What follows belongs to an exercise in optimizing a design on an open flow for small area, a short achievable clock period and few clock cycles per item; a production flow would make more cautious choices.
At most, simulation tests tie the RTL to the original design; equivalence was not proved.
Some runs may be left out. An edit can pass the tests and still lose a function that they never use.
Function not checked in runs 2 to 10: the RTL went through the layout flow alone.

===== flow/constraint.sdc =====
create_clock -name core_clock -period 9.0 [get_ports {clk}]
set_input_delay 1.8000 -clock core_clock [delete_from_list [all_inputs] [get_ports {clk}]]
set_output_delay 1.8000 -clock core_clock [all_outputs]
set_load 0.01 [all_outputs]

===== flow/design.v =====
`timescale 1ns / 1ps
module mmult(
  input  clk,                  
  input  reset_n,              
  input  enable,               
  input  [0:9*8-1] A_mat,      
  input  [0:9*8-1] B_mat,      
  output reg valid,            
  output reg [0:9*17-1] C_mat  
);
reg [7:0] A00,A01,A02,A10,A11,A12,A20,A21,A22,B00,B01,B02,B10,B11,B12,B20,B21,B22;
reg [1:0] counter;
always@(posedge clk)
begin
  if(!reset_n)
  begin
    counter<=2'd0;
    valid<=1'd0;
  end
  else
  begin
    valid<=1'd0;
    if(counter==2'd0)
    begin
      if(enable)
      begin
        A00<=A_mat[0:7];
        A01<=A_mat[8:15];
        A02<=A_mat[16:23];
        A10<=A_mat[24:31];
        A11<=A_mat[32:39];
        A12<=A_mat[40:47];
        A20<=A_mat[48:55];
        A21<=A_mat[56:63];
        A22<=A_mat[64:71];
        B00<=B_mat[0:7];
        B01<=B_mat[8:15];
        B02<=B_mat[16:23];
        B10<=B_mat[24:31];
        B11<=B_mat[32:39];
        B12<=B_mat[40:47];
        B20<=B_mat[48:55];
        B21<=B_mat[56:63];
        B22<=B_mat[64:71];
        counter<=2'd1;
      end
    end
    else if(counter==2'd1)
    begin
      C_mat[0:16]<=A00*B00+A01*B10+A02*B20;
      C_mat[51:67]<=A10*B00+A11*B10+A12*B20;
      C_mat[102:118]<=A20*B00+A21*B10+A22*B20;
      counter<=2'd2;
    end
    else if(counter==2'd2)
    begin
      C_mat[17:33]<=A00*B01+A01*B11+A02*B21;
      C_mat[68:84]<=A10*B01+A11*B11+A12*B21;
      C_mat[119:135]<=A20*B01+A21*B11+A22*B21;
      counter<=2'd3;
    end
    else
    begin
      C_mat[34:50]<=A00*B02+A01*B12+A02*B22;
      C_mat[85:101]<=A10*B02+A11*B12+A12*B22;
      C_mat[136:152]<=A20*B02+A21*B12+A22*B22;
      counter<=2'd0;
      valid<=1'd1;
    end
  end
end
endmodule

===== flow/config.mk =====
export PLATFORM = sky130hd
export DESIGN_NAME = mmult
export DESIGN_NICKNAME = mmult
export VERILOG_FILES = /design/flow/design.v
export SDC_FILE = /design/flow/constraint.sdc
export NUM_CORES = 4
export LEC_CHECK = 0
export CAP_MARGIN = 20
export CORE_MARGIN = 2
export CORE_UTILIZATION = 40
export SLEW_MARGIN = 20

===== flow/run.sh =====
#!/bin/bash
# synth_recipe.tcl (not shown) runs the flow's synth.tcl, then flattens the netlist and writes it again
# the make line also repeats each setting of config.mk as NAME=value (left out here)
make -C /OpenROAD-flow-scripts/flow DESIGN_CONFIG=/design/flow/config.mk WORK_HOME=/design/flow/orfs CLKGATE_MAP_FILE= SYNTH_SCRIPT=/design/flow/synth_recipe.tcl finish

**Run 1: PDN straps and rails**

Scale bar: 100 µm. Pins as bars on the die edge. Tap cells in grey.
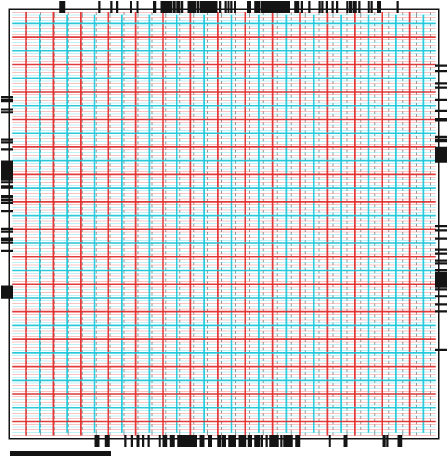
red -> VSS
cyan -> VDD
met5 straps = 30
tap cells = 2,340
rows = 154
Die H: 424 µm
width of the chip: 424 µm
Core ar.: 176,000 µm²

**Run 1: placed cells, one colour a class**

Fill, decap, tap and diode cells in grey.
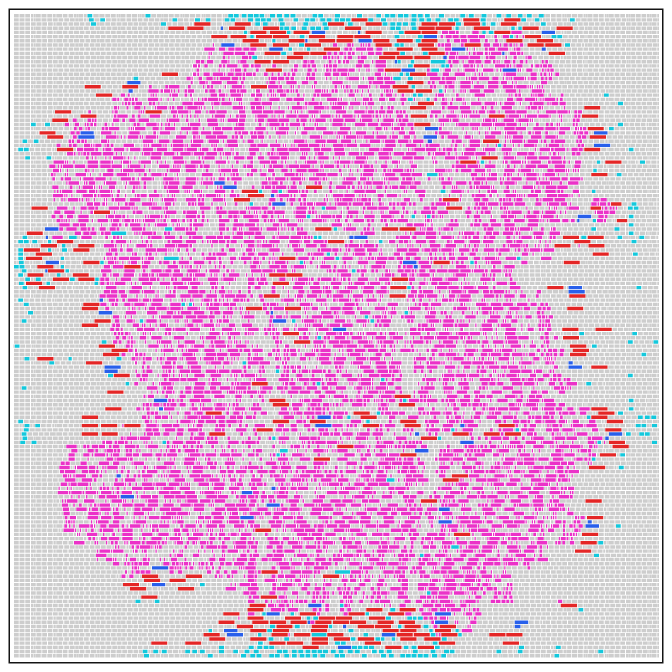
red -> sequential cells  # cells 300, share of their area 12%
magenta -> combinational and other logic  # cells 6,651, share of their area 81%
blue -> clock drivers and dummy loads  # cells 84, share of their area 2.2%
cyan -> remaining buffers and delay cells  # cells 416, share of their area 5.4%

**Run 1: clock network drawn from the DEF**

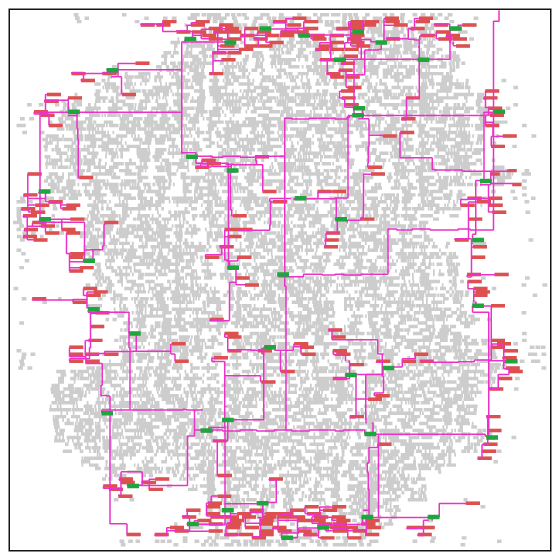
magenta -> clock wires  # length 7,500 µm
green -> clock drivers  # count 45
red -> flip-flops  # count 300
routed clock nets = 46
flops lie = widely spread
worst skew pair latency: 0.68 ns
clk_skew: 0.0329 ns

==> summary.md, run 1 <==
| Metric | Value |
|---|---|
| Largest net degree at the start of global routing | `113` |
| Kind of cell adding the most delay to the critical path | `adder cells` |
| RSZ-0062 raised after global routing | `no` |
| Final Util | `0.444` |
| Status | `complete, no violations` |
| Mux cell area share after synthesis | `0.000426` |
| Grt ovf | `0` |
| Yosys warns | `1` |
| Setup violators final | `0` |
| Top post-synthesis cells by count | `inv_1, fa_1, and2_1, ha_1, nand2_1` |
| Avg WL per Cell | `19.9 µm` |
| Worst path cell trace | `nand2_1, fa_1, fa_1, fa_1, inv_1, fa_1, fa_1, fa_1, inv_1, fa_1, inv_1, ha_1, nor2b_1, o21a_1, o21ai_0, a21oi_1, a311oi_1, xnor2_1` |
| Area share of and/or/nand/nor cells after synthesis | `0.145` |
| Crit path DAT | `7.53 ns` |
| Placer Congestion | `0.882` |
| Period utilisation layout | `0.791` |
| Detailed-route via count | `47.4k` |
| Max layer used | `met5` |
| DR iter-0 viols | `2,246` |
| Final #Nets | `9,878` |
| # H-tree levels | `2` |
| Final instance area | `78,100 µm²` |
| Placed Area | `76,300 µm²` |
| Layout cells sized above 1 | `0.0264` |
| Slowest library cell on the worst path | `edfxtp_1` |
| Placed insts | `9,702` |
| Worst-Margin Slew | `1.20 ns` |
| Crit Reg-Reg Startpoint | `B00[3]` |
| Clk root buf | `clkbuf_16` |
| Final wirelength | `195,000 µm` |
| First-pass detailed-route iteration total | `6` |
| Crit path capture | `C_mat[103]` |
| R2R Setup Slk | `1.88 ns` |
| Post-synth top area cell | `fa_1` |
| Distinct cells, synth | `47` |
| Register area share after synthesis | `0.127` |
| I/O pin total | `301` |
| TritonCTS Buffers | `45` |
| Die Area | `180,000 µm²` |
Testbench counts for the RTL of run 1, summed over its fixed seeds: cycles 6,400, products 1,600.
run 1: per-stage QoR:
stage               worst slack, ns
floorplan                      2.82
global placement               1.85
detailed placement             1.91
CTS                            1.89
global route                   1.62
finish                         1.88
run 1: worst reg2reg max path, cell delays in order (launching register included):
cell and delay [ns]:
edfxtp_1 1.08, nand2_1 0.23, fa_1 0.61, fa_1 0.46
fa_1 0.55, inv_1 0.06, fa_1 0.48, fa_1 0.51
fa_1 0.51, inv_1 0.05, fa_1 0.48, inv_1 0.04
ha_1 0.31, nor2b_1 0.15, o21a_1 0.17, o21ai_0 0.40
a21oi_1 0.27, a311oi_1 0.38, xnor2_1 0.11
run 1: registers in the layout, summed over array words and instances, names as in the netlist:
name	count
B20	8
A10	8
A22	8
A00	8
A21	8
B22	8
B00	8
A20	8
A01	8
A11	8
B12	8
C_mat	153
B01	8
B02	8
B10	8
A02	8
A12	8
counter	2
B11	8
B21	8
valid	1
run 1: worst min-delay path by stage:
stage                from          to  slack, ns  depth (start not counted)
2_1_floorplan  counter[0]  counter[0]       0.50                          2
3_3_place_gp   counter[0]  counter[0]       0.52                          2
3_5_place_dp   counter[0]  counter[0]       0.53                          2
4_1_cts        counter[0]  counter[0]       0.55                          2
5_1_grt        counter[0]  counter[0]       0.61                          2
6_report       counter[0]  counter[0]       0.54                          2
run 1: kinds of logic after synthesis:
group	Yosys count
AOI/OAI and AO/OA	240
xor gates and xnor gates	132
adders and majority gates	2317
buffers and inverters	2350
DFF	300
muxes	3
and+or+nand+nor	1900
run 1: cells in the final DEF, fill, tap and decap left out, types with 8 or more instances in the layout:
cell type	netlist	routed
xnor2_1	99	99
ha_1	877	877
nor2_1	42	40
nand2b_1	26	26
nor4_1	11	11
edfxtp_1	297	297
nand2_1	631	631
xor2_1	33	33
nand4_1	14	14
a21o_1	24	24
clkdlybuf4s50_1	0	300
buf_4	0	103
o31ai_1	10	10
diode_2	0	9
bufinv_16	0	8
a211o_1	8	8
o21bai_1	9	9
a21oi_1	66	66
fa_1	1440	1440
and2_1	1117	1117
inv_1	2059	2059
a211oi_1	19	19
nor2b_1	19	19
nor3_1	15	15
o21ai_0	46	46
clkbuf_16	0	45
o21a_1	23	23
run 1: metal layers:
layer,GRT usage,up-vias
li1,-,21408
met1,0.278,24607
met2,0.394,1059
met3,0.0271,283
met4,0.0965,2
met5,0,-
run 1: final cells by class:
class,instances,area [µm²]
multi-input cells,4592,52800
inverters,2059,7730
fillers,16938,97700
flip-flops and latches,300,8980
well taps,2340,2930
repair buffers,416,4040
clock buffers,49,1140
clock inverters,35,480
diodes,9,22.5
==> run 2: too many edits to list; what changed since run 1 <==
flow/design.v: 72 -> 6542 lines; modules unchanged: 0
  fa: new, 4 lines
  mmult: edited, 71 -> 6538 lines
==> module fa as of run 2 <==
module fa(input a, input b, input c, output s, output co);
  assign s = a ^ b ^ c;
  assign co = (a & b) | (a & c) | (b & c);
endmodule
--- a/flow/config.mk
+++ b/flow/config.mk
@@ -10,2 +10,3 @@
 export CORE_UTILIZATION = 40
 export SLEW_MARGIN = 20
+export SYNTH_HIERARCHICAL = 1
**Run 2: placed cells, one colour a class**

Fill, decap, tap and diode cells in grey.
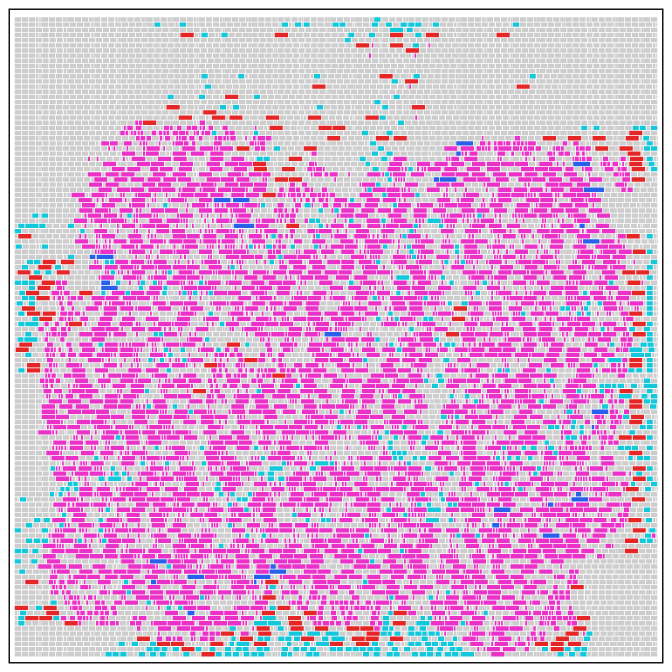
magenta -> combinational and other logic  # cells 4,031, share of their area 82%
red -> sequential cells  # cells 154, share of their area 6.0%
blue -> clock drivers and dummy loads  # cells 32, share of their area 1.2%
cyan -> remaining buffers and delay cells  # cells 582, share of their area 11%
Core ar.: 114,000 µm²
final instance area: 53,000 µm²
Seq area share: 0.0582
site row count: 124

**Run 2: clock network drawn from the DEF**

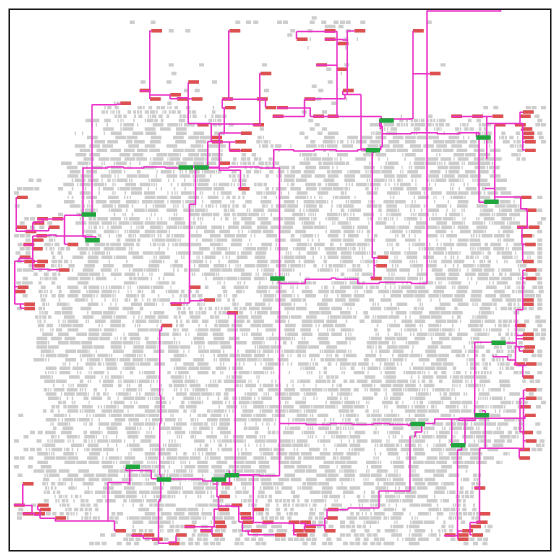
red -> flip-flops  # count 154
magenta -> clock wires  # length 4,210 µm
green -> clock drivers  # count 17
flops lie = widely spread
routed clock nets = 18

==> run 2 against run 1 <==
Compared with the run above:
- via count decreased by 24%
- critical path depth down 1
- global-route usage up 6.9 points
- final cell count fell by 35%
==> summary.md, run 2 <==
| Metric | Value |
|---|---|
| Period utilisation layout | `0.889 (was 0.791)` |
| TritonCTS Buffers | `17 (was 45)` |
| Placed insts | `6,279 (was 9,702)` |
| Status | `complete, no violations (unchanged)` |
| Final #Nets | `6,517 (was 9,878)` |
| Largest net degree at the start of global routing | `25 (was 113)` |
| Die H | `344 µm (was 424 µm)` |
| Placer Congestion | `0.958 (was 0.882)` |
| Avg WL per Cell | `26.4 µm (was 19.9 µm)` |
| Commonest non-fill, non-tap cell in the layout | `nand2_1 (was inv_1)` |
| Most frequent cells in the layout | `nand2_1, fa_1, clkdlybuf4s50_1, buf_4, inv_1 (was inv_1, fa_1, and2_1, ha_1, nand2_1)` |
| Largest registers | `C_mat (153), valid (1)` |
| Final wirelength | `167,000 µm (was 195,000 µm)` |
| Setup violators final | `0 (unchanged)` |
| Slowest library cell on the worst path | `clkdlybuf4s50_1 (was edfxtp_1)` |
| Max FFs per register | `153 (unchanged)` |
| Distinct cells, synth | `56 (was 47)` |
| Width of the chip | `344 µm (was 424 µm)` |
| Clk root buf | `clkbuf_16 (unchanged)` |
| Top reg by flops | `C_mat (unchanged)` |
| Layout cells sized above 1 | `0.0717 (was 0.0264)` |
| RSZ-0062 raised after global routing | `no (unchanged)` |
| Crit path DAT | `8.46 ns (was 7.53 ns)` |
| Top post-synthesis cells by count | `nand2_1, fa_1, clkbuf_1, inv_1, dfxtp_1 (was inv_1, fa_1, and2_1, ha_1, nand2_1)` |
| Worst-Margin Slew | `0.866 ns (was 1.20 ns)` |
| Post-synth top area cell | `fa_1 (unchanged)` |
| Bufs on Longest Clock Path | `2 (was 3)` |
| Register area share after synthesis | `0.0668 (was 0.127)` |
| Grt ovf | `0 (unchanged)` |
run 2: cell types whose count changed after synthesis, moves of 51 or more:
cell and delta:
inv_1 -1874, fa_1 +72, xnor2_1 -51, edfxtp_1 -297, nand2_1 +1135, and2_1 -1116
dfxtp_1 +151, ha_1 -805
run 2: layout make-up:
type / count / area, µm²
clock buffers: 18 / 439
repair buffers: 582 / 5460
inverters: 185 / 694
flip-flops and latches: 154 / 3080
fillers: 10578 / 61300
clock inverters: 14 / 161
diodes: 11 / 27.5
multi-input cells: 3846 / 41300
well taps: 1512 / 1890
run 2: worst paths after layout:
kind                  startpoint  slack (ns)         end  cells after the start
worst max-delay path   B_mat[46]         1.0  C_mat[137]                     17
worst min-delay path      enable        1.83       valid                      2
run 2: stage by stage:
| step | worst slack, ns | instance area [µm²] | hold WS [ns] | util |
|---|---|---|---|---|
| final | 0.998 | 53000 | 1.83 | 0.464 |
| after global routing | 0.814 | 53000 | 1.83 | 0.464 |
| after CTS | 1.05 | 53000 | 1.80 | 0.463 |
| after detailed placement | 0.408 | 52400 | 2.38 | 0.458 |
| after global placement | 0.528 | 52400 | 2.38 | 0.458 |
| after floorplan | 1.38 | 46100 | 1.92 | - |
run 2: worst max-delay path, delay by kind of cell:
| family | cells | cell delay (ns) |
|---|---|---|
| AOI/OAI and AO/OA | 2 | 0.48 |
| adders and majority gates | 10 | 4.02 |
| buffers and inverters | 2 | 0.98 |
| and+or+nand+nor | 3 | 1.18 |
run 2: per-layer routing:
layer / wire length [µm] / vias up / GRT usage
met4: 9250 / 22 / 0.140
met1: 61300 / 18816 / 0.375
met2: 77500 / 2417 / 0.465
met5: 156 / - / 0
li1: - / 14201 / -
met3: 18600 / 569 / 0.0798
run 2: logic make-up (layout without fill, tap and decap cells):
family,Yosys count,count (layout),share of synthesized area
buffers and inverters,480,799,0.0390
muxes,2,2,0.000434
AOI/OAI and AO/OA,198,198,0.0300
DFF,154,154,0.0668
adders and majority gates,1584,1584,0.675
xor gates and xnor gates,82,82,0.0156
other,0,11,0
and+or+nand+nor,1980,1980,0.173
run 2: Yosys stat by module (local to each module, per instance):
module / area, µm² / flip-flops and latches / cells
mmult: 15900 / 154 / 2968
fa: 20.0 / 0 / 1
## Run 3: what changed since run 2
--- a/flow/design.v
+++ b/flow/design.v
@@ -6529,14 +6529,43 @@
   wire [16:0] x8_1 = {1'b0, ~e8_s1511, ~e8_s1510, ~e8_s1506, ~e8_s1499, ~e8_s1489, 1'b0, ~e8_s1460, 1'b0, 1'b0, 1'b0, 1'b0, 1'b0, 1'b0, ~e8_s1352, 1'b0, 1'b0};
   always @(posedge clk) valid <= reset_n & enable;
+  reg [16:0] r0_0, r0_1;
+  reg [16:0] r1_0, r1_1;
+  reg [16:0] r2_0, r2_1;
+  reg [16:0] r3_0, r3_1;
+  reg [16:0] r4_0, r4_1;
+  reg [16:0] r5_0, r5_1;
+  reg [16:0] r6_0, r6_1;
+  reg [16:0] r7_0, r7_1;
+  reg [16:0] r8_0, r8_1;
   always @(posedge clk) begin
-    C_mat[0:16] <= x0_0 + x0_1;
-    C_mat[17:33] <= x1_0 + x1_1;
-    C_mat[34:50] <= x2_0 + x2_1;
-    C_mat[51:67] <= x3_0 + x3_1;
-    C_mat[68:84] <= x4_0 + x4_1;
-    C_mat[85:101] <= x5_0 + x5_1;
-    C_mat[102:118] <= x6_0 + x6_1;
-    C_mat[119:135] <= x7_0 + x7_1;
-    C_mat[136:152] <= x8_0 + x8_1;
+    r0_0 <= x0_0;
+    r0_1 <= x0_1;
+    r1_0 <= x1_0;
+    r1_1 <= x1_1;
+    r2_0 <= x2_0;
+    r2_1 <= x2_1;
+    r3_0 <= x3_0;
+    r3_1 <= x3_1;
+    r4_0 <= x4_0;
+    r4_1 <= x4_1;
+    r5_0 <= x5_0;
+    r5_1 <= x5_1;
+    r6_0 <= x6_0;
+    r6_1 <= x6_1;
+    r7_0 <= x7_0;
+    r7_1 <= x7_1;
+    r8_0 <= x8_0;
+    r8_1 <= x8_1;
+  end
+  always @* begin
+    C_mat[0:16] = r0_0 + r0_1;
+    C_mat[17:33] = r1_0 + r1_1;
+    C_mat[34:50] = r2_0 + r2_1;
+    C_mat[51:67] = r3_0 + r3_1;
+    C_mat[68:84] = r4_0 + r4_1;
+    C_mat[85:101] = r5_0 + r5_1;
+    C_mat[102:118] = r6_0 + r6_1;
+    C_mat[119:135] = r7_0 + r7_1;
+    C_mat[136:152] = r8_0 + r8_1;
   end
 endmodule
**Run 3: PDN straps and rails**

Scale bar: 100 µm. Pins as bars on the die edge. Tap cells in grey.
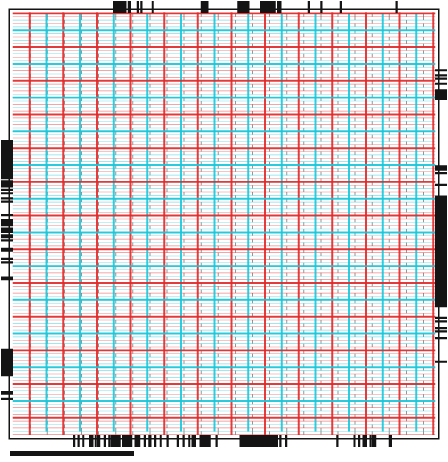
red -> VSS
cyan -> VDD
signal pins = 301
met4 straps = 25
met5 straps = 25

**Run 3: placement view**

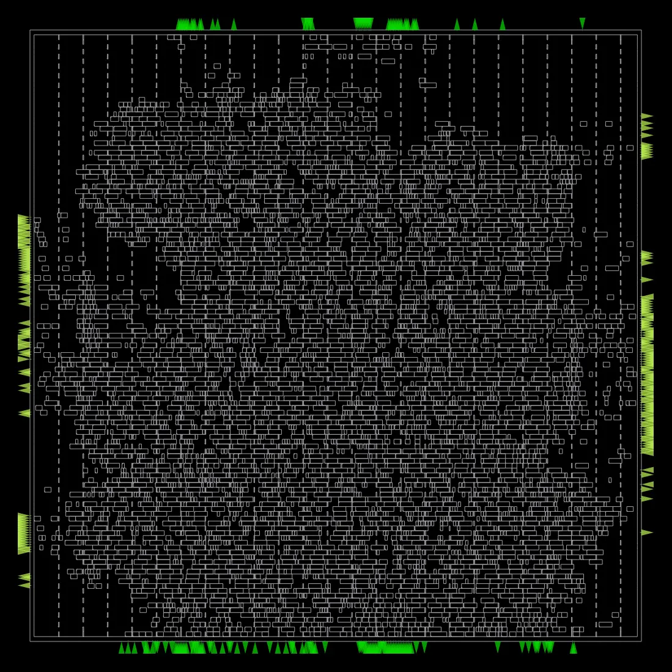
site row count: 125
tap cells: 1,524
FFs & Latches: 217

==> run 3 against run 2 <==
Compared with the run above:
- non-clock buffer count down 113
- first-iteration DRC count fell by 15%
- maximum frequency is 15% higher
- cell area decreased by 0.79%
- worst hold slack worse by 0.056 ns
- flip-flop and latch count up 63
- sequential share of layout area rose by 2.4 points
- setup slack gained 1.1 ns
- final cell count shrank 1.8%
- via count shrank 3.5%
- critical endpoint is now r6_0[8]
- largest cell class unchanged
==> summary.md, run 3 <==
| Metric | Value |
|---|---|
| Status | `complete, no violations (unchanged)` |
| Clk root buf | `clkbuf_16 (unchanged)` |
| Bufs on Longest Clock Path | `3 (was 2)` |
| Hold_sp | `enable (unchanged)` |
| Final Util | `0.454 (was 0.464)` |
| Yosys warns | `7 (unchanged)` |
| Post-synth top area cell | `fa_1 (unchanged)` |
| Crit path launch | `A_mat[63] (was B_mat[46])` |
| Largest net degree at the start of global routing | `25 (unchanged)` |
| First-pass detailed-route iteration total | `5 (was 6)` |
| TritonCTS Buffers | `34 (was 17)` |
| Worst-Margin Slew | `1.27 ns (was 0.866 ns)` |
| Avg WL per Cell | `26.8 µm (was 26.4 µm)` |
| I/O pin total | `301 (unchanged)` |
| Core ar. | `116,000 µm² (was 114,000 µm²)` |
| Setup violators final | `0 (unchanged)` |
| Top post-synthesis cells by count | `nand2_1, fa_1, clkbuf_1, inv_1, dfxtp_1 (unchanged)` |
| Width of the chip | `345 µm (was 344 µm)` |
| Die Area | `119,000 µm² (was 118,000 µm²)` |
| Fillers | `10.8k (was 10.6k)` |
| Distinct cells, synth | `52 (was 56)` |
| # H-tree levels | `2 (was 4)` |
| Final hold slack | `1.77 ns (was 1.83 ns)` |
| Most frequent cells in the layout | `nand2_1, fa_1, clkdlybuf4s50_1, inv_1, dfxtp_1 (was nand2_1, fa_1, clkdlybuf4s50_1, buf_4, inv_1)` |
| Worst path cell trace | `clkdlybuf4s50_1, nand2_1, fa_1, fa_1, fa_1, fa_1, fa_1, fa_1, fa_1, fa_1, fa_1, inv_1 (was clkdlybuf4s50_1, nand2_1, fa_1, fa_1, fa_1, fa_1, fa_1, fa_1, fa_1, fa_1, fa_1, inv_1, ha_1, or3b_2, or4_4, o211a_1, o311ai_1)` |
[run 3: metrics by stage]
step / instances / area (µm²) / worst slack [ns]
after global placement: 6128 / 51400 / 1.51
final: 6207 / 52600 / 2.06
after floorplan: 4441 / 46600 / 2.81
after detailed placement: 6128 / 51400 / 1.48
after CTS: 6188 / 52600 / 2.11
after global routing: 6202 / 52600 / 1.98
[run 3: layer usage]
metal,share of wire,wire [µm],track usage
met3,0.13,20900,0.0956
met2,0.45,74300,0.437
met5,0.00056,94,0.000800
met4,0.053,8760,0.140
met1,0.37,62400,0.372
[run 3: kinds of logic (layout without fill, tap and decap cells)]
logic type      count (synthesis)  count (layout)  share of synthesized area
xor+xnor                      115             115                     0.0216
simple gates                 1882            1882                      0.156
buf+inv                       534             757                     0.0444
other cells                     0              19                          0
mux                             1               1                   0.000215
flops                         217             217                     0.0932
compound gates                108             108                     0.0160
fa+ha+maj                    1584            1584                      0.668
[run 3: modules after synthesis (local to each module, per instance)]
module,cells,flops+latches
mmult,2929,217
fa,1,0
[run 3: final cells by class]
class / instances / area (µm²) / share of cell area
Inverter: 228 / 856 / 0.0163
Clock buffer: 43 / 976 / 0.0186
Sequential cell: 217 / 4340 / 0.0826
Antenna cell: 19 / 47.5 / 0.000904
Clock inverter: 17 / 176 / 0.00335
Timing Repair Buffer: 469 / 4070 / 0.0774
Tap cell: 1524 / 1910 / 0.0363
Multi-Input combinational cell: 3690 / 40200 / 0.765
[run 3: how the worst max path moves through the flow]
stage                          to  slack [ns]  depth (start not counted)
after global placement    r3_0[8]        1.51                         12
final                     r6_0[8]        2.06                         12
after floorplan           r3_0[8]        2.81                         12
after detailed placement  r3_0[8]        1.48                         12
after global routing      r3_0[8]        1.98                         12
after CTS                 r3_0[8]        2.11                         12
## Run 4: what changed since run 3
--- a/flow/config.mk
+++ b/flow/config.mk
@@ -9,4 +9,5 @@
 export CORE_MARGIN = 2
 export CORE_UTILIZATION = 40
+export SETUP_SLACK_MARGIN = 2.5
 export SLEW_MARGIN = 20
 export SYNTH_HIERARCHICAL = 1
**Run 4: placement view**

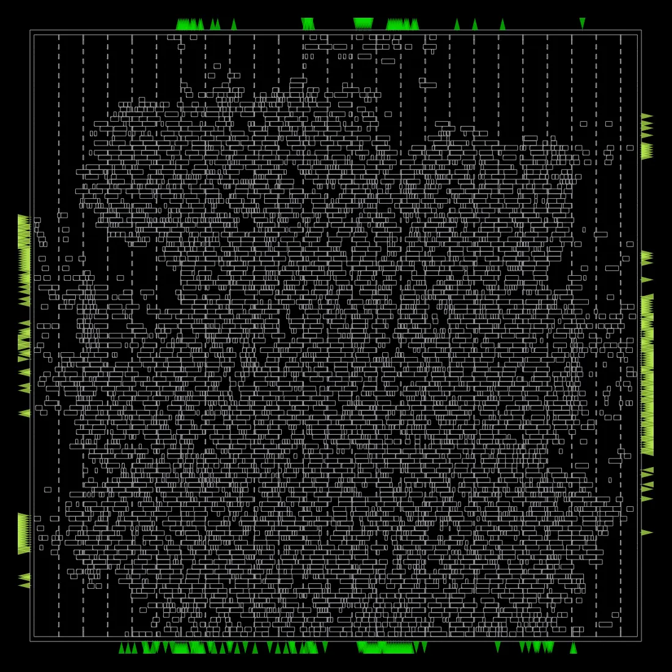
Final Util: 0.453
Seq area share: 0.0827
Fillers: 10.9k
Core ar.: 116,000 µm²

**Run 4: routed metal, one colour a layer**

Scale bar: 100 µm. Two of the layers only.
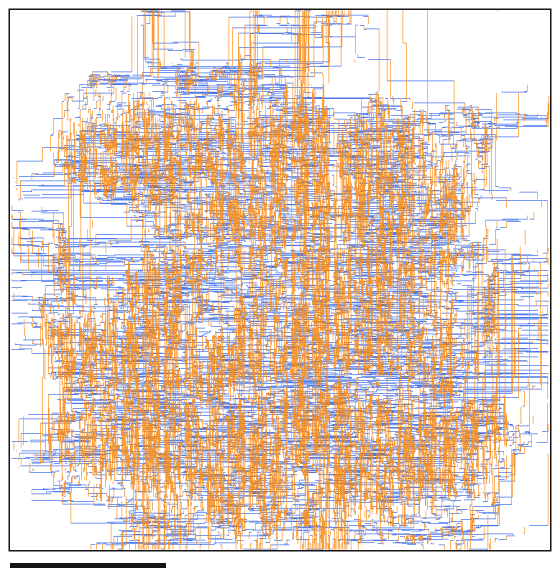
orange -> metal 2  # wire length 74.0 mm
blue -> metal 1  # wire length 62.1 mm
detailed-route via count: 34.9k
Avg WL per Cell: 26.8 µm
all-layer global routing usage: 0.288
final wirelength: 167,000 µm

==> run 4 against run 3 <==
Compared with the run above:
- still clean
- clock-buffer cell count unchanged
- routed wire length about the same
- sequential share of layout area about the same
- die area unchanged
- flip-flop and latch count unchanged
- cell area about the same
- via count up 0.39%
- first-iteration DRC count up 1.5%
- worst hold slack worse by 0.0019 ns
- critical path type unchanged
==> summary.md, run 4 <==
| Metric | Value |
|---|---|
| CP max stage delay | `0.87 ns (was 1.31 ns)` |
| Period utilisation layout | `0.719 (was 0.771)` |
| Most common cell in the synthesized netlist | `nand2_1 (unchanged)` |
| Width of the chip | `345 µm (unchanged)` |
| Bufs on Longest Clock Path | `3 (unchanged)` |
| Hold_sp | `enable (unchanged)` |
| Status | `complete, no violations (unchanged)` |
| Final #Nets | `6,372 (was 6,371)` |
| RSZ-0062 raised after global routing | `yes (was no)` |
| CP Launch Type | `input port (unchanged)` |
| Post-route worst setup slack | `2.53 ns (was 2.06 ns)` |
| First-pass detailed-route iteration total | `7 (was 5)` |
| Asr flop ratio synth | `0 (unchanged)` |
| Register area share after synthesis | `0.0932 (unchanged)` |
| CTS clk-pin slew, worst paths | `0.06 ns (about the same)` |
| Post-synth top area cell | `fa_1 (unchanged)` |
| Slowest library cell on the worst path | `clkdlybuf4s15_1 (was clkdlybuf4s50_1)` |
| Worst Path Buf+Inv | `2 (unchanged)` |
| Die Area | `119,000 µm² (unchanged)` |
| Placer Congestion | `0.921 (unchanged)` |
| Clk root buf | `clkbuf_16 (unchanged)` |
| Worst path cell trace | `clkdlybuf4s15_1, nand2_1, fa_1, fa_1, fa_1, fa_1, fa_1, fa_1, fa_1, fa_1, fa_1, inv_1 (was clkdlybuf4s50_1, nand2_1, fa_1, fa_1, fa_1, fa_1, fa_1, fa_1, fa_1, fa_1, fa_1, inv_1)` |
| Crit path top cell by count | `fa_1 (unchanged)` |
| Setup violators final | `0 (unchanged)` |
| Crit path launch | `B_mat[30] (was A_mat[63])` |
| # H-tree levels | `2 (unchanged)` |
| Kind of cell adding the most delay to the critical path | `adder cells (unchanged)` |
| Crit path DAT | `6.96 ns (was 7.43 ns)` |
| Site row count | `125 (unchanged)` |
| Commonest non-fill, non-tap cell in the layout | `nand2_1 (unchanged)` |
| DR iter-0 viols | `3,206 (was 3,158)` |
| Die H | `345 µm (unchanged)` |
| Distinct cells, synth | `52 (unchanged)` |
| TritonCTS Buffers | `34 (unchanged)` |
| Yosys warns | `7 (unchanged)` |
| Place WS | `1.48 ns (unchanged)` |
| Largest net degree at the start of global routing | `25 (unchanged)` |
| I/O pin total | `301 (unchanged)` |
| Most frequent cells in the layout | `nand2_1, fa_1, inv_1, dfxtp_1, clkdlybuf4s50_1 (was nand2_1, fa_1, clkdlybuf4s50_1, inv_1, dfxtp_1)` |
| Top post-synthesis cells by count | `nand2_1, fa_1, clkbuf_1, inv_1, dfxtp_1 (unchanged)` |
==> run 4: cell types whose count changed in the layout (fill, tap and decap cells not counted), sizes merged <==
cell	before	now
clkdlybuf4s15	0	6
dlymetal6s2s	0	18
dlygate4sd2	0	13
clkbuf	43	65
buf	212	210
clkdlybuf4s50	257	201
==> run 4: cell families after synthesis <==
kind of cell / count (synthesis) / share of synthesized area
muxes: 1 / 0.000215
DFF: 217 / 0.0932
xor gates and xnor gates: 115 / 0.0216
buffers and inverters: 534 / 0.0444
AOI/OAI and AO/OA: 108 / 0.0160
adders and majority gates: 1584 / 0.668
and+or+nand+nor: 1882 / 0.156
==> run 4: worst paths after layout <==
check	endpoint	depth (start not counted)
worst min-delay path	valid	2
worst max-delay path	r3_0[8]	12
==> run 4: layer usage <==
layer / wire length, µm / GRT usage
met4: 9150 / 0.141
met2: 74000 / 0.436
met5: 102 / 0.000800
met1: 62100 / 0.372
met3: 21200 / 0.0957
==> run 4: cell type report <==
| class | instances | area [µm²] |
|---|---|---|
| Tap cell | 1524 | 1910 |
| Sequential cell | 217 | 4340 |
| Clock buffer | 43 | 976 |
| Fill cell | 10864 | 63300 |
| Clock inverter | 17 | 176 |
| Multi-Input combinational cell | 3690 | 40200 |
| Inverter | 228 | 856 |
| Timing Repair Buffer | 470 | 4020 |
| Antenna cell | 19 | 47.5 |
==> run 4: stage by stage <==
| stage | hold WS, ns | instances | instance area, µm² |
|---|---|---|---|
| final | 1.77 | 6208 | 52500 |
| after global placement | 2.37 | 6128 | 51400 |
| after floorplan | 1.92 | 4441 | 46600 |
| after global routing | 1.80 | 6203 | 52500 |
| after CTS | 1.75 | 6188 | 52500 |
| after detailed placement | 2.39 | 6128 | 51400 |
==> run 4: what timing repair did <==
action | 4_1_cts | 5_1_grt
resized for setup | 45 | 66
setup endpoints to repair | 30 | 33
gates cloned | 0 | 0
setup buffers | 0 | 0
==> run 4: per-module statistics from Yosys (local to each module, per instance) <==
module / copies in the design / cell area, µm² / flops+latches / cells inside
mmult: 1 / 16400 / 217 / 2929
fa: 1512 / 20.0 / 0 / 1
## Run 5: what changed since run 4
--- a/flow/config.mk
+++ b/flow/config.mk
@@ -9,5 +9,5 @@
 export CORE_MARGIN = 2
 export CORE_UTILIZATION = 40
-export SETUP_SLACK_MARGIN = 2.5
+export SETUP_SLACK_MARGIN = 4
 export SLEW_MARGIN = 20
 export SYNTH_HIERARCHICAL = 1
**Run 5: the clock tree on the layout**

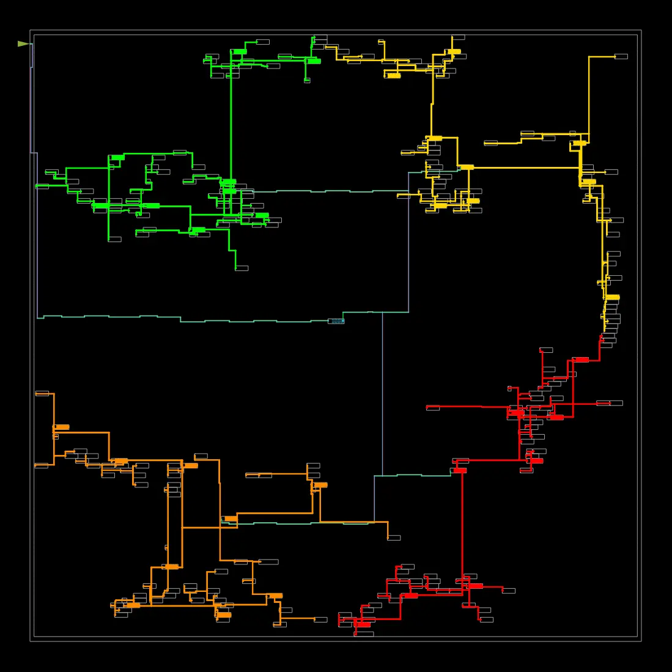
CTS Sinks: 217
clk root buf: clkbuf_16
# H-tree levels: 2
TritonCTS Buffers: 36

**Run 5: clock network drawn from the DEF**

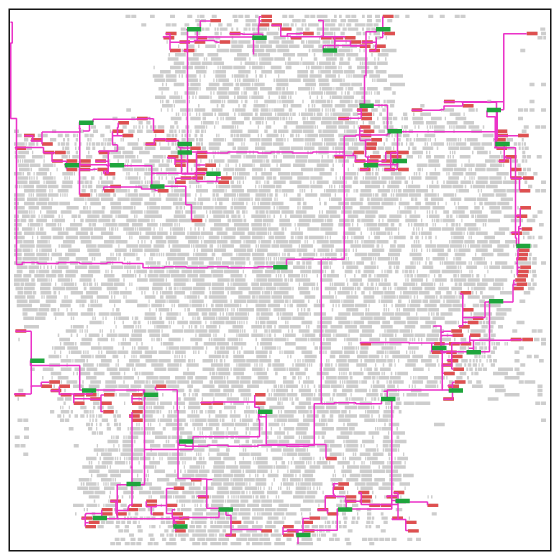
magenta -> clock wires  # length 4,640 µm
green -> clock drivers  # count 36
red -> flip-flops  # count 217
flops lie = widely spread

==> run 5 against run 4 <==
Compared with the run above:
- still clean on timing, DRC and antenna
- flip-flop and latch count stayed put
- synthesized cell count stayed put
- critical path depth stayed put
- via count is 8.4% higher
- largest cell class unchanged
==> summary.md, run 5 <==
| Metric | Value |
|---|---|
| Period utilisation layout | `0.611 (was 0.719)` |
| Detailed-route via count | `37.8k (was 34.9k)` |
| Site row count | `125 (unchanged)` |
| CP Launch Type | `input port (unchanged)` |
| Avg WL per Cell | `30.1 µm (was 26.8 µm)` |
| Most common cell in the synthesized netlist | `nand2_1 (unchanged)` |
| All-layer global routing usage | `0.329 (was 0.288)` |
| Antenna-violating nets left | `0 (unchanged)` |
| Yosys warns | `7 (unchanged)` |
| Largest net degree at the start of global routing | `25 (unchanged)` |
| Distinct cells, synth | `52 (unchanged)` |
| CTS clk-pin slew, worst paths | `0.06 ns (about the same)` |
| Crit path DAT | `5.99 ns (was 6.96 ns)` |
| I/O pin total | `301 (unchanged)` |
| DR iter-0 viols | `4,240 (was 3,206)` |
| Vias in the first global route | `42.0k (was 40.6k)` |
| Syn Area/Cell | `10.5 µm² (unchanged)` |
| Syn Inst Count | `4,441 (unchanged)` |
| Slowest library cell on the worst path | `fa_2 (was clkdlybuf4s15_1)` |
| Layout area overhead | `29.5% (was 12.7%)` |
| Layout cells sized above 1 | `0.297 (was 0.0669)` |
| Final #Nets | `6,574 (was 6,372)` |
| Status | `complete, no violations (unchanged)` |
| Crit path kind | `input port to flip-flop (unchanged)` |
| Worst-Margin Slew | `0.487 ns (was 1.22 ns)` |
| Most frequent cells in the layout | `nand2_1, fa_1, fa_2, dfxtp_1, inv_1 (was nand2_1, fa_1, inv_1, dfxtp_1, clkdlybuf4s50_1)` |
| Die Area | `119,000 µm² (unchanged)` |
| Register area share after synthesis | `0.0932 (unchanged)` |
| RSZ-0062 raised after global routing | `yes (unchanged)` |
| Commonest non-fill, non-tap cell in the layout | `nand2_1 (unchanged)` |
| First-pass detailed-route iteration total | `8 (was 7)` |
| Core ar. | `116,000 µm² (unchanged)` |
| Post-synth top area cell | `fa_1 (unchanged)` |
| Die H | `345 µm (unchanged)` |
| Width of the chip | `345 µm (unchanged)` |
| Bufs on Longest Clock Path | `3 (unchanged)` |
| Setup violators final | `0 (unchanged)` |
| Final Util | `0.521 (was 0.453)` |
| Worst path cell trace | `buf_12, buf_12, nand2_1, fa_1, fa_2, fa_2, fa_1, fa_1, fa_2, fa_2, fa_1, inv_1 (was clkdlybuf4s15_1, nand2_1, fa_1, fa_1, fa_1, fa_1, fa_1, fa_1, fa_1, fa_1, fa_1, inv_1)` |
| Hold path depth | `4 (was 2)` |
| Grt ovf | `0 (unchanged)` |
| CP max stage delay | `0.59 ns (was 0.87 ns)` |
| Final wirelength | `193,000 µm (was 167,000 µm)` |
| Placer Congestion | `0.920 (was 0.921)` |
| Asr flop ratio synth | `0 (unchanged)` |
| Top post-synthesis cells by count | `nand2_1, fa_1, clkbuf_1, inv_1, dfxtp_1 (unchanged)` |
## run 5: path summary, 6_finish.rpt
check                 startpoint      end  slack (ns)
worst max-delay path   B_mat[44]  r8_0[8]        3.50
worst min-delay path   A_mat[39]  r5_0[0]        1.71
## run 5: metrics by stage
step                      hold WS, ns  setup WS, ns  std cells  cell area [µm²]
after global routing             1.72          3.48       6397            60400
after global placement           2.38          1.70       6071            52500
after detailed placement         2.39          1.74       6071            52500
after floorplan                  1.92          3.24       4441            51000
after CTS                        1.71          3.55       6364            59700
final                            1.71          3.50       6402            60400
## run 5: repair_timing
item,4_1_cts,5_1_grt
endpoints found under the setup margin,166,72
pin swaps,258,102
setup buffers,175,28
gates resized for setup,1249,144
cloned,54,1
## run 5: critical path, delay by kind of cell
kind	cells	cell delay (ns)
simple gates	1	0.11
buf+inv	3	0.37
fa+ha+maj	8	3.72
## run 5: logic make-up after synthesis
logic type      synth area share
mux                     0.000215
xor+xnor                  0.0216
compound gates            0.0160
simple gates               0.156
flops                     0.0932
fa+ha+maj                  0.668
buf+inv                   0.0444
## run 5: Yosys stat by module (local to each module, per instance)
module  copies in the design  cells inside  cell area, µm²  flip-flops and latches
mmult                      1          2929           16400                     217
fa                      1512             1            20.0                       0
## run 5: area by class of cell
type	instances	area, µm²
Antenna cell	9	22.5
Clock inverter	20	234
Tap cell	1524	1910
Sequential cell	217	4340
Inverter	228	856
Timing Repair Buffer	670	9500
Multi-Input combinational cell	3690	42500
Fill cell	9906	55500
Clock buffer	44	1000
## run 5: routing by layer
| layer | routed length (µm) | GRT usage |
|---|---|---|
| met1 | 66100 | 0.397 |
| met2 | 83400 | 0.488 |
| met3 | 27600 | 0.130 |
| met4 | 15700 | 0.212 |
| met5 | 234 | 0.0136 |
## Run 6: what changed since run 5
--- a/flow/config.mk
+++ b/flow/config.mk
@@ -9,5 +9,5 @@
 export CORE_MARGIN = 2
 export CORE_UTILIZATION = 40
-export SETUP_SLACK_MARGIN = 4
-export SLEW_MARGIN = 20
+export SETUP_SLACK_MARGIN = 2.5
+export SLEW_MARGIN = 70
 export SYNTH_HIERARCHICAL = 1
**Run 6: placed cells, one colour a class**

Fill, decap, tap and diode cells in grey.
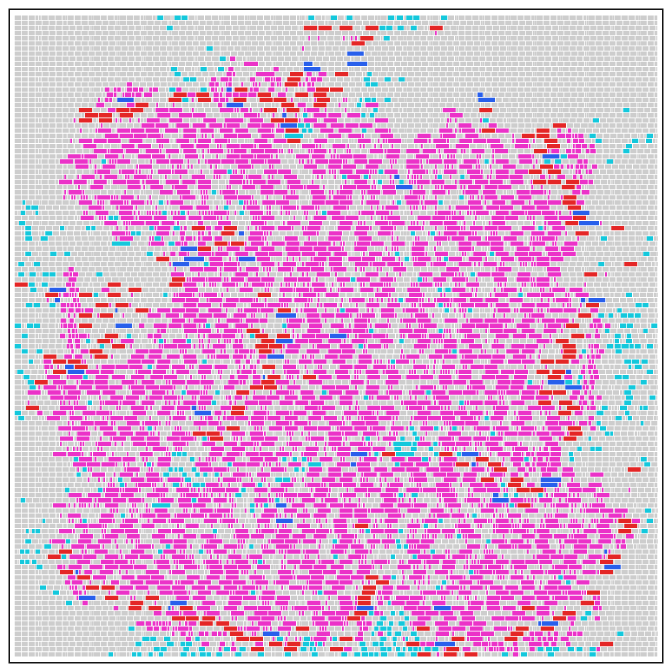
red -> sequential cells  # cells 217, share of their area 8.5%
cyan -> remaining buffers and delay cells  # cells 474, share of their area 8.2%
magenta -> combinational and other logic  # cells 3,918, share of their area 81%
blue -> clock drivers and dummy loads  # cells 61, share of their area 2.4%

**Run 6: clock network drawn from the DEF**

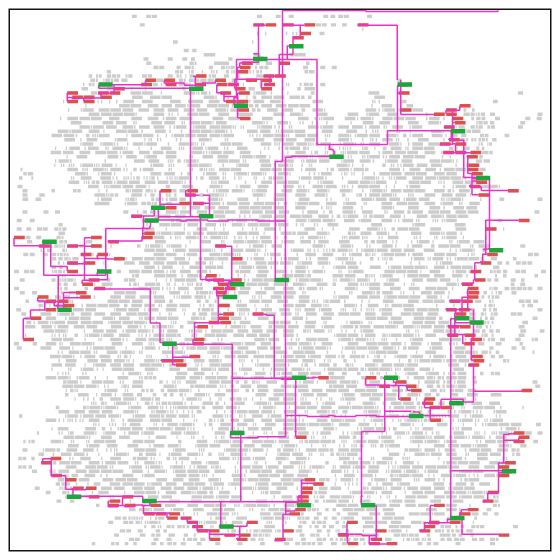
green -> clock drivers  # count 34
magenta -> clock wires  # length 4,550 µm
red -> flip-flops  # count 217
flops lie = widely spread
routed clock nets = 35

==> run 6 against run 5 <==
Compared with the run above:
- die area is the same
- area after synthesis is the same
- still clean
- critical path type unchanged
- critical endpoint is now r6_0[8]
- cell area shrank 12%
==> summary.md, run 6 <==
| Metric | Value |
|---|---|
| Register area share after synthesis | `0.0932 (unchanged)` |
| Avg WL per Cell | `26.9 µm (was 30.1 µm)` |
| Site row count | `125 (unchanged)` |
| Top post-synthesis cells by count | `nand2_1, fa_1, clkbuf_1, inv_1, dfxtp_1 (unchanged)` |
| Syn Area/Cell | `10.5 µm² (unchanged)` |
| Die H | `345 µm (unchanged)` |
| Largest net degree at the start of global routing | `25 (unchanged)` |
| RSZ-0062 raised after global routing | `no (was yes)` |
| Fillers | `10.8k (was 9,906)` |
| FF+latch area | `4340 µm² (unchanged)` |
| Bufs on Longest Clock Path | `3 (unchanged)` |
| Grt ovf | `0 (unchanged)` |
| Status | `complete, no violations (unchanged)` |
| Fin cells | `6,208 (was 6,402)` |
| Commonest non-fill, non-tap cell in the layout | `nand2_1 (unchanged)` |
| Final Util | `0.457 (was 0.521)` |
| Worst-Margin Slew | `0.472 ns (was 0.487 ns)` |
| Placed insts | `6,132 (was 6,071)` |
| Period utilisation layout | `0.706 (was 0.611)` |
| Most frequent cells in the layout | `nand2_1, fa_1, buf_4, inv_1, dfxtp_1 (was nand2_1, fa_1, fa_2, dfxtp_1, inv_1)` |
| Final instance area | `53,000 µm² (was 60,400 µm²)` |
| Distinct cells, synth | `52 (unchanged)` |
| Width of the chip | `345 µm (unchanged)` |
| Core ar. | `116,000 µm² (unchanged)` |
| Die Area | `119,000 µm² (unchanged)` |
| Layout cells sized above 1 | `0.0837 (was 0.297)` |
| All-layer global routing usage | `0.288 (was 0.329)` |
| Detailed-route via count | `34.9k (was 37.8k)` |
| Final wirelength | `167,000 µm (was 193,000 µm)` |
| Antenna-violating nets left | `0 (unchanged)` |
| Placed Area | `51,600 µm² (was 52,500 µm²)` |
| Placer Congestion | `0.921 (was 0.920)` |
| DR iter-0 viols | `3,169 (was 4,240)` |
| Crit path DAT | `6.83 ns (was 5.99 ns)` |
| First-pass detailed-route iteration total | `6 (was 8)` |
==> run 6: cell type report <==
| cell class | count | area share |
|---|---|---|
| inverters | 228 | 0.0162 |
| clock buffers | 39 | 0.0168 |
| clock inverters | 22 | 0.00588 |
| repair buffers | 474 | 0.0788 |
| well taps | 1524 | 0.0360 |
| diodes | 14 | 0.000662 |
| multi-input cells | 3690 | 0.764 |
| flip-flops and latches | 217 | 0.0820 |
==> run 6: worst paths after layout <==
kind	to	depth (start not counted)	start	slack [ns]
max	r6_0[8]	13	B_mat[31]	2.65
min	valid	2	enable	1.77
==> run 6: Yosys stat by module (local to each module, per instance) <==
module	flip-flops and latches	cells inside
fa	0	1
mmult	217	2929
==> run 6: critical path, stage by stage <==
cell,delay (ns)
clkdlybuf4s50_1,0.46
buf_4,0.37
nand2_1,0.21
fa_1,0.44
fa_1,0.54
fa_1,0.44
fa_1,0.40
fa_1,0.43
fa_1,0.41
fa_1,0.39
fa_1,0.39
fa_1,0.49
inv_1,0.04
==> run 6: per-stage QoR <==
step                      hold WS [ns]  setup slack (ns)
after detailed placement          2.38              1.87
final                             1.77              2.65
after floorplan                   1.92              2.81
after global placement            2.37              1.51
after global routing              1.80              2.51
after CTS                         1.75              2.58
==> run 6: routing by layer <==
layer,share of wire,track usage
met1,0.37,0.374
met2,0.45,0.441
met3,0.13,0.0907
met4,0.050,0.134
met5,0.00039,0
==> run 6: what timing repair did <==
action / in CTS / in global routing
hold buffers: 0 / 0
gates resized for setup: 1 / 1
hold endpoints to repair: 0 / 0
endpoints found under the setup margin: 1 / 1
==> run 6: cell families (layout without fill, tap and decap cells) <==
group	after synthesis	after routing	share of synthesized area
and+or+nand+nor	1882	1882	0.156
adders and majority gates	1584	1584	0.668
buffers and inverters	534	763	0.0444
DFF	217	217	0.0932
xor gates and xnor gates	115	115	0.0216
AOI/OAI and AO/OA	108	108	0.0160
muxes	1	1	0.000215
other	0	14	0
## Run 7: large edit since run 6, in outline
flow/design.v: 6571 -> 5395 lines; modules unchanged: 1
  aoi222: new, 3 lines
  mmult: edited, 6567 -> 5388 lines
==> module aoi222 as of run 7 <==
module aoi222(input s1, input x1, input s2, input x2, input s3, input x3, output y);
  assign y = ~((s1 & x1) | (s2 & x2) | (s3 & x3));
endmodule
==> flow/flow/run.sh (new file) <==
#!/bin/bash
# Layout flow: the standard ORFS flow (standard.sh, unchanged synthesis),
# except that the port buffers are plain buffers (buf_4) instead of the
# delay-cell buffers buffer_ports picks by default. Every input and output
# port still gets its own buffer. Each step's full output goes to a log here.
set -euo pipefail
export BUFFER_PORTS_ARGS="-buffer_cell sky130_fd_sc_hd__buf_4"
bash standard.sh finish > standard_finish.log 2>&1
==> flow/standard.sh (new file) <==
#!/bin/bash
# synth_recipe.tcl (not shown) runs the flow's synth.tcl, then flattens the netlist and writes it again
# the make line also repeats each setting of config.mk as NAME=value (left out here)
make -C /OpenROAD-flow-scripts/flow DESIGN_CONFIG=/design/flow/config.mk WORK_HOME=/design/flow/orfs CLKGATE_MAP_FILE= SYNTH_SCRIPT=/design/flow/synth_recipe.tcl "${@:-finish}"
--- a/flow/config.mk
+++ b/flow/config.mk
@@ -8,6 +8,6 @@
 export CAP_MARGIN = 20
 export CORE_MARGIN = 2
-export CORE_UTILIZATION = 40
-export SETUP_SLACK_MARGIN = 2.5
+export CORE_UTILIZATION = 55
+export SETUP_SLACK_MARGIN = 3.8
 export SLEW_MARGIN = 70
 export SYNTH_HIERARCHICAL = 1
removed: flow/run.sh
**Run 7: the clock tree on the layout**

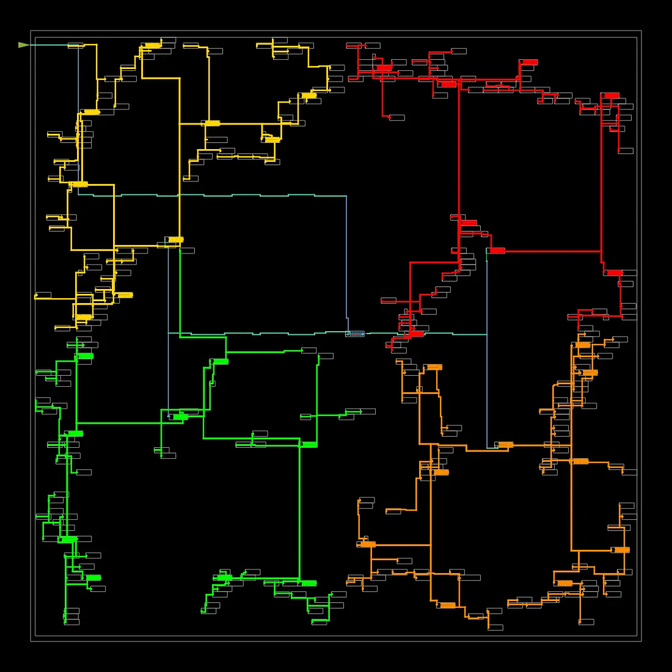
TritonCTS Buffers: 37
CTS Sinks: 262
FFs & Latches: 262

**Run 7: routed metal, one colour a layer**

Scale bar: 100 µm. Two of the layers only.
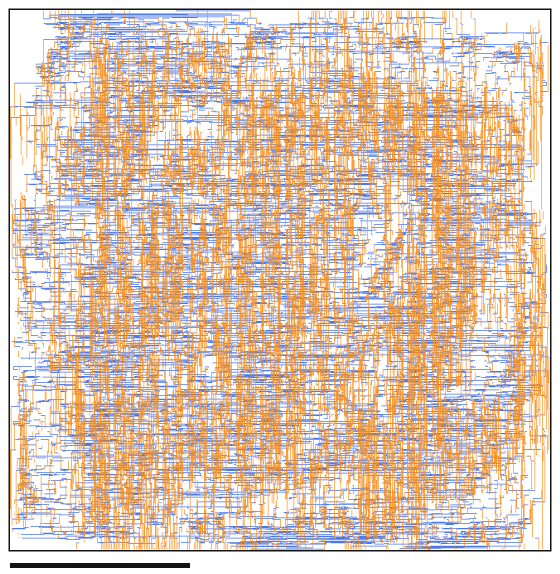
blue -> metal 1  # wire length 58.7 mm
orange -> metal 2  # wire length 75.0 mm
detailed-route via count: 35.2k
final wirelength: 159,000 µm

==> run 7 against run 6 <==
Compared with the run above:
- critical endpoint is now C_mat[17]
- core utilization up 15 points
- via count up 0.76%
- synthesized cell count up 2.3%
- routed wire length down 4.9%
- die area down 25%
- non-clock buffer count down 158
- highest routed layer unchanged
- global-route usage up 8.3 points
- clock-buffer cell count up 11
==> summary.md, run 7 <==
| Metric | Value |
|---|---|
| Status | `complete, no violations (unchanged)` |
| Avg WL per Cell | `27.4 µm (was 26.9 µm)` |
| All-layer global routing usage | `0.371 (was 0.288)` |
| CP max stage delay | `0.55 ns (was 0.54 ns)` |
| Compound-Gate Fraction of Synth Area | `0.0200 (was 0.0160)` |
| Post-route worst setup slack | `3.85 ns (was 2.65 ns)` |
| Final hold slack | `1.41 ns (was 1.77 ns)` |
| Final Util | `0.608 (was 0.457)` |
| Period utilisation layout | `0.573 (was 0.706)` |
| Site row count | `108 (was 125)` |
| Mux cell area share after synthesis | `0.000208 (was 0.000215)` |
| XOR/XNOR share of the synthesized area | `0.0189 (was 0.0216)` |
| CTS clk-pin slew, worst paths | `0.05 ns (about the same)` |
| Die H | `300 µm (was 345 µm)` |
| RSZ-0062 raised after global routing | `yes (was no)` |
| Crit path kind | `flip-flop to output port (was input port to flip-flop)` |
| Fillers | `7,292 (was 10.8k)` |
| Setup violators final | `0 (unchanged)` |
| Antenna-violating nets left | `0 (unchanged)` |
| Top post-synthesis cells by count | `nand2_1, fa_1, clkbuf_1, dfxtp_1, inv_1 (was nand2_1, fa_1, clkbuf_1, inv_1, dfxtp_1)` |
| Register area share after synthesis | `0.109 (was 0.0932)` |
| Layout area overhead | `9.57% (was 13.5%)` |
| Post-synthesis adder-cell area fraction | `0.657 (was 0.668)` |
| # H-tree levels | `2 (unchanged)` |
| I/O pin total | `301 (unchanged)` |
| Placed Area | `51,100 µm² (was 51,600 µm²)` |
| Die Area | `89,900 µm² (was 119,000 µm²)` |
| FF+latch area | `5250 µm² (was 4340 µm²)` |
| Placed insts | `5,712 (was 6,132)` |
| Most frequent cells in the layout | `nand2_1, fa_1, buf_4, dfxtp_1, inv_1 (was nand2_1, fa_1, buf_4, inv_1, dfxtp_1)` |
| DR iter-0 viols | `3,134 (was 3,169)` |
| Yosys warns | `7 (unchanged)` |
| Worst path cell trace | `fa_1, inv_1, ha_1, and2_2, a22o_1, a31o_2, a311o_1, xnor2_2, buf_4 (was clkdlybuf4s50_1, buf_4, nand2_1, fa_1, fa_1, fa_1, fa_1, fa_1, fa_1, fa_1, fa_1, fa_1, inv_1)` |
| Final instance area | `52,700 µm² (was 53,000 µm²)` |
| GR Layer Usage met2 | `0.587 (was 0.441)` |
| Worst-Margin Slew | `0.465 ns (was 0.472 ns)` |
| Placer Congestion | `0.875 (was 0.921)` |
| Width of the chip | `300 µm (was 345 µm)` |
| Clk root buf | `clkbuf_16 (unchanged)` |
| Syn Area/Cell | `10.6 µm² (was 10.5 µm²)` |
| Slowest library cell on the worst path | `fa_1 (unchanged)` |
| Largest family of logic cells by synthesized area | `adder cells (unchanged)` |
| Kind of cell adding the most delay to the critical path | `adder cells (unchanged)` |
## run 7: repair_timing
| item | CTS | global route |
|---|---|---|
| cloned | 0 | 0 |
| endpoints found under the setup margin | 5 | 9 |
| hold buffers | 0 | 0 |
| buffers inserted | 0 | 1 |
| resized for setup | 5 | 16 |
| pin swaps | 3 | 4 |
## run 7: logic make-up (layout without fill, tap and decap cells)
group,count (synthesis),count (layout)
buffers and inverters,504,586
and+or+nand+nor,1910,1910
AOI/OAI and AO/OA,133,133
muxes,1,1
adders and majority gates,1629,1629
xor gates and xnor gates,104,104
DFF,262,262
other,0,8
## run 7: worst paths after layout
path   start         to  slack (ns)  cells past startpoint
max   q1_9_0  C_mat[17]        3.85                      9
min   enable      valid        1.41                      2
## run 7: cell type report
type	count	share of cell area
multi-input cells	3777	0.784
flip-flops and latches	262	0.0995
well taps	1155	0.0274
clock inverters	14	0.00406
clock buffers	50	0.0204
repair buffers	316	0.0500
diodes	8	0.000380
inverters	206	0.0147
## run 7: routing by layer
layer | share of wire | routed length (µm)
met2 | 0.47 | 75000
met1 | 0.37 | 58700
met4 | 0.048 | 7600
met3 | 0.11 | 17300
met5 | 0.00035 | 55
## run 7: per-module statistics from Yosys (local to each module, per instance)
module  cells inside  cell area (µm²)
fa                 1             20.0
mmult           3049            18200
==> run 8: too many edits to list; what changed since run 7 <==
flow/design.v: 5395 -> 5392 lines; modules unchanged: 1
  mmult: edited, 5388 -> 5388 lines
  removed: aoi222
==> flow/run.sh (new file) <==
#!/bin/bash
# synth_recipe.tcl (not shown) runs the flow's synth.tcl, then flattens the netlist and writes it again
# the make line also repeats each setting of config.mk as NAME=value (left out here)
make -C /OpenROAD-flow-scripts/flow DESIGN_CONFIG=/design/flow/config.mk WORK_HOME=/design/flow/orfs CLKGATE_MAP_FILE= SYNTH_SCRIPT=/design/flow/synth_recipe.tcl finish
--- a/flow/config.mk
+++ b/flow/config.mk
@@ -8,6 +8,6 @@
 export CAP_MARGIN = 20
 export CORE_MARGIN = 2
-export CORE_UTILIZATION = 55
-export SETUP_SLACK_MARGIN = 3.8
+export CORE_UTILIZATION = 40
+export SETUP_SLACK_MARGIN = 3.5
 export SLEW_MARGIN = 70
 export SYNTH_HIERARCHICAL = 1
removed: flow/flow/run.sh
removed: flow/standard.sh
**Run 8: routed metal, one colour a layer**

Scale bar: 100 µm. Two of the layers only.
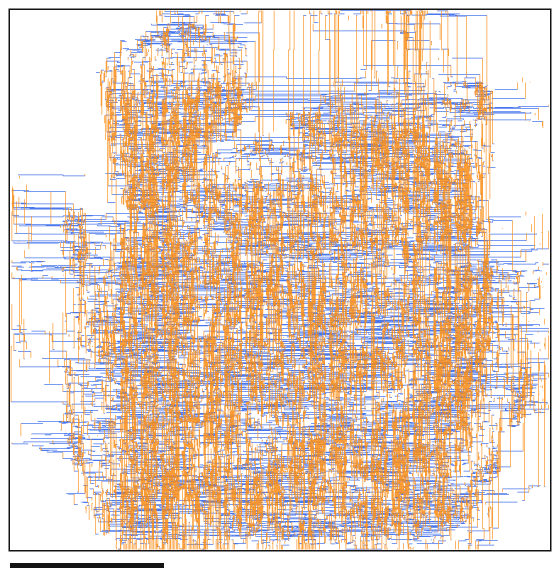
blue -> metal 1  # wire length 62.2 mm
orange -> metal 2  # wire length 78.8 mm
detailed-route via count: 35.3k
Avg WL per Cell: 26.6 µm
final wirelength: 167,000 µm
all-layer global routing usage: 0.282

**Run 8: PDN straps and rails**

Scale bar: 100 µm. Pins as bars on the die edge. Tap cells in grey.
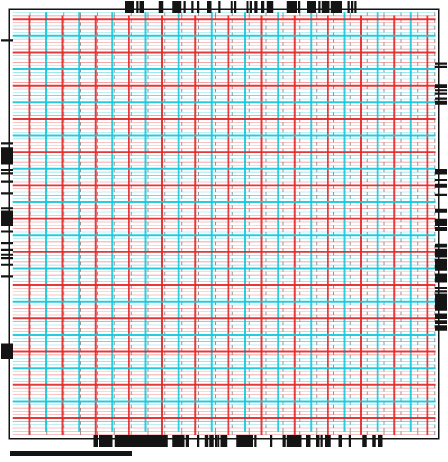
cyan -> VDD
red -> VSS
signal pins = 301
met1 rails = 128
rows = 127
met4 straps = 25
tap cells = 1,612

==> run 8 against run 7 <==
Compared with the run above:
- sequential share of layout area increased by 0.86 points
- die area is 36% higher
- still clean
- flip-flop and latch count grew 36
- critical endpoint is now C_mat[86]
- area after synthesis decreased by 0.37%
==> summary.md, run 8 <==
| Metric | Value |
|---|---|
| Layout area overhead | `15.2% (was 9.57%)` |
| Width of the chip | `350 µm (was 300 µm)` |
| Site row count | `127 (was 108)` |
| Placed Area | `52,900 µm² (was 51,100 µm²)` |
| Worst-Margin Slew | `0.550 ns (was 0.465 ns)` |
| Place WS | `3.15 ns (was 3.39 ns)` |
| Syn Area/Cell | `10.8 µm² (was 10.6 µm²)` |
| Most common cell in the synthesized netlist | `nand2_1 (unchanged)` |
| Die H | `350 µm (was 300 µm)` |
| Clk root buf | `clkbuf_16 (unchanged)` |
| Global-route met1 utilization | `0.358 (was 0.486)` |
| Antenna-violating nets left | `0 (unchanged)` |
| Asr flop ratio synth | `0 (unchanged)` |
| Slowest library cell on the worst path | `fa_1 (unchanged)` |
| Die Area | `123,000 µm² (was 89,900 µm²)` |
| CP Launch Type | `flip-flop (unchanged)` |
| Grt ovf | `0 (unchanged)` |
| DR iter-0 viols | `3,091 (was 3,134)` |
| TritonCTS Buffers | `41 (was 37)` |
| Crit path kind | `flip-flop to output port (unchanged)` |
| CTS Hold Bufs | `0 (unchanged)` |
| Placer Congestion | `0.880 (was 0.875)` |
| Core ar. | `119,000 µm² (was 86,800 µm²)` |
| Bufs on Longest Clock Path | `3 (unchanged)` |
| CTS clk-pin slew, worst paths | `0.06 ns (was 0.05 ns)` |
| Period utilisation layout | `0.615 (was 0.573)` |
| Layout cells sized above 1 | `0.0814 (was 0.0941)` |
| # H-tree levels | `2 (unchanged)` |
| Setup violators final | `0 (unchanged)` |
| Crit path DAT | `3.74 ns (was 3.35 ns)` |
| Status | `complete, no violations (unchanged)` |
| Worst path cell trace | `fa_1, fa_1, inv_1, ha_4, or4b_4, o211ai_1, buf_2, a31o_1, a21oi_2, xnor2_2, buf_2 (was fa_1, inv_1, ha_1, and2_2, a22o_1, a31o_2, a311o_1, xnor2_2, buf_4)` |
| Distinct cells, synth | `41 (was 68)` |
| Fillers | `11.0k (was 7,292)` |
| Syn Inst Count | `4,450 (was 4,543)` |
==> run 8: final cells by class <==
cell class                      instances  area, µm²  area share
Clock buffer                           54       1140      0.0207
Inverter                              165        619      0.0112
Sequential cell                       298       5970       0.108
Clock inverter                         19        254     0.00460
Multi-Input combinational cell       3699      41000       0.742
Tap cell                             1612       2020      0.0365
Timing Repair Buffer                  420       4210      0.0763
Antenna cell                           12       30.0    0.000544
==> run 8: per-stage QoR <==
stage	hold WS, ns	util
6_report	1.73	0.462
5_1_grt	1.73	0.462
4_1_cts	1.68	0.457
3_5_place_dp	2.35	0.443
3_3_place_gp	2.37	0.438
2_1_floorplan	1.92	-
==> run 8: path summary, 6_finish.rpt <==
path | start | to | cells past startpoint
min | enable | valid | 2
max | q5_8_0 | C_mat[86] | 11
==> run 8: modules after synthesis (local to each module, per instance) <==
module  flops+latches  cells inside
fa                  0             1
mmult             298          2938
==> run 8: logic make-up (layout without fill, tap and decap cells) <==
kind of cell | after synthesis | count (layout) | share of synthesized area
simple gates | 1863 | 1863 | 0.152
fa+ha+maj | 1584 | 1584 | 0.650
buf+inv | 453 | 658 | 0.0355
flops | 298 | 298 | 0.124
compound gates | 136 | 136 | 0.0171
xor+xnor | 116 | 116 | 0.0212
other cells | 0 | 12 | 0
==> run 8: per-layer routing <==
metal	routed length (µm)	share of wire
met1	62200	0.37
met2	78800	0.47
met3	17800	0.11
met4	8160	0.049
met5	88	0.00053
==> run 8: repair_timing <==
action,4_1_cts,5_1_grt
gates resized for setup,139,57
endpoints found under the setup margin,53,33
buffers inserted,8,1
pin swaps,36,35
==> run 8: critical path, delay by kind of cell, from the launching register on <==
kind | cells | cell delay (ns)
flip-flops | 1 | 0.32
XOR/XNOR | 1 | 0.21
AO/OA/AOI/OAI | 3 | 0.48
buffers and inverters | 3 | 0.45
AND/OR/NAND/NOR | 1 | 0.45
adder cells (fa/ha/maj) | 3 | 1.22
## Run 9: what changed since run 8
--- a/flow/config.mk
+++ b/flow/config.mk
@@ -6,4 +6,5 @@
 export NUM_CORES = 4
 export LEC_CHECK = 0
+export ABC_CLOCK_PERIOD_IN_PS = 2000
 export CAP_MARGIN = 20
 export CORE_MARGIN = 2
**Run 9: clock network drawn from the DEF**

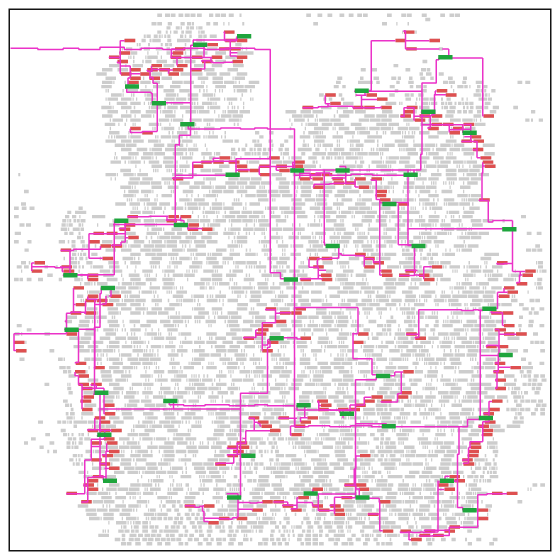
red -> flip-flops  # count 298
magenta -> clock wires  # length 5,640 µm
green -> clock drivers  # count 41
routed clock nets = 42
flops lie = widely spread

**Run 9: the clock tree on the layout**

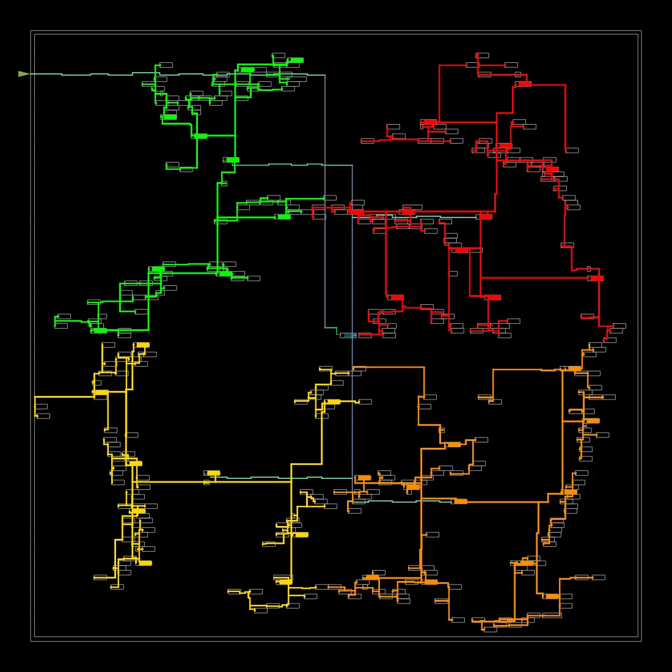
FFs & Latches: 298
CTS Sinks: 298
TritonCTS Buffers: 41

==> run 9 against run 8 <==
Compared with the run above:
- still clean
- sequential share of layout area unchanged
- first-iteration DRC count unchanged
- largest cell class unchanged
- highest routed layer unchanged
==> summary.md, run 9 <==
| Metric | Value |
|---|---|
| Status | `complete, no violations (unchanged)` |
| Die H | `350 µm (unchanged)` |
| Most common cell in the synthesized netlist | `nand2_1 (unchanged)` |
| All-layer global routing usage | `0.282 (unchanged)` |
| Distinct cells, synth | `41 (unchanged)` |
| Period utilisation layout | `0.615 (unchanged)` |
| Asr flop ratio synth | `0 (unchanged)` |
| Setup violators final | `0 (unchanged)` |
| Post-synth top area cell | `fa_1 (unchanged)` |
| Worst-Margin Slew | `0.550 ns (unchanged)` |
| Crit path kind | `flip-flop to output port (unchanged)` |
| First-pass detailed-route iteration total | `5 (unchanged)` |
| # H-tree levels | `2 (unchanged)` |
| Place WS | `3.15 ns (unchanged)` |
| DR iter-0 viols | `3,091 (unchanged)` |
| Crit path launch | `q5_8_0 (unchanged)` |
| CTS Hold Bufs | `0 (unchanged)` |
| Most frequent cells in the layout | `nand2_1, fa_1, dfxtp_1, clkdlybuf4s50_1, inv_1 (unchanged)` |
| Layout cells sized above 1 | `0.0814 (unchanged)` |
| Avg WL per Cell | `26.6 µm (unchanged)` |
| Hold_sp | `enable (unchanged)` |
| Top post-synthesis cells by count | `nand2_1, fa_1, dfxtp_1, clkbuf_1, inv_1 (unchanged)` |
| Detailed-route via count | `35.3k (unchanged)` |
| Crit path DAT | `3.74 ns (about the same)` |
| Placer Congestion | `0.880 (unchanged)` |
| Final wirelength | `167,000 µm (unchanged)` |
| Core ar. | `119,000 µm² (unchanged)` |
## run 9: metal layers
| metal | track usage | up-vias | routed length, µm |
|---|---|---|---|
| met4 | 0.131 | 14 | 8160 |
| met3 | 0.0740 | 533 | 17800 |
| met2 | 0.452 | 2350 | 78800 |
| met5 | 0 | - | 88 |
| met1 | 0.358 | 18778 | 62200 |
| li1 | - | 13659 | - |
## run 9: kinds of logic (layout without fill, tap and decap cells)
| group | count (synthesis) | in the layout | share of synthesized area |
|---|---|---|---|
| AND/OR/NAND/NOR | 1863 | 1863 | 0.152 |
| AO/OA/AOI/OAI | 136 | 136 | 0.0171 |
| buffers and inverters | 453 | 658 | 0.0355 |
| flip-flops | 298 | 298 | 0.124 |
| adder cells (fa/ha/maj) | 1584 | 1584 | 0.650 |
| XOR/XNOR | 116 | 116 | 0.0212 |
| other | 0 | 12 | 0 |
## run 9: final timing paths
check   endpoint  slack, ns  cells past startpoint
max    C_mat[86]       3.46                     11
min        valid       1.73                      2
## run 9: cell type report
type,count,area (µm²)
clock inverter,19,254
multi-input combinational,3699,41000
inverter,165,619
tap,1612,2020
fill,11044,64300
clock buffer,54,1140
sequential,298,5970
antenna,12,30.0
timing repair buffer,420,4210
## run 9: worst max-delay path, cell delays in order, from the launching register on
cell and delay, ns:
dfxtp_1 0.32, fa_1 0.43, fa_1 0.52, inv_1 0.08, ha_4 0.27, or4b_4 0.45
o211ai_1 0.22, buf_2 0.19, a31o_1 0.18, a21oi_2 0.08, xnor2_2 0.21, buf_2 0.18
## run 9: per-stage QoR
stage,utilization,cells,hold slack [ns],cell area (µm²)
floorplan,-,4450,1.92,48000
global placement,0.438,6167,2.37,52300
detailed placement,0.443,6175,2.35,52900
CTS,0.457,6256,1.68,54700
global route,0.462,6275,1.73,55200
finish,0.462,6279,1.73,55200
## run 9: per-module statistics from Yosys, one instance, submodules excluded
module,cell area [µm²],copies in the design,cells inside,flops+latches
mmult,17700,1,2938,298
fa,20.0,1512,1,0
## run 9: what timing repair did
action,4_1_cts,5_1_grt
setup endpoints to repair,53,33
hold endpoints to repair,0,0
pin swaps,36,35
setup buffers,8,1
resized for setup,139,57
## Run 10: what changed since run 9
==> flow/flow/run.sh (new file) <==
#!/bin/bash
# Layout flow: the standard ORFS flow (standard.sh, unchanged synthesis),
# except that the port buffers are plain buffers (buf_4) instead of the
# delay-cell buffers buffer_ports picks by default. Every input and output
# port still gets its own buffer. Each step's full output goes to a log here.
set -euo pipefail
export BUFFER_PORTS_ARGS="-buffer_cell sky130_fd_sc_hd__buf_4"
bash standard.sh finish > standard_finish.log 2>&1
==> flow/standard.sh (new file) <==
#!/bin/bash
# synth_recipe.tcl (not shown) runs the flow's synth.tcl, then flattens the netlist and writes it again
# the make line also repeats each setting of config.mk as NAME=value (left out here)
make -C /OpenROAD-flow-scripts/flow DESIGN_CONFIG=/design/flow/config.mk WORK_HOME=/design/flow/orfs CLKGATE_MAP_FILE= SYNTH_SCRIPT=/design/flow/synth_recipe.tcl "${@:-finish}"
--- a/flow/config.mk
+++ b/flow/config.mk
@@ -6,5 +6,4 @@
 export NUM_CORES = 4
 export LEC_CHECK = 0
-export ABC_CLOCK_PERIOD_IN_PS = 2000
 export CAP_MARGIN = 20
 export CORE_MARGIN = 2
removed: flow/run.sh
**Run 10: placement view**

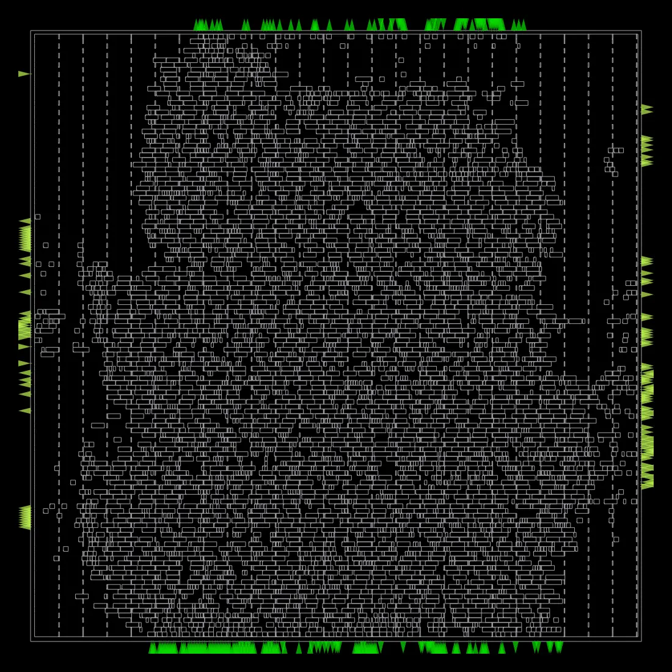
site row count: 127
fin cells: 6,190
Final Util: 0.453
Fillers: 11.1k
Seq area share: 0.110

**Run 10: the clock tree on the layout**

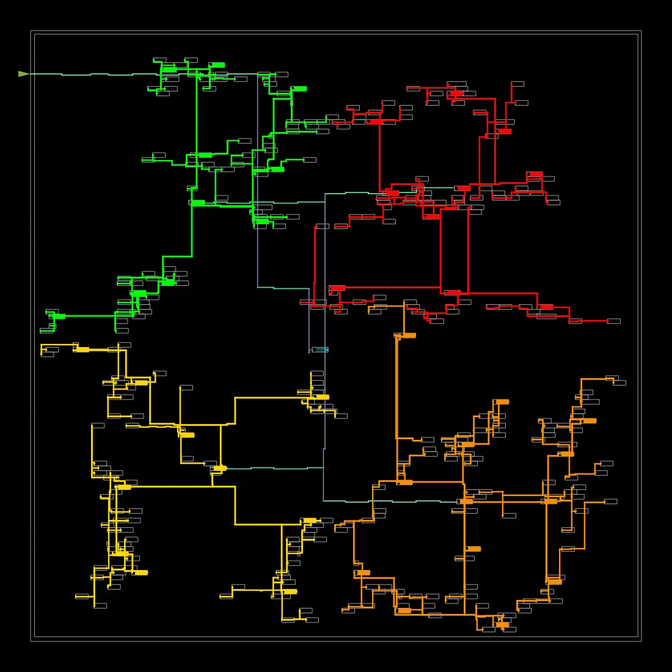
TritonCTS Buffers: 44

==> run 10 against run 9 <==
Compared with the run above:
- critical path type unchanged
- highest routed layer unchanged
- cell area is 2.1% lower
- sequential share of layout area grew 0.23 points
- synthesized cell count is the same
- global-route usage grew 0.16 points
- die area unchanged
- first-iteration DRC count rose by 4.9%
==> summary.md, run 10 <==
| Metric | Value |
|---|---|
| Clk root buf | `clkbuf_16 (unchanged)` |
| DR iter-0 viols | `3,243 (was 3,091)` |
| Syn Area/Cell | `10.8 µm² (unchanged)` |
| CTS Hold Bufs | `0 (unchanged)` |
| Bufs on Longest Clock Path | `3 (unchanged)` |
| Most frequent cells in the layout | `nand2_1, fa_1, dfxtp_1, buf_4, inv_1 (was nand2_1, fa_1, dfxtp_1, clkdlybuf4s50_1, inv_1)` |
| Setup violators final | `0 (unchanged)` |
| Place WS | `3.61 ns (was 3.15 ns)` |
| Final #Nets | `6,265 (was 6,356)` |
| Yosys warns | `7 (unchanged)` |
| Core ar. | `119,000 µm² (unchanged)` |
| Status | `complete, no violations (unchanged)` |
| First-pass detailed-route iteration total | `8 (was 5)` |
| Post-route worst setup slack | `3.40 ns (was 3.46 ns)` |
| Syn Inst Count | `4,450 (unchanged)` |
| All-layer global routing usage | `0.283 (was 0.282)` |
| Worst-Margin Slew | `0.486 ns (was 0.550 ns)` |
| FF+latch area | `5970 µm² (unchanged)` |
| Die Area | `123,000 µm² (unchanged)` |
| Detailed-route via count | `35.0k (was 35.3k)` |
| Layout area overhead | `12.8% (was 15.2%)` |
| Final wirelength | `169,000 µm (was 167,000 µm)` |
| RSZ-0062 raised after global routing | `yes (unchanged)` |
| Crit path kind | `flip-flop to output port (unchanged)` |
| Slowest library cell on the worst path | `or4b_4 (was fa_1)` |
| Vias in the first global route | `39.8k (was 40.9k)` |
| CP Launch Type | `flip-flop (unchanged)` |
| Post-synth top area cell | `fa_1 (unchanged)` |
| Crit path DAT | `3.80 ns (was 3.74 ns)` |
| Largest net degree at the start of global routing | `25 (unchanged)` |
| Avg WL per Cell | `27.2 µm (was 26.6 µm)` |
run 10: changes by cell type in the layout (fill, tap and decap cells not counted), sizes merged:
cell,before,now
buf,177,325
bufinv,5,10
clkbuf,58,55
clkdlybuf4s50,204,0
diode,12,9
dlygate4sd2,28,0
dlymetal6s2s,7,0
inv,169,172
run 10: layout make-up:
class,count,share of cell area
multi-input combinational,3699,0.754
antenna,9,0.000416
sequential,298,0.110
inverter,165,0.0115
clock inverter,27,0.00856
timing repair buffer,326,0.0556
tap,1612,0.0373
clock buffer,54,0.0220
run 10: routing by layer:
metal	routed length, µm	share of wire	up-vias	GRT usage
met3	20200	0.12	449	0.0838
met2	78100	0.46	2435	0.442
met4	7930	0.047	6	0.124
met5	37	0.00022	-	0
met1	62300	0.37	18592	0.369
li1	-	-	13479	-
run 10: per-module statistics from Yosys, one instance, submodules excluded:
| module | area [µm²] | flip-flops and latches | cells | times used |
|---|---|---|---|---|
| fa | 20.0 | 0 | 1 | 1512 |
| mmult | 17700 | 298 | 2938 | 1 |
run 10: timing repair:
action | in CTS | in global routing
pin swaps | 24 | 35
resized for setup | 47 | 33
gates cloned | 0 | 0
endpoints found under the setup margin | 12 | 14
buffers inserted | 3 | 0
run 10: per-stage QoR:
stage               cell area [µm²]  utilization  hold slack [ns]
floorplan                     48000            -             1.92
global placement              51100        0.428             2.00
detailed placement            51700        0.433             2.01
CTS                           53600        0.449             1.31
global route                  54100        0.453             1.35
finish                        54100        0.453             1.34
run 10: critical path: cells and delay by family (launching register included):
kind            cells  cell delay, ns
xor+xnor            1            0.26
flops               1            0.32
simple gates        1            0.48
compound gates      3            0.54
buf+inv             2            0.28
fa+ha+maj           4            1.28
run 10: final timing paths:
kind	startpoint	end	slack [ns]	cells past startpoint
worst max-delay path	q4_6_0	C_mat[69]	3.40	11
worst min-delay path	enable	valid	1.34	2
run 10: kinds of logic (layout without fill, tap and decap cells):
logic type,Yosys count,after routing,share of synthesized area
AO/OA/AOI/OAI,136,136,0.0171
XOR/XNOR,116,116,0.0212
other,0,9,0
flip-flops,298,298,0.124
AND/OR/NAND/NOR,1863,1863,0.152
adder cells (fa/ha/maj),1584,1584,0.650
buffers and inverters,453,572,0.0355
--- run 11: outline of the changes from run 10 ---
flow/design.v: 5392 -> 5413 lines; modules unchanged: 1
  aoi222: new, 3 lines
  mmult: edited, 5388 -> 5406 lines
==> module aoi222 as of run 11 <==
module aoi222(input s1, input x1, input s2, input x2, input s3, input x3, output y);
  assign y = ~((s1 & x1) | (s2 & x2) | (s3 & x3));
endmodule
--- a/flow/config.mk
+++ b/flow/config.mk
@@ -9,5 +9,5 @@
 export CORE_MARGIN = 2
 export CORE_UTILIZATION = 40
-export SETUP_SLACK_MARGIN = 3.5
+export SETUP_SLACK_MARGIN = 4.2
 export SLEW_MARGIN = 70
 export SYNTH_HIERARCHICAL = 1
**Run 11: placement view**

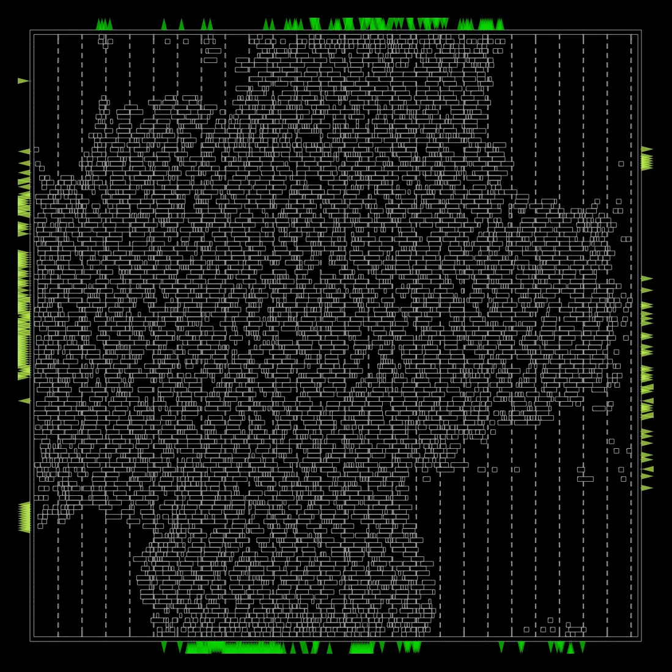
fin cells: 6,395
FFs & Latches: 280

**Run 11: PDN straps and rails**

Scale bar: 100 µm. Pins as bars on the die edge. Tap cells in grey.
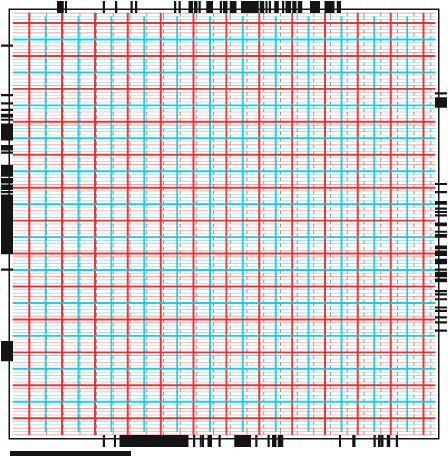
red -> VSS
cyan -> VDD
rows = 128
met1 rails = 129
signal pins = 301
met4 straps = 25
Core ar.: 122,000 µm²

==> run 11 against run 10 <==
Compared with the run above:
- highest routed layer unchanged
- critical endpoint is now C_mat[86]
- global-route usage fell by 0.35 points
- non-clock buffer count rose by 9
- critical path type unchanged
- area after synthesis rose by 1.9%
==> summary.md, run 11 <==
| Metric | Value |
|---|---|
| Status | `complete, no violations (unchanged)` |
| CTS Sinks | `280 (was 298)` |
| Yosys warns | `7 (unchanged)` |
| Top post-synthesis cells by count | `nand2_1, fa_1, clkbuf_1, dfxtp_1, inv_1 (was nand2_1, fa_1, dfxtp_1, clkbuf_1, inv_1)` |
| CTS Hold Bufs | `0 (unchanged)` |
| Post-route worst setup slack | `3.94 ns (was 3.40 ns)` |
| Asr flop ratio synth | `0 (unchanged)` |
| Die Area | `125,000 µm² (was 123,000 µm²)` |
| Vias in the first global route | `41.5k (was 39.8k)` |
| Hold EP | `valid (unchanged)` |
| Final #Nets | `6,511 (was 6,265)` |
| Largest net degree at the start of global routing | `25 (unchanged)` |
| Register area share after synthesis | `0.115 (was 0.124)` |
| Commonest non-fill, non-tap cell in the layout | `nand2_1 (unchanged)` |
| CTS clk-pin slew, worst paths | `0.06 ns (about the same)` |
| Most frequent cells in the layout | `nand2_1, fa_1, fa_2, dfxtp_1, buf_4 (was nand2_1, fa_1, dfxtp_1, buf_4, inv_1)` |
| Fillers | `11.2k (was 11.1k)` |
| Distinct cells, synth | `62 (was 41)` |
| Detailed-route via count | `36.8k (was 35.0k)` |
| Final hold slack | `1.36 ns (was 1.34 ns)` |
| Post-synth top area cell | `fa_1 (unchanged)` |
| Avg WL per Cell | `27.0 µm (was 27.2 µm)` |
| First-pass detailed-route iteration total | `7 (was 8)` |
| Area of the multi-input gates | `43,000 µm² (was 40,800 µm²)` |
| Die H | `353 µm (was 350 µm)` |
| Width of the chip | `353 µm (was 350 µm)` |
| TritonCTS Buffers | `40 (was 44)` |
| Layout area overhead | `14.7% (was 12.8%)` |
| All-layer global routing usage | `0.280 (was 0.283)` |
| Placer Congestion | `0.917 (was 0.890)` |
| Antenna-violating nets left | `0 (unchanged)` |
| # H-tree levels | `2 (unchanged)` |
| RSZ-0062 raised after global routing | `yes (unchanged)` |
| Worst-Margin Slew | `0.481 ns (was 0.486 ns)` |
| Clk root buf | `clkbuf_16 (unchanged)` |
| Period utilisation layout | `0.563 (was 0.623)` |
| Setup violators final | `0 (unchanged)` |
| Final wirelength | `173,000 µm (was 169,000 µm)` |
Testbench counts for the RTL of run 11, summed over its fixed seeds: cycles 1,600, products 1,600.
-- run 11: Yosys stat by module (local to each module, per instance) --
module | area, µm² | cells | times used
fa | 20.0 | 1 | 1485
mmult | 19100 | 3174 | 1
-- run 11: worst max path at each step --
stage	from	endpoint	slack, ns
2_1_floorplan	B_mat[58]	q1_10_1	4.20
3_3_place_gp	A_mat[43]	q4_13_0	3.69
3_5_place_dp	B_mat[37]	q1_8_1	3.69
4_1_cts	q5_9_2	C_mat[86]	3.93
5_1_grt	q5_9_2	C_mat[86]	3.85
6_report	q5_9_2	C_mat[86]	3.94
-- run 11: cell type report --
class | instances | area share
Sequential cell | 280 | 0.100
Clock inverter | 17 | 0.00426
Inverter | 227 | 0.0152
Clock buffer | 57 | 0.0213
Antenna cell | 4 | 0.000179
Timing Repair Buffer | 335 | 0.0555
Multi-Input combinational cell | 3850 | 0.767
Tap cell | 1625 | 0.0363
-- run 11: repair_timing --
action,CTS,global route
endpoints found under the setup margin,42,39
pin swaps,51,50
resized for setup,100,73
buffers inserted,9,9
hold endpoints to repair,0,0
-- run 11: kinds of logic (layout without fill, tap and decap cells) --
logic type               count (synthesis)  after routing  share of synthesized area
AO/OA/AOI/OAI                          161            161                     0.0218
AND/OR/NAND/NOR                       1952           1952                      0.157
buffers and inverters                  529            636                     0.0413
other                                    0              4                          0
flip-flops                             280            280                      0.115
multiplexers                             7              7                    0.00151
adder cells (fa/ha/maj)               1630           1630                      0.646
XOR/XNOR                               100            100                     0.0179
-- run 11: critical path, stage by stage (launching register included) --
cell	delay, ns
dfxtp_2	0.32
fa_1	0.56
inv_2	0.05
ha_4	0.21
and2_4	0.14
a221o_1	0.35
o21ai_2	0.18
a31oi_1	0.10
or4_4	0.58
buf_6	0.15
-- run 11: routing by layer --
metal	global-route usage	share of wire
met1	0.354	0.36
met2	0.450	0.47
met3	0.0657	0.11
met4	0.145	0.057
met5	0	0.00023
-- run 11: per-stage QoR --
stage / util / cells
final: 0.461 / 6395
after global routing: 0.461 / 6391
after CTS: 0.455 / 6376
after detailed placement: 0.438 / 6293
after global placement: 0.434 / 6282
after floorplan: - / 4659
## Run 12: what changed since run 11
--- a/flow/config.mk
+++ b/flow/config.mk
@@ -9,5 +9,5 @@
 export CORE_MARGIN = 2
 export CORE_UTILIZATION = 40
-export SETUP_SLACK_MARGIN = 4.2
+export SETUP_SLACK_MARGIN = 3.5
 export SLEW_MARGIN = 70
 export SYNTH_HIERARCHICAL = 1
**Run 12: placed cells, one colour a class**

Fill, decap, tap and diode cells in grey.
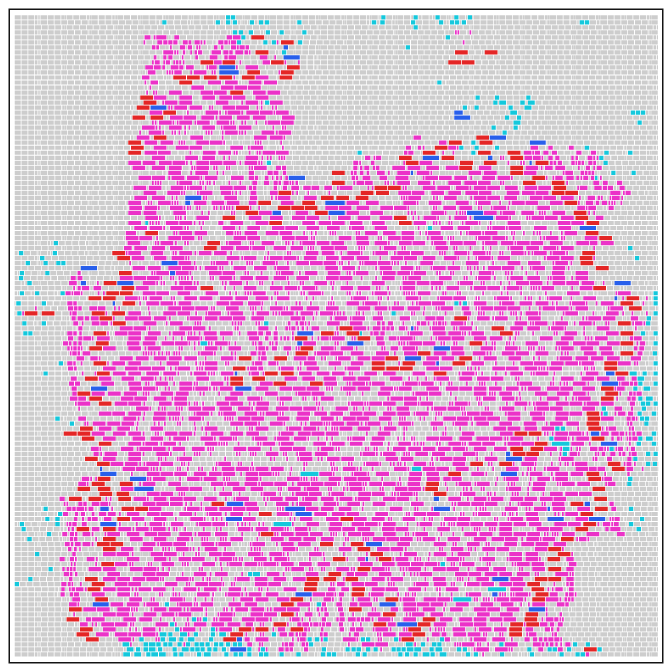
cyan -> remaining buffers and delay cells  # cells 311, share of their area 4.9%
blue -> clock drivers and dummy loads  # cells 74, share of their area 2.8%
red -> sequential cells  # cells 280, share of their area 11%
magenta -> combinational and other logic  # cells 4,077, share of their area 81%
Seq area share: 0.104
final instance area: 53,800 µm²
site row count: 128
Final Util: 0.443

**Run 12: the clock tree on the layout**

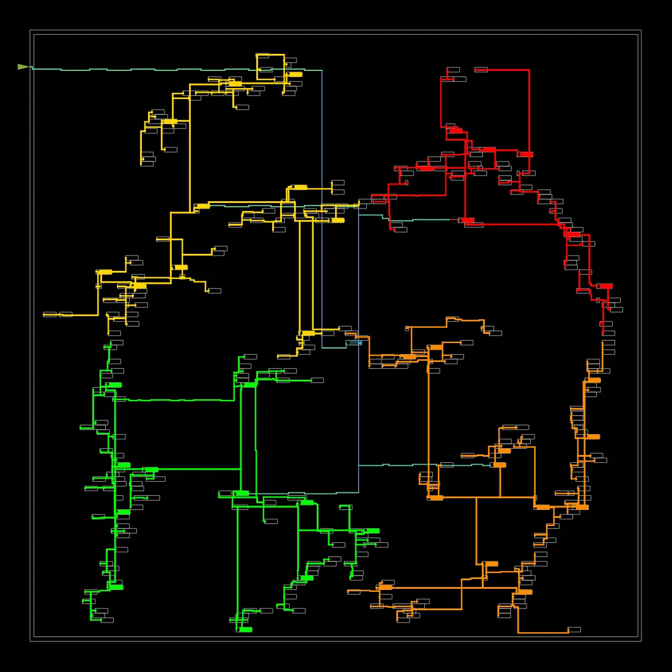
TritonCTS Buffers: 41
CTS Sinks: 280

==> run 12 against run 11 <==
Compared with the run above:
- still clean
- first-iteration DRC count down 13%
- final cell count down 0.44%
- core utilization down 1.8 points
- synthesized cell count unchanged
- largest cell class unchanged
==> summary.md, run 12 <==
| Metric | Value |
|---|---|
| Crit path DAT | `3.44 ns (was 3.26 ns)` |
| Avg WL per Cell | `25.2 µm (was 27.0 µm)` |
| Register area share after synthesis | `0.115 (unchanged)` |
| Final Hold Fails | `0 (unchanged)` |
| First-pass detailed-route iteration total | `6 (was 7)` |
| First-pass GRT wire length | `250,000 µm (was 260,000 µm)` |
| Placed Area | `52,200 µm² (was 53,300 µm²)` |
| Worst-Margin Slew | `0.482 ns (was 0.481 ns)` |
| Setup repair bufs after CTS | `0 (was 9)` |
| Placed insts | `6,288 (was 6,293)` |
| Largest net degree at the start of global routing | `25 (unchanged)` |
| Distinct cells, synth | `62 (unchanged)` |
| Final wirelength | `161,000 µm (was 173,000 µm)` |
| Yosys warns | `7 (unchanged)` |
| I/O pin total | `301 (unchanged)` |
| Top post-synthesis cells by count | `nand2_1, fa_1, clkbuf_1, dfxtp_1, inv_1 (unchanged)` |
| Setup violators final | `0 (unchanged)` |
| Antenna diodes | `0 (was 4)` |
| Detailed-route via count | `35.5k (was 36.8k)` |
| Asr flop ratio synth | `0 (unchanged)` |
| Layout area overhead | `10.2% (was 14.7%)` |
| # H-tree levels | `2 (unchanged)` |
| Clk root buf | `clkbuf_16 (unchanged)` |
| CP Launch Type | `flip-flop (unchanged)` |
| Placer Congestion | `0.887 (was 0.917)` |
| Syn Area/Cell | `10.5 µm² (unchanged)` |
| Crit path launch | `q4_6_0 (was q5_9_2)` |
| PostCTS Resize Cnt | `0 (was 100)` |
| Final #Nets | `6,488 (was 6,511)` |
| Vias in the first global route | `40.9k (was 41.5k)` |
| Synth top area share | `0.609 (unchanged)` |
| Die H | `353 µm (unchanged)` |
| Crit path kind | `flip-flop to output port (unchanged)` |
| Antenna-violating nets left | `0 (unchanged)` |
| Layout cells sized above 1 | `0.0877 (was 0.182)` |
| Status | `complete, no violations (unchanged)` |
| Post-synth top area cell | `fa_1 (unchanged)` |
| Commonest non-fill, non-tap cell in the layout | `nand2_1 (unchanged)` |
| Core ar. | `122,000 µm² (unchanged)` |
| Die Area | `125,000 µm² (unchanged)` |
| Syn Inst Count | `4,659 (unchanged)` |
| Fin cells | `6,367 (was 6,395)` |
| Period utilisation layout | `0.582 (was 0.563)` |
| Most frequent cells in the layout | `nand2_1, fa_1, dfxtp_1, buf_4, inv_1 (was nand2_1, fa_1, fa_2, dfxtp_1, buf_4)` |
| Final hold slack | `1.37 ns (was 1.36 ns)` |
## run 12: per-module statistics from Yosys, one instance, submodules excluded
module  copies in the design  flip-flops and latches
fa                      1485                       0
mmult                      1                     280
## run 12: through the flow
stage                     utilization  setup WS, ns
after floorplan                     -          3.93
after global placement          0.428          3.67
after detailed placement        0.429          3.64
after CTS                       0.441          3.75
after global routing            0.443          3.52
final                           0.443          3.76
## run 12: layout make-up
type	instances	area [µm²]	share of cell area
flip-flops and latches	280	5610	0.104
clock inverters	21	293	0.00544
inverters	227	852	0.0158
clock buffers	53	1140	0.0212
well taps	1625	2030	0.0378
repair buffers	311	2560	0.0476
multi-input cells	3850	41400	0.768
## run 12: worst paths after layout
path	end	slack, ns	cells after the start
setup / recovery	C_mat[69]	3.76	11
hold / removal	valid	1.37	2
## run 12: worst max-delay path, stage by stage (launching register included)
cell and delay, ns:
dfxtp_1 0.32, fa_1 0.42, inv_1 0.07, ha_1 0.22, nor4bb_1 0.38, a221oi_1 0.14
buf_1 0.16, o21ai_0 0.37, nand4b_1 0.16, o211ai_1 0.16, clkdlybuf4s15_2 0.29, buf_4 0.14
## run 12: metal layers
layer | vias up | wire (µm) | global-route usage
met5 | - | 74 | 0
met4 | 6 | 7290 | 0.115
met3 | 478 | 15600 | 0.0647
met2 | 2120 | 77700 | 0.438
met1 | 18778 | 60100 | 0.335
li1 | 14115 | - | -
## run 12: cell families (layout without fill, tap and decap cells)
logic type	after synthesis	in the layout	synth area share
AND/OR/NAND/NOR	1952	1952	0.157
flip-flops	280	280	0.115
multiplexers	7	7	0.00151
XOR/XNOR	100	100	0.0179
adder cells (fa/ha/maj)	1630	1630	0.646
AO/OA/AOI/OAI	161	161	0.0218
buffers and inverters	529	612	0.0413
## Run 13: what changed since run 12
--- a/flow/config.mk
+++ b/flow/config.mk
@@ -8,6 +8,6 @@
 export CAP_MARGIN = 20
 export CORE_MARGIN = 2
-export CORE_UTILIZATION = 40
-export SETUP_SLACK_MARGIN = 3.5
+export CORE_UTILIZATION = 55
+export SETUP_SLACK_MARGIN = 3.8
 export SLEW_MARGIN = 70
 export SYNTH_HIERARCHICAL = 1
**Run 13: clock network drawn from the DEF**

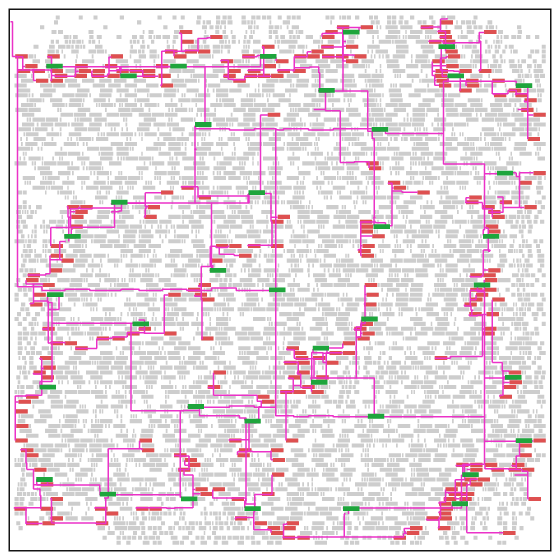
magenta -> clock wires  # length 5,240 µm
red -> flip-flops  # count 280
green -> clock drivers  # count 38
flops lie = widely spread

**Run 13: the clock tree on the layout**

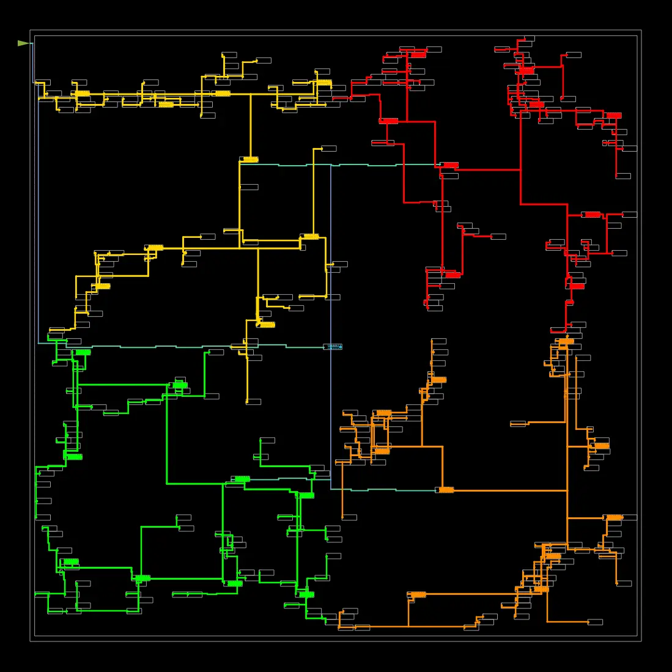
TritonCTS Buffers: 38

==> run 13 against run 12 <==
Compared with the run above:
- still clean on timing, DRC and antenna
- routed wire length fell by 0.42%
- maximum frequency rose by 2.2%
- area after synthesis did not move
- flip-flop and latch count did not move
- final cell count fell by 7.1%
- via count rose by 1.6%
- global-route usage rose by 10 points
- critical path depth fell by 2
- first-iteration DRC count rose by 8.6%
- worst hold slack improved by 0.032 ns
- highest routed layer is now met4
==> summary.md, run 13 <==
| Metric | Value |
|---|---|
| Status | `complete, no violations (unchanged)` |
| All-layer global routing usage | `0.367 (was 0.266)` |
| Placed Area | `51,700 µm² (was 52,200 µm²)` |
| Register area share after synthesis | `0.115 (unchanged)` |
| Distinct cells, synth | `62 (unchanged)` |
| I/O pin total | `301 (unchanged)` |
| Avg WL per Cell | `27.0 µm (was 25.2 µm)` |
| Post-synth top area cell | `fa_1 (unchanged)` |
| First-pass detailed-route iteration total | `6 (unchanged)` |
| Width of the chip | `302 µm (was 353 µm)` |
| Placer Congestion | `0.919 (was 0.887)` |
| Fin cells | `5,914 (was 6,367)` |
| Bufs on Longest Clock Path | `3 (unchanged)` |
| Hold_sp | `enable (unchanged)` |
| CP Launch Type | `flip-flop (unchanged)` |
| Final instance area | `53,400 µm² (was 53,800 µm²)` |
| DR iter-0 viols | `3,362 (was 3,096)` |
| Top post-synthesis cells by count | `nand2_1, fa_1, clkbuf_1, dfxtp_1, inv_1 (unchanged)` |
| Vias in the first global route | `40.3k (was 40.9k)` |
| First-pass GRT wire length | `245,000 µm (was 250,000 µm)` |
| CTS Hold Bufs | `0 (unchanged)` |
| Layout cells sized above 1 | `0.0893 (was 0.0877)` |
| Die Area | `91,200 µm² (was 125,000 µm²)` |
| Area of the multi-input gates | `41,400 µm² (about the same)` |
| Commonest non-fill, non-tap cell in the layout | `nand2_1 (unchanged)` |
| WP data required | `7.20 ns (about the same)` |
| Hold path depth | `2 (unchanged)` |
| Die H | `302 µm (was 353 µm)` |
| Period utilisation layout | `0.570 (was 0.582)` |
| Final Hold Fails | `0 (unchanged)` |
| Synth top area share | `0.609 (unchanged)` |
| RSZ-0062 raised after global routing | `yes (was no)` |
| Worst-Margin Slew | `0.482 ns (about the same)` |
| Layout area overhead | `9.39% (was 10.2%)` |
| Largest net degree at the start of global routing | `25 (unchanged)` |
| Detailed-route via count | `36.0k (was 35.5k)` |
| Yosys warns | `7 (unchanged)` |
| Placed insts | `5,829 (was 6,288)` |
| Syn Inst Count | `4,659 (unchanged)` |
| Crit path DAT | `3.33 ns (was 3.44 ns)` |
| Hold EP | `valid (unchanged)` |
| Most frequent cells in the layout | `nand2_1, fa_1, dfxtp_1, buf_4, inv_1 (unchanged)` |
| Site row count | `109 (was 128)` |
| Grt ovf | `0 (unchanged)` |
| # H-tree levels | `2 (unchanged)` |
| Asr flop ratio synth | `0 (unchanged)` |
| Setup violators final | `0 (unchanged)` |
| FF+latch area | `5610 µm² (unchanged)` |
| Clk root buf | `clkbuf_16 (unchanged)` |
| Antenna-violating nets left | `0 (unchanged)` |
| Initial core utilization | `0.554 (was 0.402)` |
| Core ar. | `88,200 µm² (was 122,000 µm²)` |
| Crit path kind | `flip-flop to output port (unchanged)` |
| CTS clk-pin slew, worst paths | `0.06 ns (about the same)` |
run 13: cell counts after synthesis:
No cell type changed its count.
run 13: timing repair:
item / 4_1_cts / 5_1_grt
endpoints found under the setup margin: 3 / 8
hold endpoints to repair: 0 / 0
gates resized for setup: 0 / 6
pin swaps: 2 / 2
buffers inserted: 2 / 2
run 13: critical path, stage by stage, from the launching register on:
cell	delay [ns]
dfxtp_1	0.31
fa_1	0.52
inv_1	0.04
ha_1	0.35
and2_1	0.22
a221oi_4	0.34
a21oi_1	0.15
or4_1	0.48
o311ai_0	0.14
buf_4	0.20
run 13: area by class of cell:
class | count | area share
clock buffer | 53 | 0.0214
timing repair buffer | 321 | 0.0526
sequential | 280 | 0.105
inverter | 227 | 0.0159
antenna | 3 | 0.000140
multi-input combinational | 3850 | 0.775
clock inverter | 15 | 0.00290
tap | 1165 | 0.0273
run 13: kinds of logic after synthesis:
kind of cell | count (synthesis) | share of synthesized area
AOI/OAI and AO/OA | 161 | 0.0218
adders and majority gates | 1630 | 0.646
muxes | 7 | 0.00151
xor gates and xnor gates | 100 | 0.0179
buffers and inverters | 529 | 0.0413
DFF | 280 | 0.115
and+or+nand+nor | 1952 | 0.157
run 13: how the worst max path moves through the flow:
stage | startpoint | end
6_report | q6_9_0 | C_mat[102]
5_1_grt | q6_9_0 | C_mat[102]
4_1_cts | q4_9_0 | C_mat[68]
3_5_place_dp | A_mat[3] | q2_10_1
3_3_place_gp | A_mat[3] | q2_10_1
2_1_floorplan | B_mat[8] | q1_10_1
run 13: metal layers:
metal,wire length [µm],global-route usage
met5,0,0
met4,7080,0.151
met3,17500,0.0823
met2,75600,0.584
met1,59800,0.493
run 13: Yosys stat by module (local to each module, per instance):
module	cells inside	times used	flip-flops and latches	area, µm²
fa	1	1485	0	20.0
mmult	3174	1	280	19100
run 13: metrics by stage:
stage | utilization | hold slack [ns]
after floorplan | - | 1.92
after global placement | 0.582 | 2.00
after detailed placement | 0.586 | 2.01
after CTS | 0.601 | 1.37
after global routing | 0.606 | 1.39
final | 0.606 | 1.40
==> run 14: too many edits to list; what changed since run 13 <==
flow/design.v: 5413 -> 6068 lines; modules unchanged: 2
  pgcell: new, 4 lines
  gcell: new, 3 lines
  mmult: edited, 5406 -> 6054 lines
==> module gcell as of run 14 <==
module gcell(input g1, input p1, input g0, output g);
  assign g = g1 | (p1 & g0);
endmodule
==> module pgcell as of run 14 <==
module pgcell(input g1, input p1, input g0, input p0, output g, output p);
  assign g = g1 | (p1 & g0);
  assign p = p1 & p0;
endmodule
--- a/flow/config.mk
+++ b/flow/config.mk
@@ -8,6 +8,6 @@
 export CAP_MARGIN = 20
 export CORE_MARGIN = 2
-export CORE_UTILIZATION = 55
-export SETUP_SLACK_MARGIN = 3.8
+export CORE_UTILIZATION = 65
+export SETUP_SLACK_MARGIN = 4.5
 export SLEW_MARGIN = 70
 export SYNTH_HIERARCHICAL = 1
**Run 14: clock network drawn from the DEF**

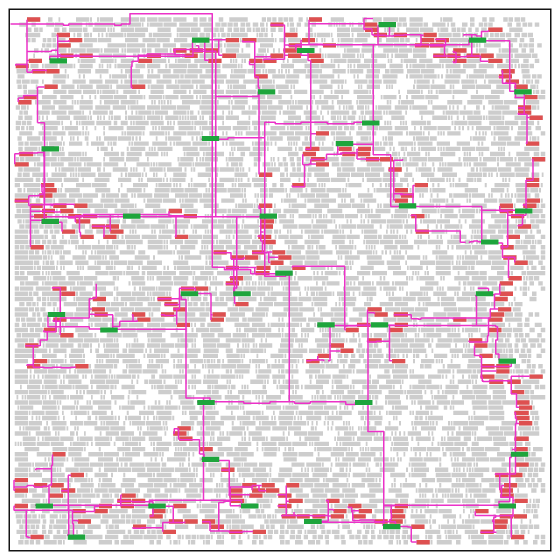
red -> flip-flops  # count 280
magenta -> clock wires  # length 4,970 µm
green -> clock drivers  # count 37
routed clock nets = 38

**Run 14: placement view**

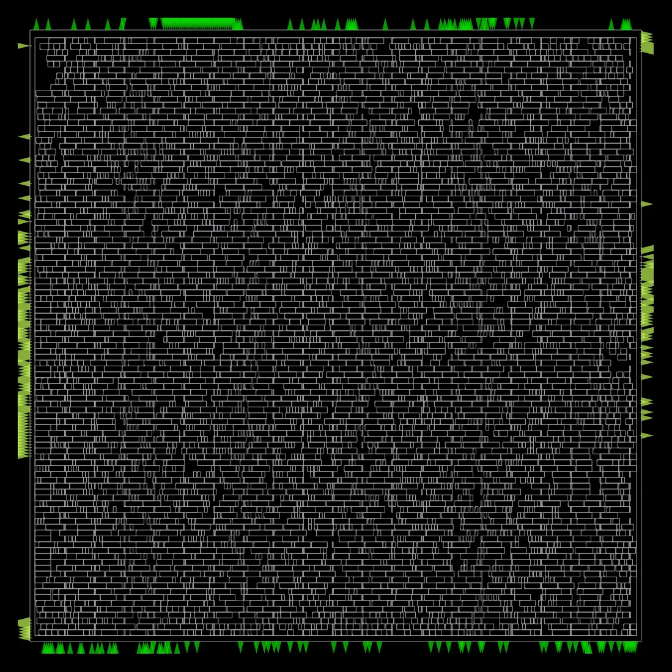
fin cells: 5,811
Core ar.: 77,500 µm²
Final Util: 0.755
Seq area share: 0.0967

==> run 14 against run 13 <==
Compared with the run above:
- worst hold slack better by 0.026 ns
- via count is 1.6% higher
- routed wire length is 2.6% higher
- cell area is 9.4% higher
- maximum frequency is 9.0% higher
- core utilization is 15 points higher
- flip-flop and latch count stayed put
- critical path type unchanged
- highest routed layer is now met5
==> summary.md, run 14 <==
| Metric | Value |
|---|---|
| Status | `complete, no violations (unchanged)` |
| Antenna-violating nets left | `0 (unchanged)` |
| First-pass GRT wire length | `241,000 µm (was 245,000 µm)` |
| CTS Sinks | `280 (unchanged)` |
| Final Hold Fails | `0 (unchanged)` |
| DR iter-0 viols | `3,922 (was 3,362)` |
| Avg WL per Cell | `28.2 µm (was 27.0 µm)` |
| Distinct cells, synth | `13 (was 62)` |
| # H-tree levels | `2 (unchanged)` |
| Crit path DAT | `2.91 ns (was 3.33 ns)` |
| Layout area overhead | `14.9% (was 9.39%)` |
| Commonest non-fill, non-tap cell in the layout | `nand2_1 (unchanged)` |
| Fillers | `5,143 (was 7,487)` |
| WP data required | `7.20 ns (about the same)` |
| Site row count | `102 (was 109)` |
| Grt ovf | `0 (unchanged)` |
| All-layer global routing usage | `0.403 (was 0.367)` |
| Die H | `284 µm (was 302 µm)` |
| CTS clk-pin slew, worst paths | `0.06 ns (about the same)` |
| Detailed-route via count | `36.6k (was 36.0k)` |
| Bufs on Longest Clock Path | `3 (unchanged)` |
| Most frequent cells in the layout | `nand2_1, fa_1, fa_2, dfxtp_1, inv_1 (was nand2_1, fa_1, dfxtp_1, buf_4, inv_1)` |
| Placer Congestion | `0.882 (was 0.919)` |
| Crit path kind | `flip-flop to output port (unchanged)` |
| Clk root buf | `clkbuf_16 (unchanged)` |
| CP Launch Type | `flip-flop (unchanged)` |
| TritonCTS Buffers | `37 (was 38)` |
| Width of the chip | `284 µm (was 302 µm)` |
| Synth top area share | `0.584 (was 0.609)` |
| First-pass detailed-route iteration total | `8 (was 6)` |
| CTS Hold Bufs | `0 (unchanged)` |
| Die Area | `80,500 µm² (was 91,200 µm²)` |
| Final #Nets | `6,512 (was 6,495)` |
| Yosys warns | `7 (unchanged)` |
| Period utilisation layout | `0.523 (was 0.570)` |
| Setup violators final | `0 (unchanged)` |
| Layout cells sized above 1 | `0.266 (was 0.0893)` |
Testbench counts for the RTL of run 14, summed over its fixed seeds: cycles 1,600, products 1,600.
[run 14: critical path, stage by stage, from the launching register on]
cell and delay, ns:
dfxtp_2 0.32, fa_2 0.60, inv_2 0.05, ha_4 0.22, a21o_1 0.17, a21o_1 0.20, a21o_1 0.18, a21o_1 0.15
xnor3_2 0.28, buf_6 0.15
[run 14: repair_timing]
| action | 4_1_cts | 5_1_grt |
|---|---|---|
| pin swaps | 86 | 112 |
| setup buffers | 39 | 29 |
| gates cloned | 3 | 15 |
| resized for setup | 327 | 322 |
| setup endpoints to repair | 127 | 107 |
[run 14: routing by layer]
layer | track usage | share of wire | wire, µm | vias to the layer above
met5 | 0 | 0.00019 | 31 | -
met4 | 0.203 | 0.062 | 10100 | 4
met3 | 0.108 | 0.13 | 22000 | 768
met2 | 0.646 | 0.47 | 77300 | 2990
met1 | 0.511 | 0.33 | 54700 | 18990
li1 | - | - | - | 13878
[run 14: kinds of logic (layout without fill, tap and decap cells)]
family	Yosys count	count (layout)	share of synthesized area
buffers and inverters	540	691	0.0817
XOR/XNOR	117	117	0.0226
AO/OA/AOI/OAI	198	198	0.0292
other	1	46	0.0000737
adder cells (fa/ha/maj)	1620	1620	0.618
AND/OR/NAND/NOR	1819	1819	0.139
flip-flops	280	280	0.110
[run 14: per-module statistics from Yosys (local to each module, per instance)]
module	area (µm²)	cells	copies in the design	flops+latches
mmult	19100	2802	1	280
pgcell	13.8	2	90	0
fa	20.0	1	1485	0
gcell	7.51	1	108	0
[run 14: worst paths after layout]
kind	start	end	slack (ns)	cells after the start
hold / removal	enable	valid	1.43	2
setup / recovery	q4_12_0	C_mat[68]	4.29	9
[run 14: final cells by class]
| type | count | area, µm² | share of cell area |
|---|---|---|---|
| multi-input combinational | 3799 | 43900 | 0.751 |
| sequential | 280 | 5650 | 0.0967 |
| timing repair buffer | 393 | 5470 | 0.0936 |
| tap | 1040 | 1300 | 0.0223 |
| clock buffer | 52 | 1070 | 0.0183 |
| inverter | 234 | 878 | 0.0150 |
| clock inverter | 12 | 178 | 0.00304 |
| antenna | 1 | 2.50 | 0.0000428 |
[run 14: metrics by stage]
| step | hold slack [ns] | setup slack, ns | instances | area, µm² |
|---|---|---|---|---|
| global route | 1.43 | 4.24 | 5810 | 58500 |
| floorplan | 1.92 | 4.23 | 4619 | 53000 |
| detailed placement | 2.00 | 3.70 | 5660 | 53300 |
| CTS | 1.40 | 4.27 | 5766 | 56400 |
| global placement | 2.00 | 3.75 | 5653 | 53000 |
| finish | 1.43 | 4.29 | 5811 | 58500 |
## Run 15: what changed since run 14
--- a/flow/config.mk
+++ b/flow/config.mk
@@ -8,6 +8,6 @@
 export CAP_MARGIN = 20
 export CORE_MARGIN = 2
-export CORE_UTILIZATION = 65
-export SETUP_SLACK_MARGIN = 4.5
+export CORE_UTILIZATION = 45
+export SETUP_SLACK_MARGIN = 4.2
 export SLEW_MARGIN = 70
 export SYNTH_HIERARCHICAL = 1
**Run 15: placed cells, one colour a class**

Fill, decap, tap and diode cells in grey.
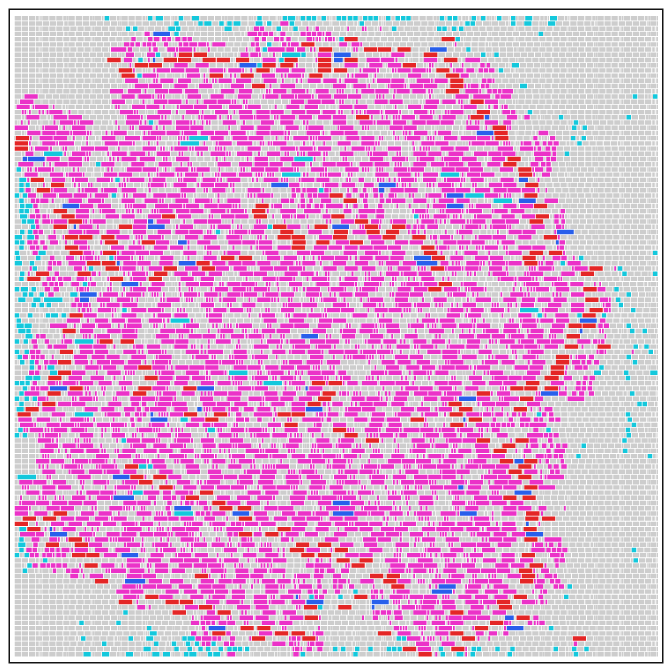
magenta -> combinational and other logic  # cells 4,033, share of their area 81%
blue -> clock drivers and dummy loads  # cells 70, share of their area 2.6%
cyan -> remaining buffers and delay cells  # cells 324, share of their area 5.7%
red -> sequential cells  # cells 280, share of their area 11%

**Run 15: clock network drawn from the DEF**

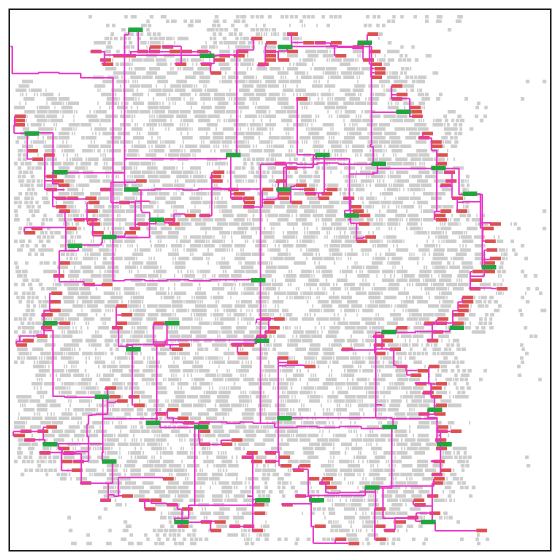
red -> flip-flops  # count 280
magenta -> clock wires  # length 5,540 µm
green -> clock drivers  # count 40
routed clock nets = 41
flops lie = widely spread

==> run 15 against run 14 <==
Compared with the run above:
- still clean
- die area is 44% higher
- setup slack worse by 0.10 ns
- sequential share of layout area grew 0.57 points
- maximum frequency decreased by 2.1%
- non-clock buffer count shrank 69
- critical endpoint is now C_mat[51]
- largest cell class unchanged
==> summary.md, run 15 <==
| Metric | Value |
|---|---|
| Antenna-violating nets left | `0 (unchanged)` |
| Commonest non-fill, non-tap cell in the layout | `nand2_1 (unchanged)` |
| Final #Nets | `6,446 (was 6,512)` |
| Placer Congestion | `0.861 (was 0.882)` |
| Final Util | `0.488 (was 0.755)` |
| Initial core utilization | `0.453 (was 0.657)` |
| Setup violators final | `0 (unchanged)` |
| Die Area | `116,000 µm² (was 80,500 µm²)` |
| CP max stage delay | `0.55 ns (was 0.60 ns)` |
| Most common cell in the synthesized netlist | `nand2_1 (unchanged)` |
| Final Hold Fails | `0 (unchanged)` |
| Largest net degree at the start of global routing | `25 (unchanged)` |
| Status | `complete, no violations (unchanged)` |
| Slowest library cell on the worst path | `fa_1 (was fa_2)` |
| Clk root buf | `clkbuf_16 (unchanged)` |
| Hold path depth | `2 (unchanged)` |
| Crit path DAT | `3.01 ns (was 2.91 ns)` |
| RSZ-0062 raised after global routing | `yes (unchanged)` |
| Distinct cells, synth | `13 (unchanged)` |
| Detailed-route via count | `35.2k (was 36.6k)` |
| Final wirelength | `161,000 µm (was 164,000 µm)` |
| Layout cells sized above 1 | `0.124 (was 0.266)` |
| Syn Inst Count | `4,575 (unchanged)` |
| Crit path launch | `q3_12_0 (was q4_12_0)` |
run 15: worst min-delay path by stage:
stage | startpoint | to | slack, ns
floorplan | enable | valid | 1.92
detailed placement | enable | valid | 2.01
CTS | enable | valid | 1.36
global route | enable | valid | 1.37
finish | enable | valid | 1.39
global placement | enable | valid | 2.00
run 15: layout make-up:
| class | count | area (µm²) |
|---|---|---|
| diodes | 4 | 10.0 |
| clock buffers | 53 | 1130 |
| clock inverters | 17 | 229 |
| fillers | 10227 | 57500 |
| inverters | 234 | 878 |
| multi-input cells | 3799 | 42100 |
| flip-flops and latches | 280 | 5610 |
| well taps | 1500 | 1880 |
| repair buffers | 324 | 3010 |
run 15: kinds of logic after synthesis:
| kind of cell | Yosys count | synth area share |
|---|---|---|
| xor+xnor | 117 | 0.0226 |
| compound gates | 198 | 0.0292 |
| buf+inv | 540 | 0.0817 |
| fa+ha+maj | 1620 | 0.618 |
| other cells | 1 | 0.0000737 |
| flops | 280 | 0.110 |
| simple gates | 1819 | 0.139 |
run 15: Yosys stat by module (local to each module, per instance):
module	cells inside	flops+latches
pgcell	2	0
fa	1	0
gcell	1	0
mmult	2802	280
run 15: repair_timing:
action / 4_1_cts / 5_1_grt
endpoints found under the hold margin: 0 / 0
buffers inserted: 2 / 3
setup endpoints to repair: 36 / 37
gates resized for setup: 38 / 24
hold buffers: 0 / 0
pin swaps: 10 / 14
run 15: worst max-delay path, delay by kind of cell, from the launching register on:
family	cells	cell delay, ns
buffers and inverters	2	0.23
AO/OA/AOI/OAI	4	0.74
adder cells (fa/ha/maj)	2	0.77
flip-flops	1	0.32
XOR/XNOR	1	0.33
run 15: layer usage:
layer,vias to the layer above,part of all wire
met5,-,0.00019
li1,13739,-
met2,2358,0.47
met3,533,0.11
met1,18602,0.38
met4,4,0.048
run 15: metrics by stage:
stage / hold slack (ns) / instance area, µm² / setup slack, ns / cells
after floorplan: 1.92 / 51400 / 4.19 / 4619
after global placement: 2.00 / 52200 / 3.70 / 6113
after detailed placement: 2.01 / 52600 / 3.66 / 6119
after CTS: 1.36 / 54200 / 4.15 / 6191
after global routing: 1.37 / 54800 / 4.12 / 6210
final: 1.39 / 54800 / 4.19 / 6211

re-timing with driven ports:
The flow's constraints put no driver on any port. The routed layouts listed below were extracted and timed again, unchanged, in two steps. Step 1 (the two cells are an assumption about what drives the block):
set clk [get_ports {clk}]
set_driving_cell -lib_cell sky130_fd_sc_hd__clkbuf_16 $clk
set_driving_cell -lib_cell sky130_fd_sc_hd__buf_2 [delete_from_list [all_inputs] $clk]
Step 2 times the ports against the registers' clock, not the clock port: input delays grow and output delays shrink by t, the midpoint of the rising clock arrivals with the driver on. Three values: no drivers, after step 1, after step 2; two values: the first two.
run | shift t [ns] | setup WS [ns] | worst data-port slew with drivers (ns)
run 1 | 0.744 | 1.880 / 1.880 / 1.880 | 0.14
run 2 | 0.613 | 0.998 / 0.974 / 0.361 | 0.16
run 3 | 0.667 | 2.057 / 2.048 / 1.381 | 0.16
run 4 | 0.667 | 2.525 / 2.541 / 1.874 | 0.15
run 5 | 0.679 | 3.500 / 3.434 / 2.754 | 0.24
run 6 | 0.660 | 2.650 / 2.604 / 1.944 | 0.15
run 7 | 0.665 | 3.847 / 3.770 / 3.291 | 0.14
run 8 | 0.686 | 3.463 / 3.390 / 3.082 | 0.16
run 9 | 0.686 | 3.463 / 3.390 / 3.082 | 0.16
run 10 | 0.720 | 3.396 / 3.319 / 3.573 | 0.15
run 11 | 0.691 | 3.936 / 3.865 / 3.615 | 0.13
run 12 | 0.684 | 3.759 / 3.682 / 3.592 | 0.09
run 13 | 0.661 | 3.870 / 3.796 / 3.559 | 0.09
run 14 | 0.649 | 4.293 / 4.221 / 3.671 | 0.29
run 15 | 0.690 | 4.192 / 4.118 / 3.567 | 0.15
After both steps every run listed still meets setup and hold. For run 5, which loses most, drivers alone change the setup slack by -0.066 ns; drivers and shift together by -0.746 ns.
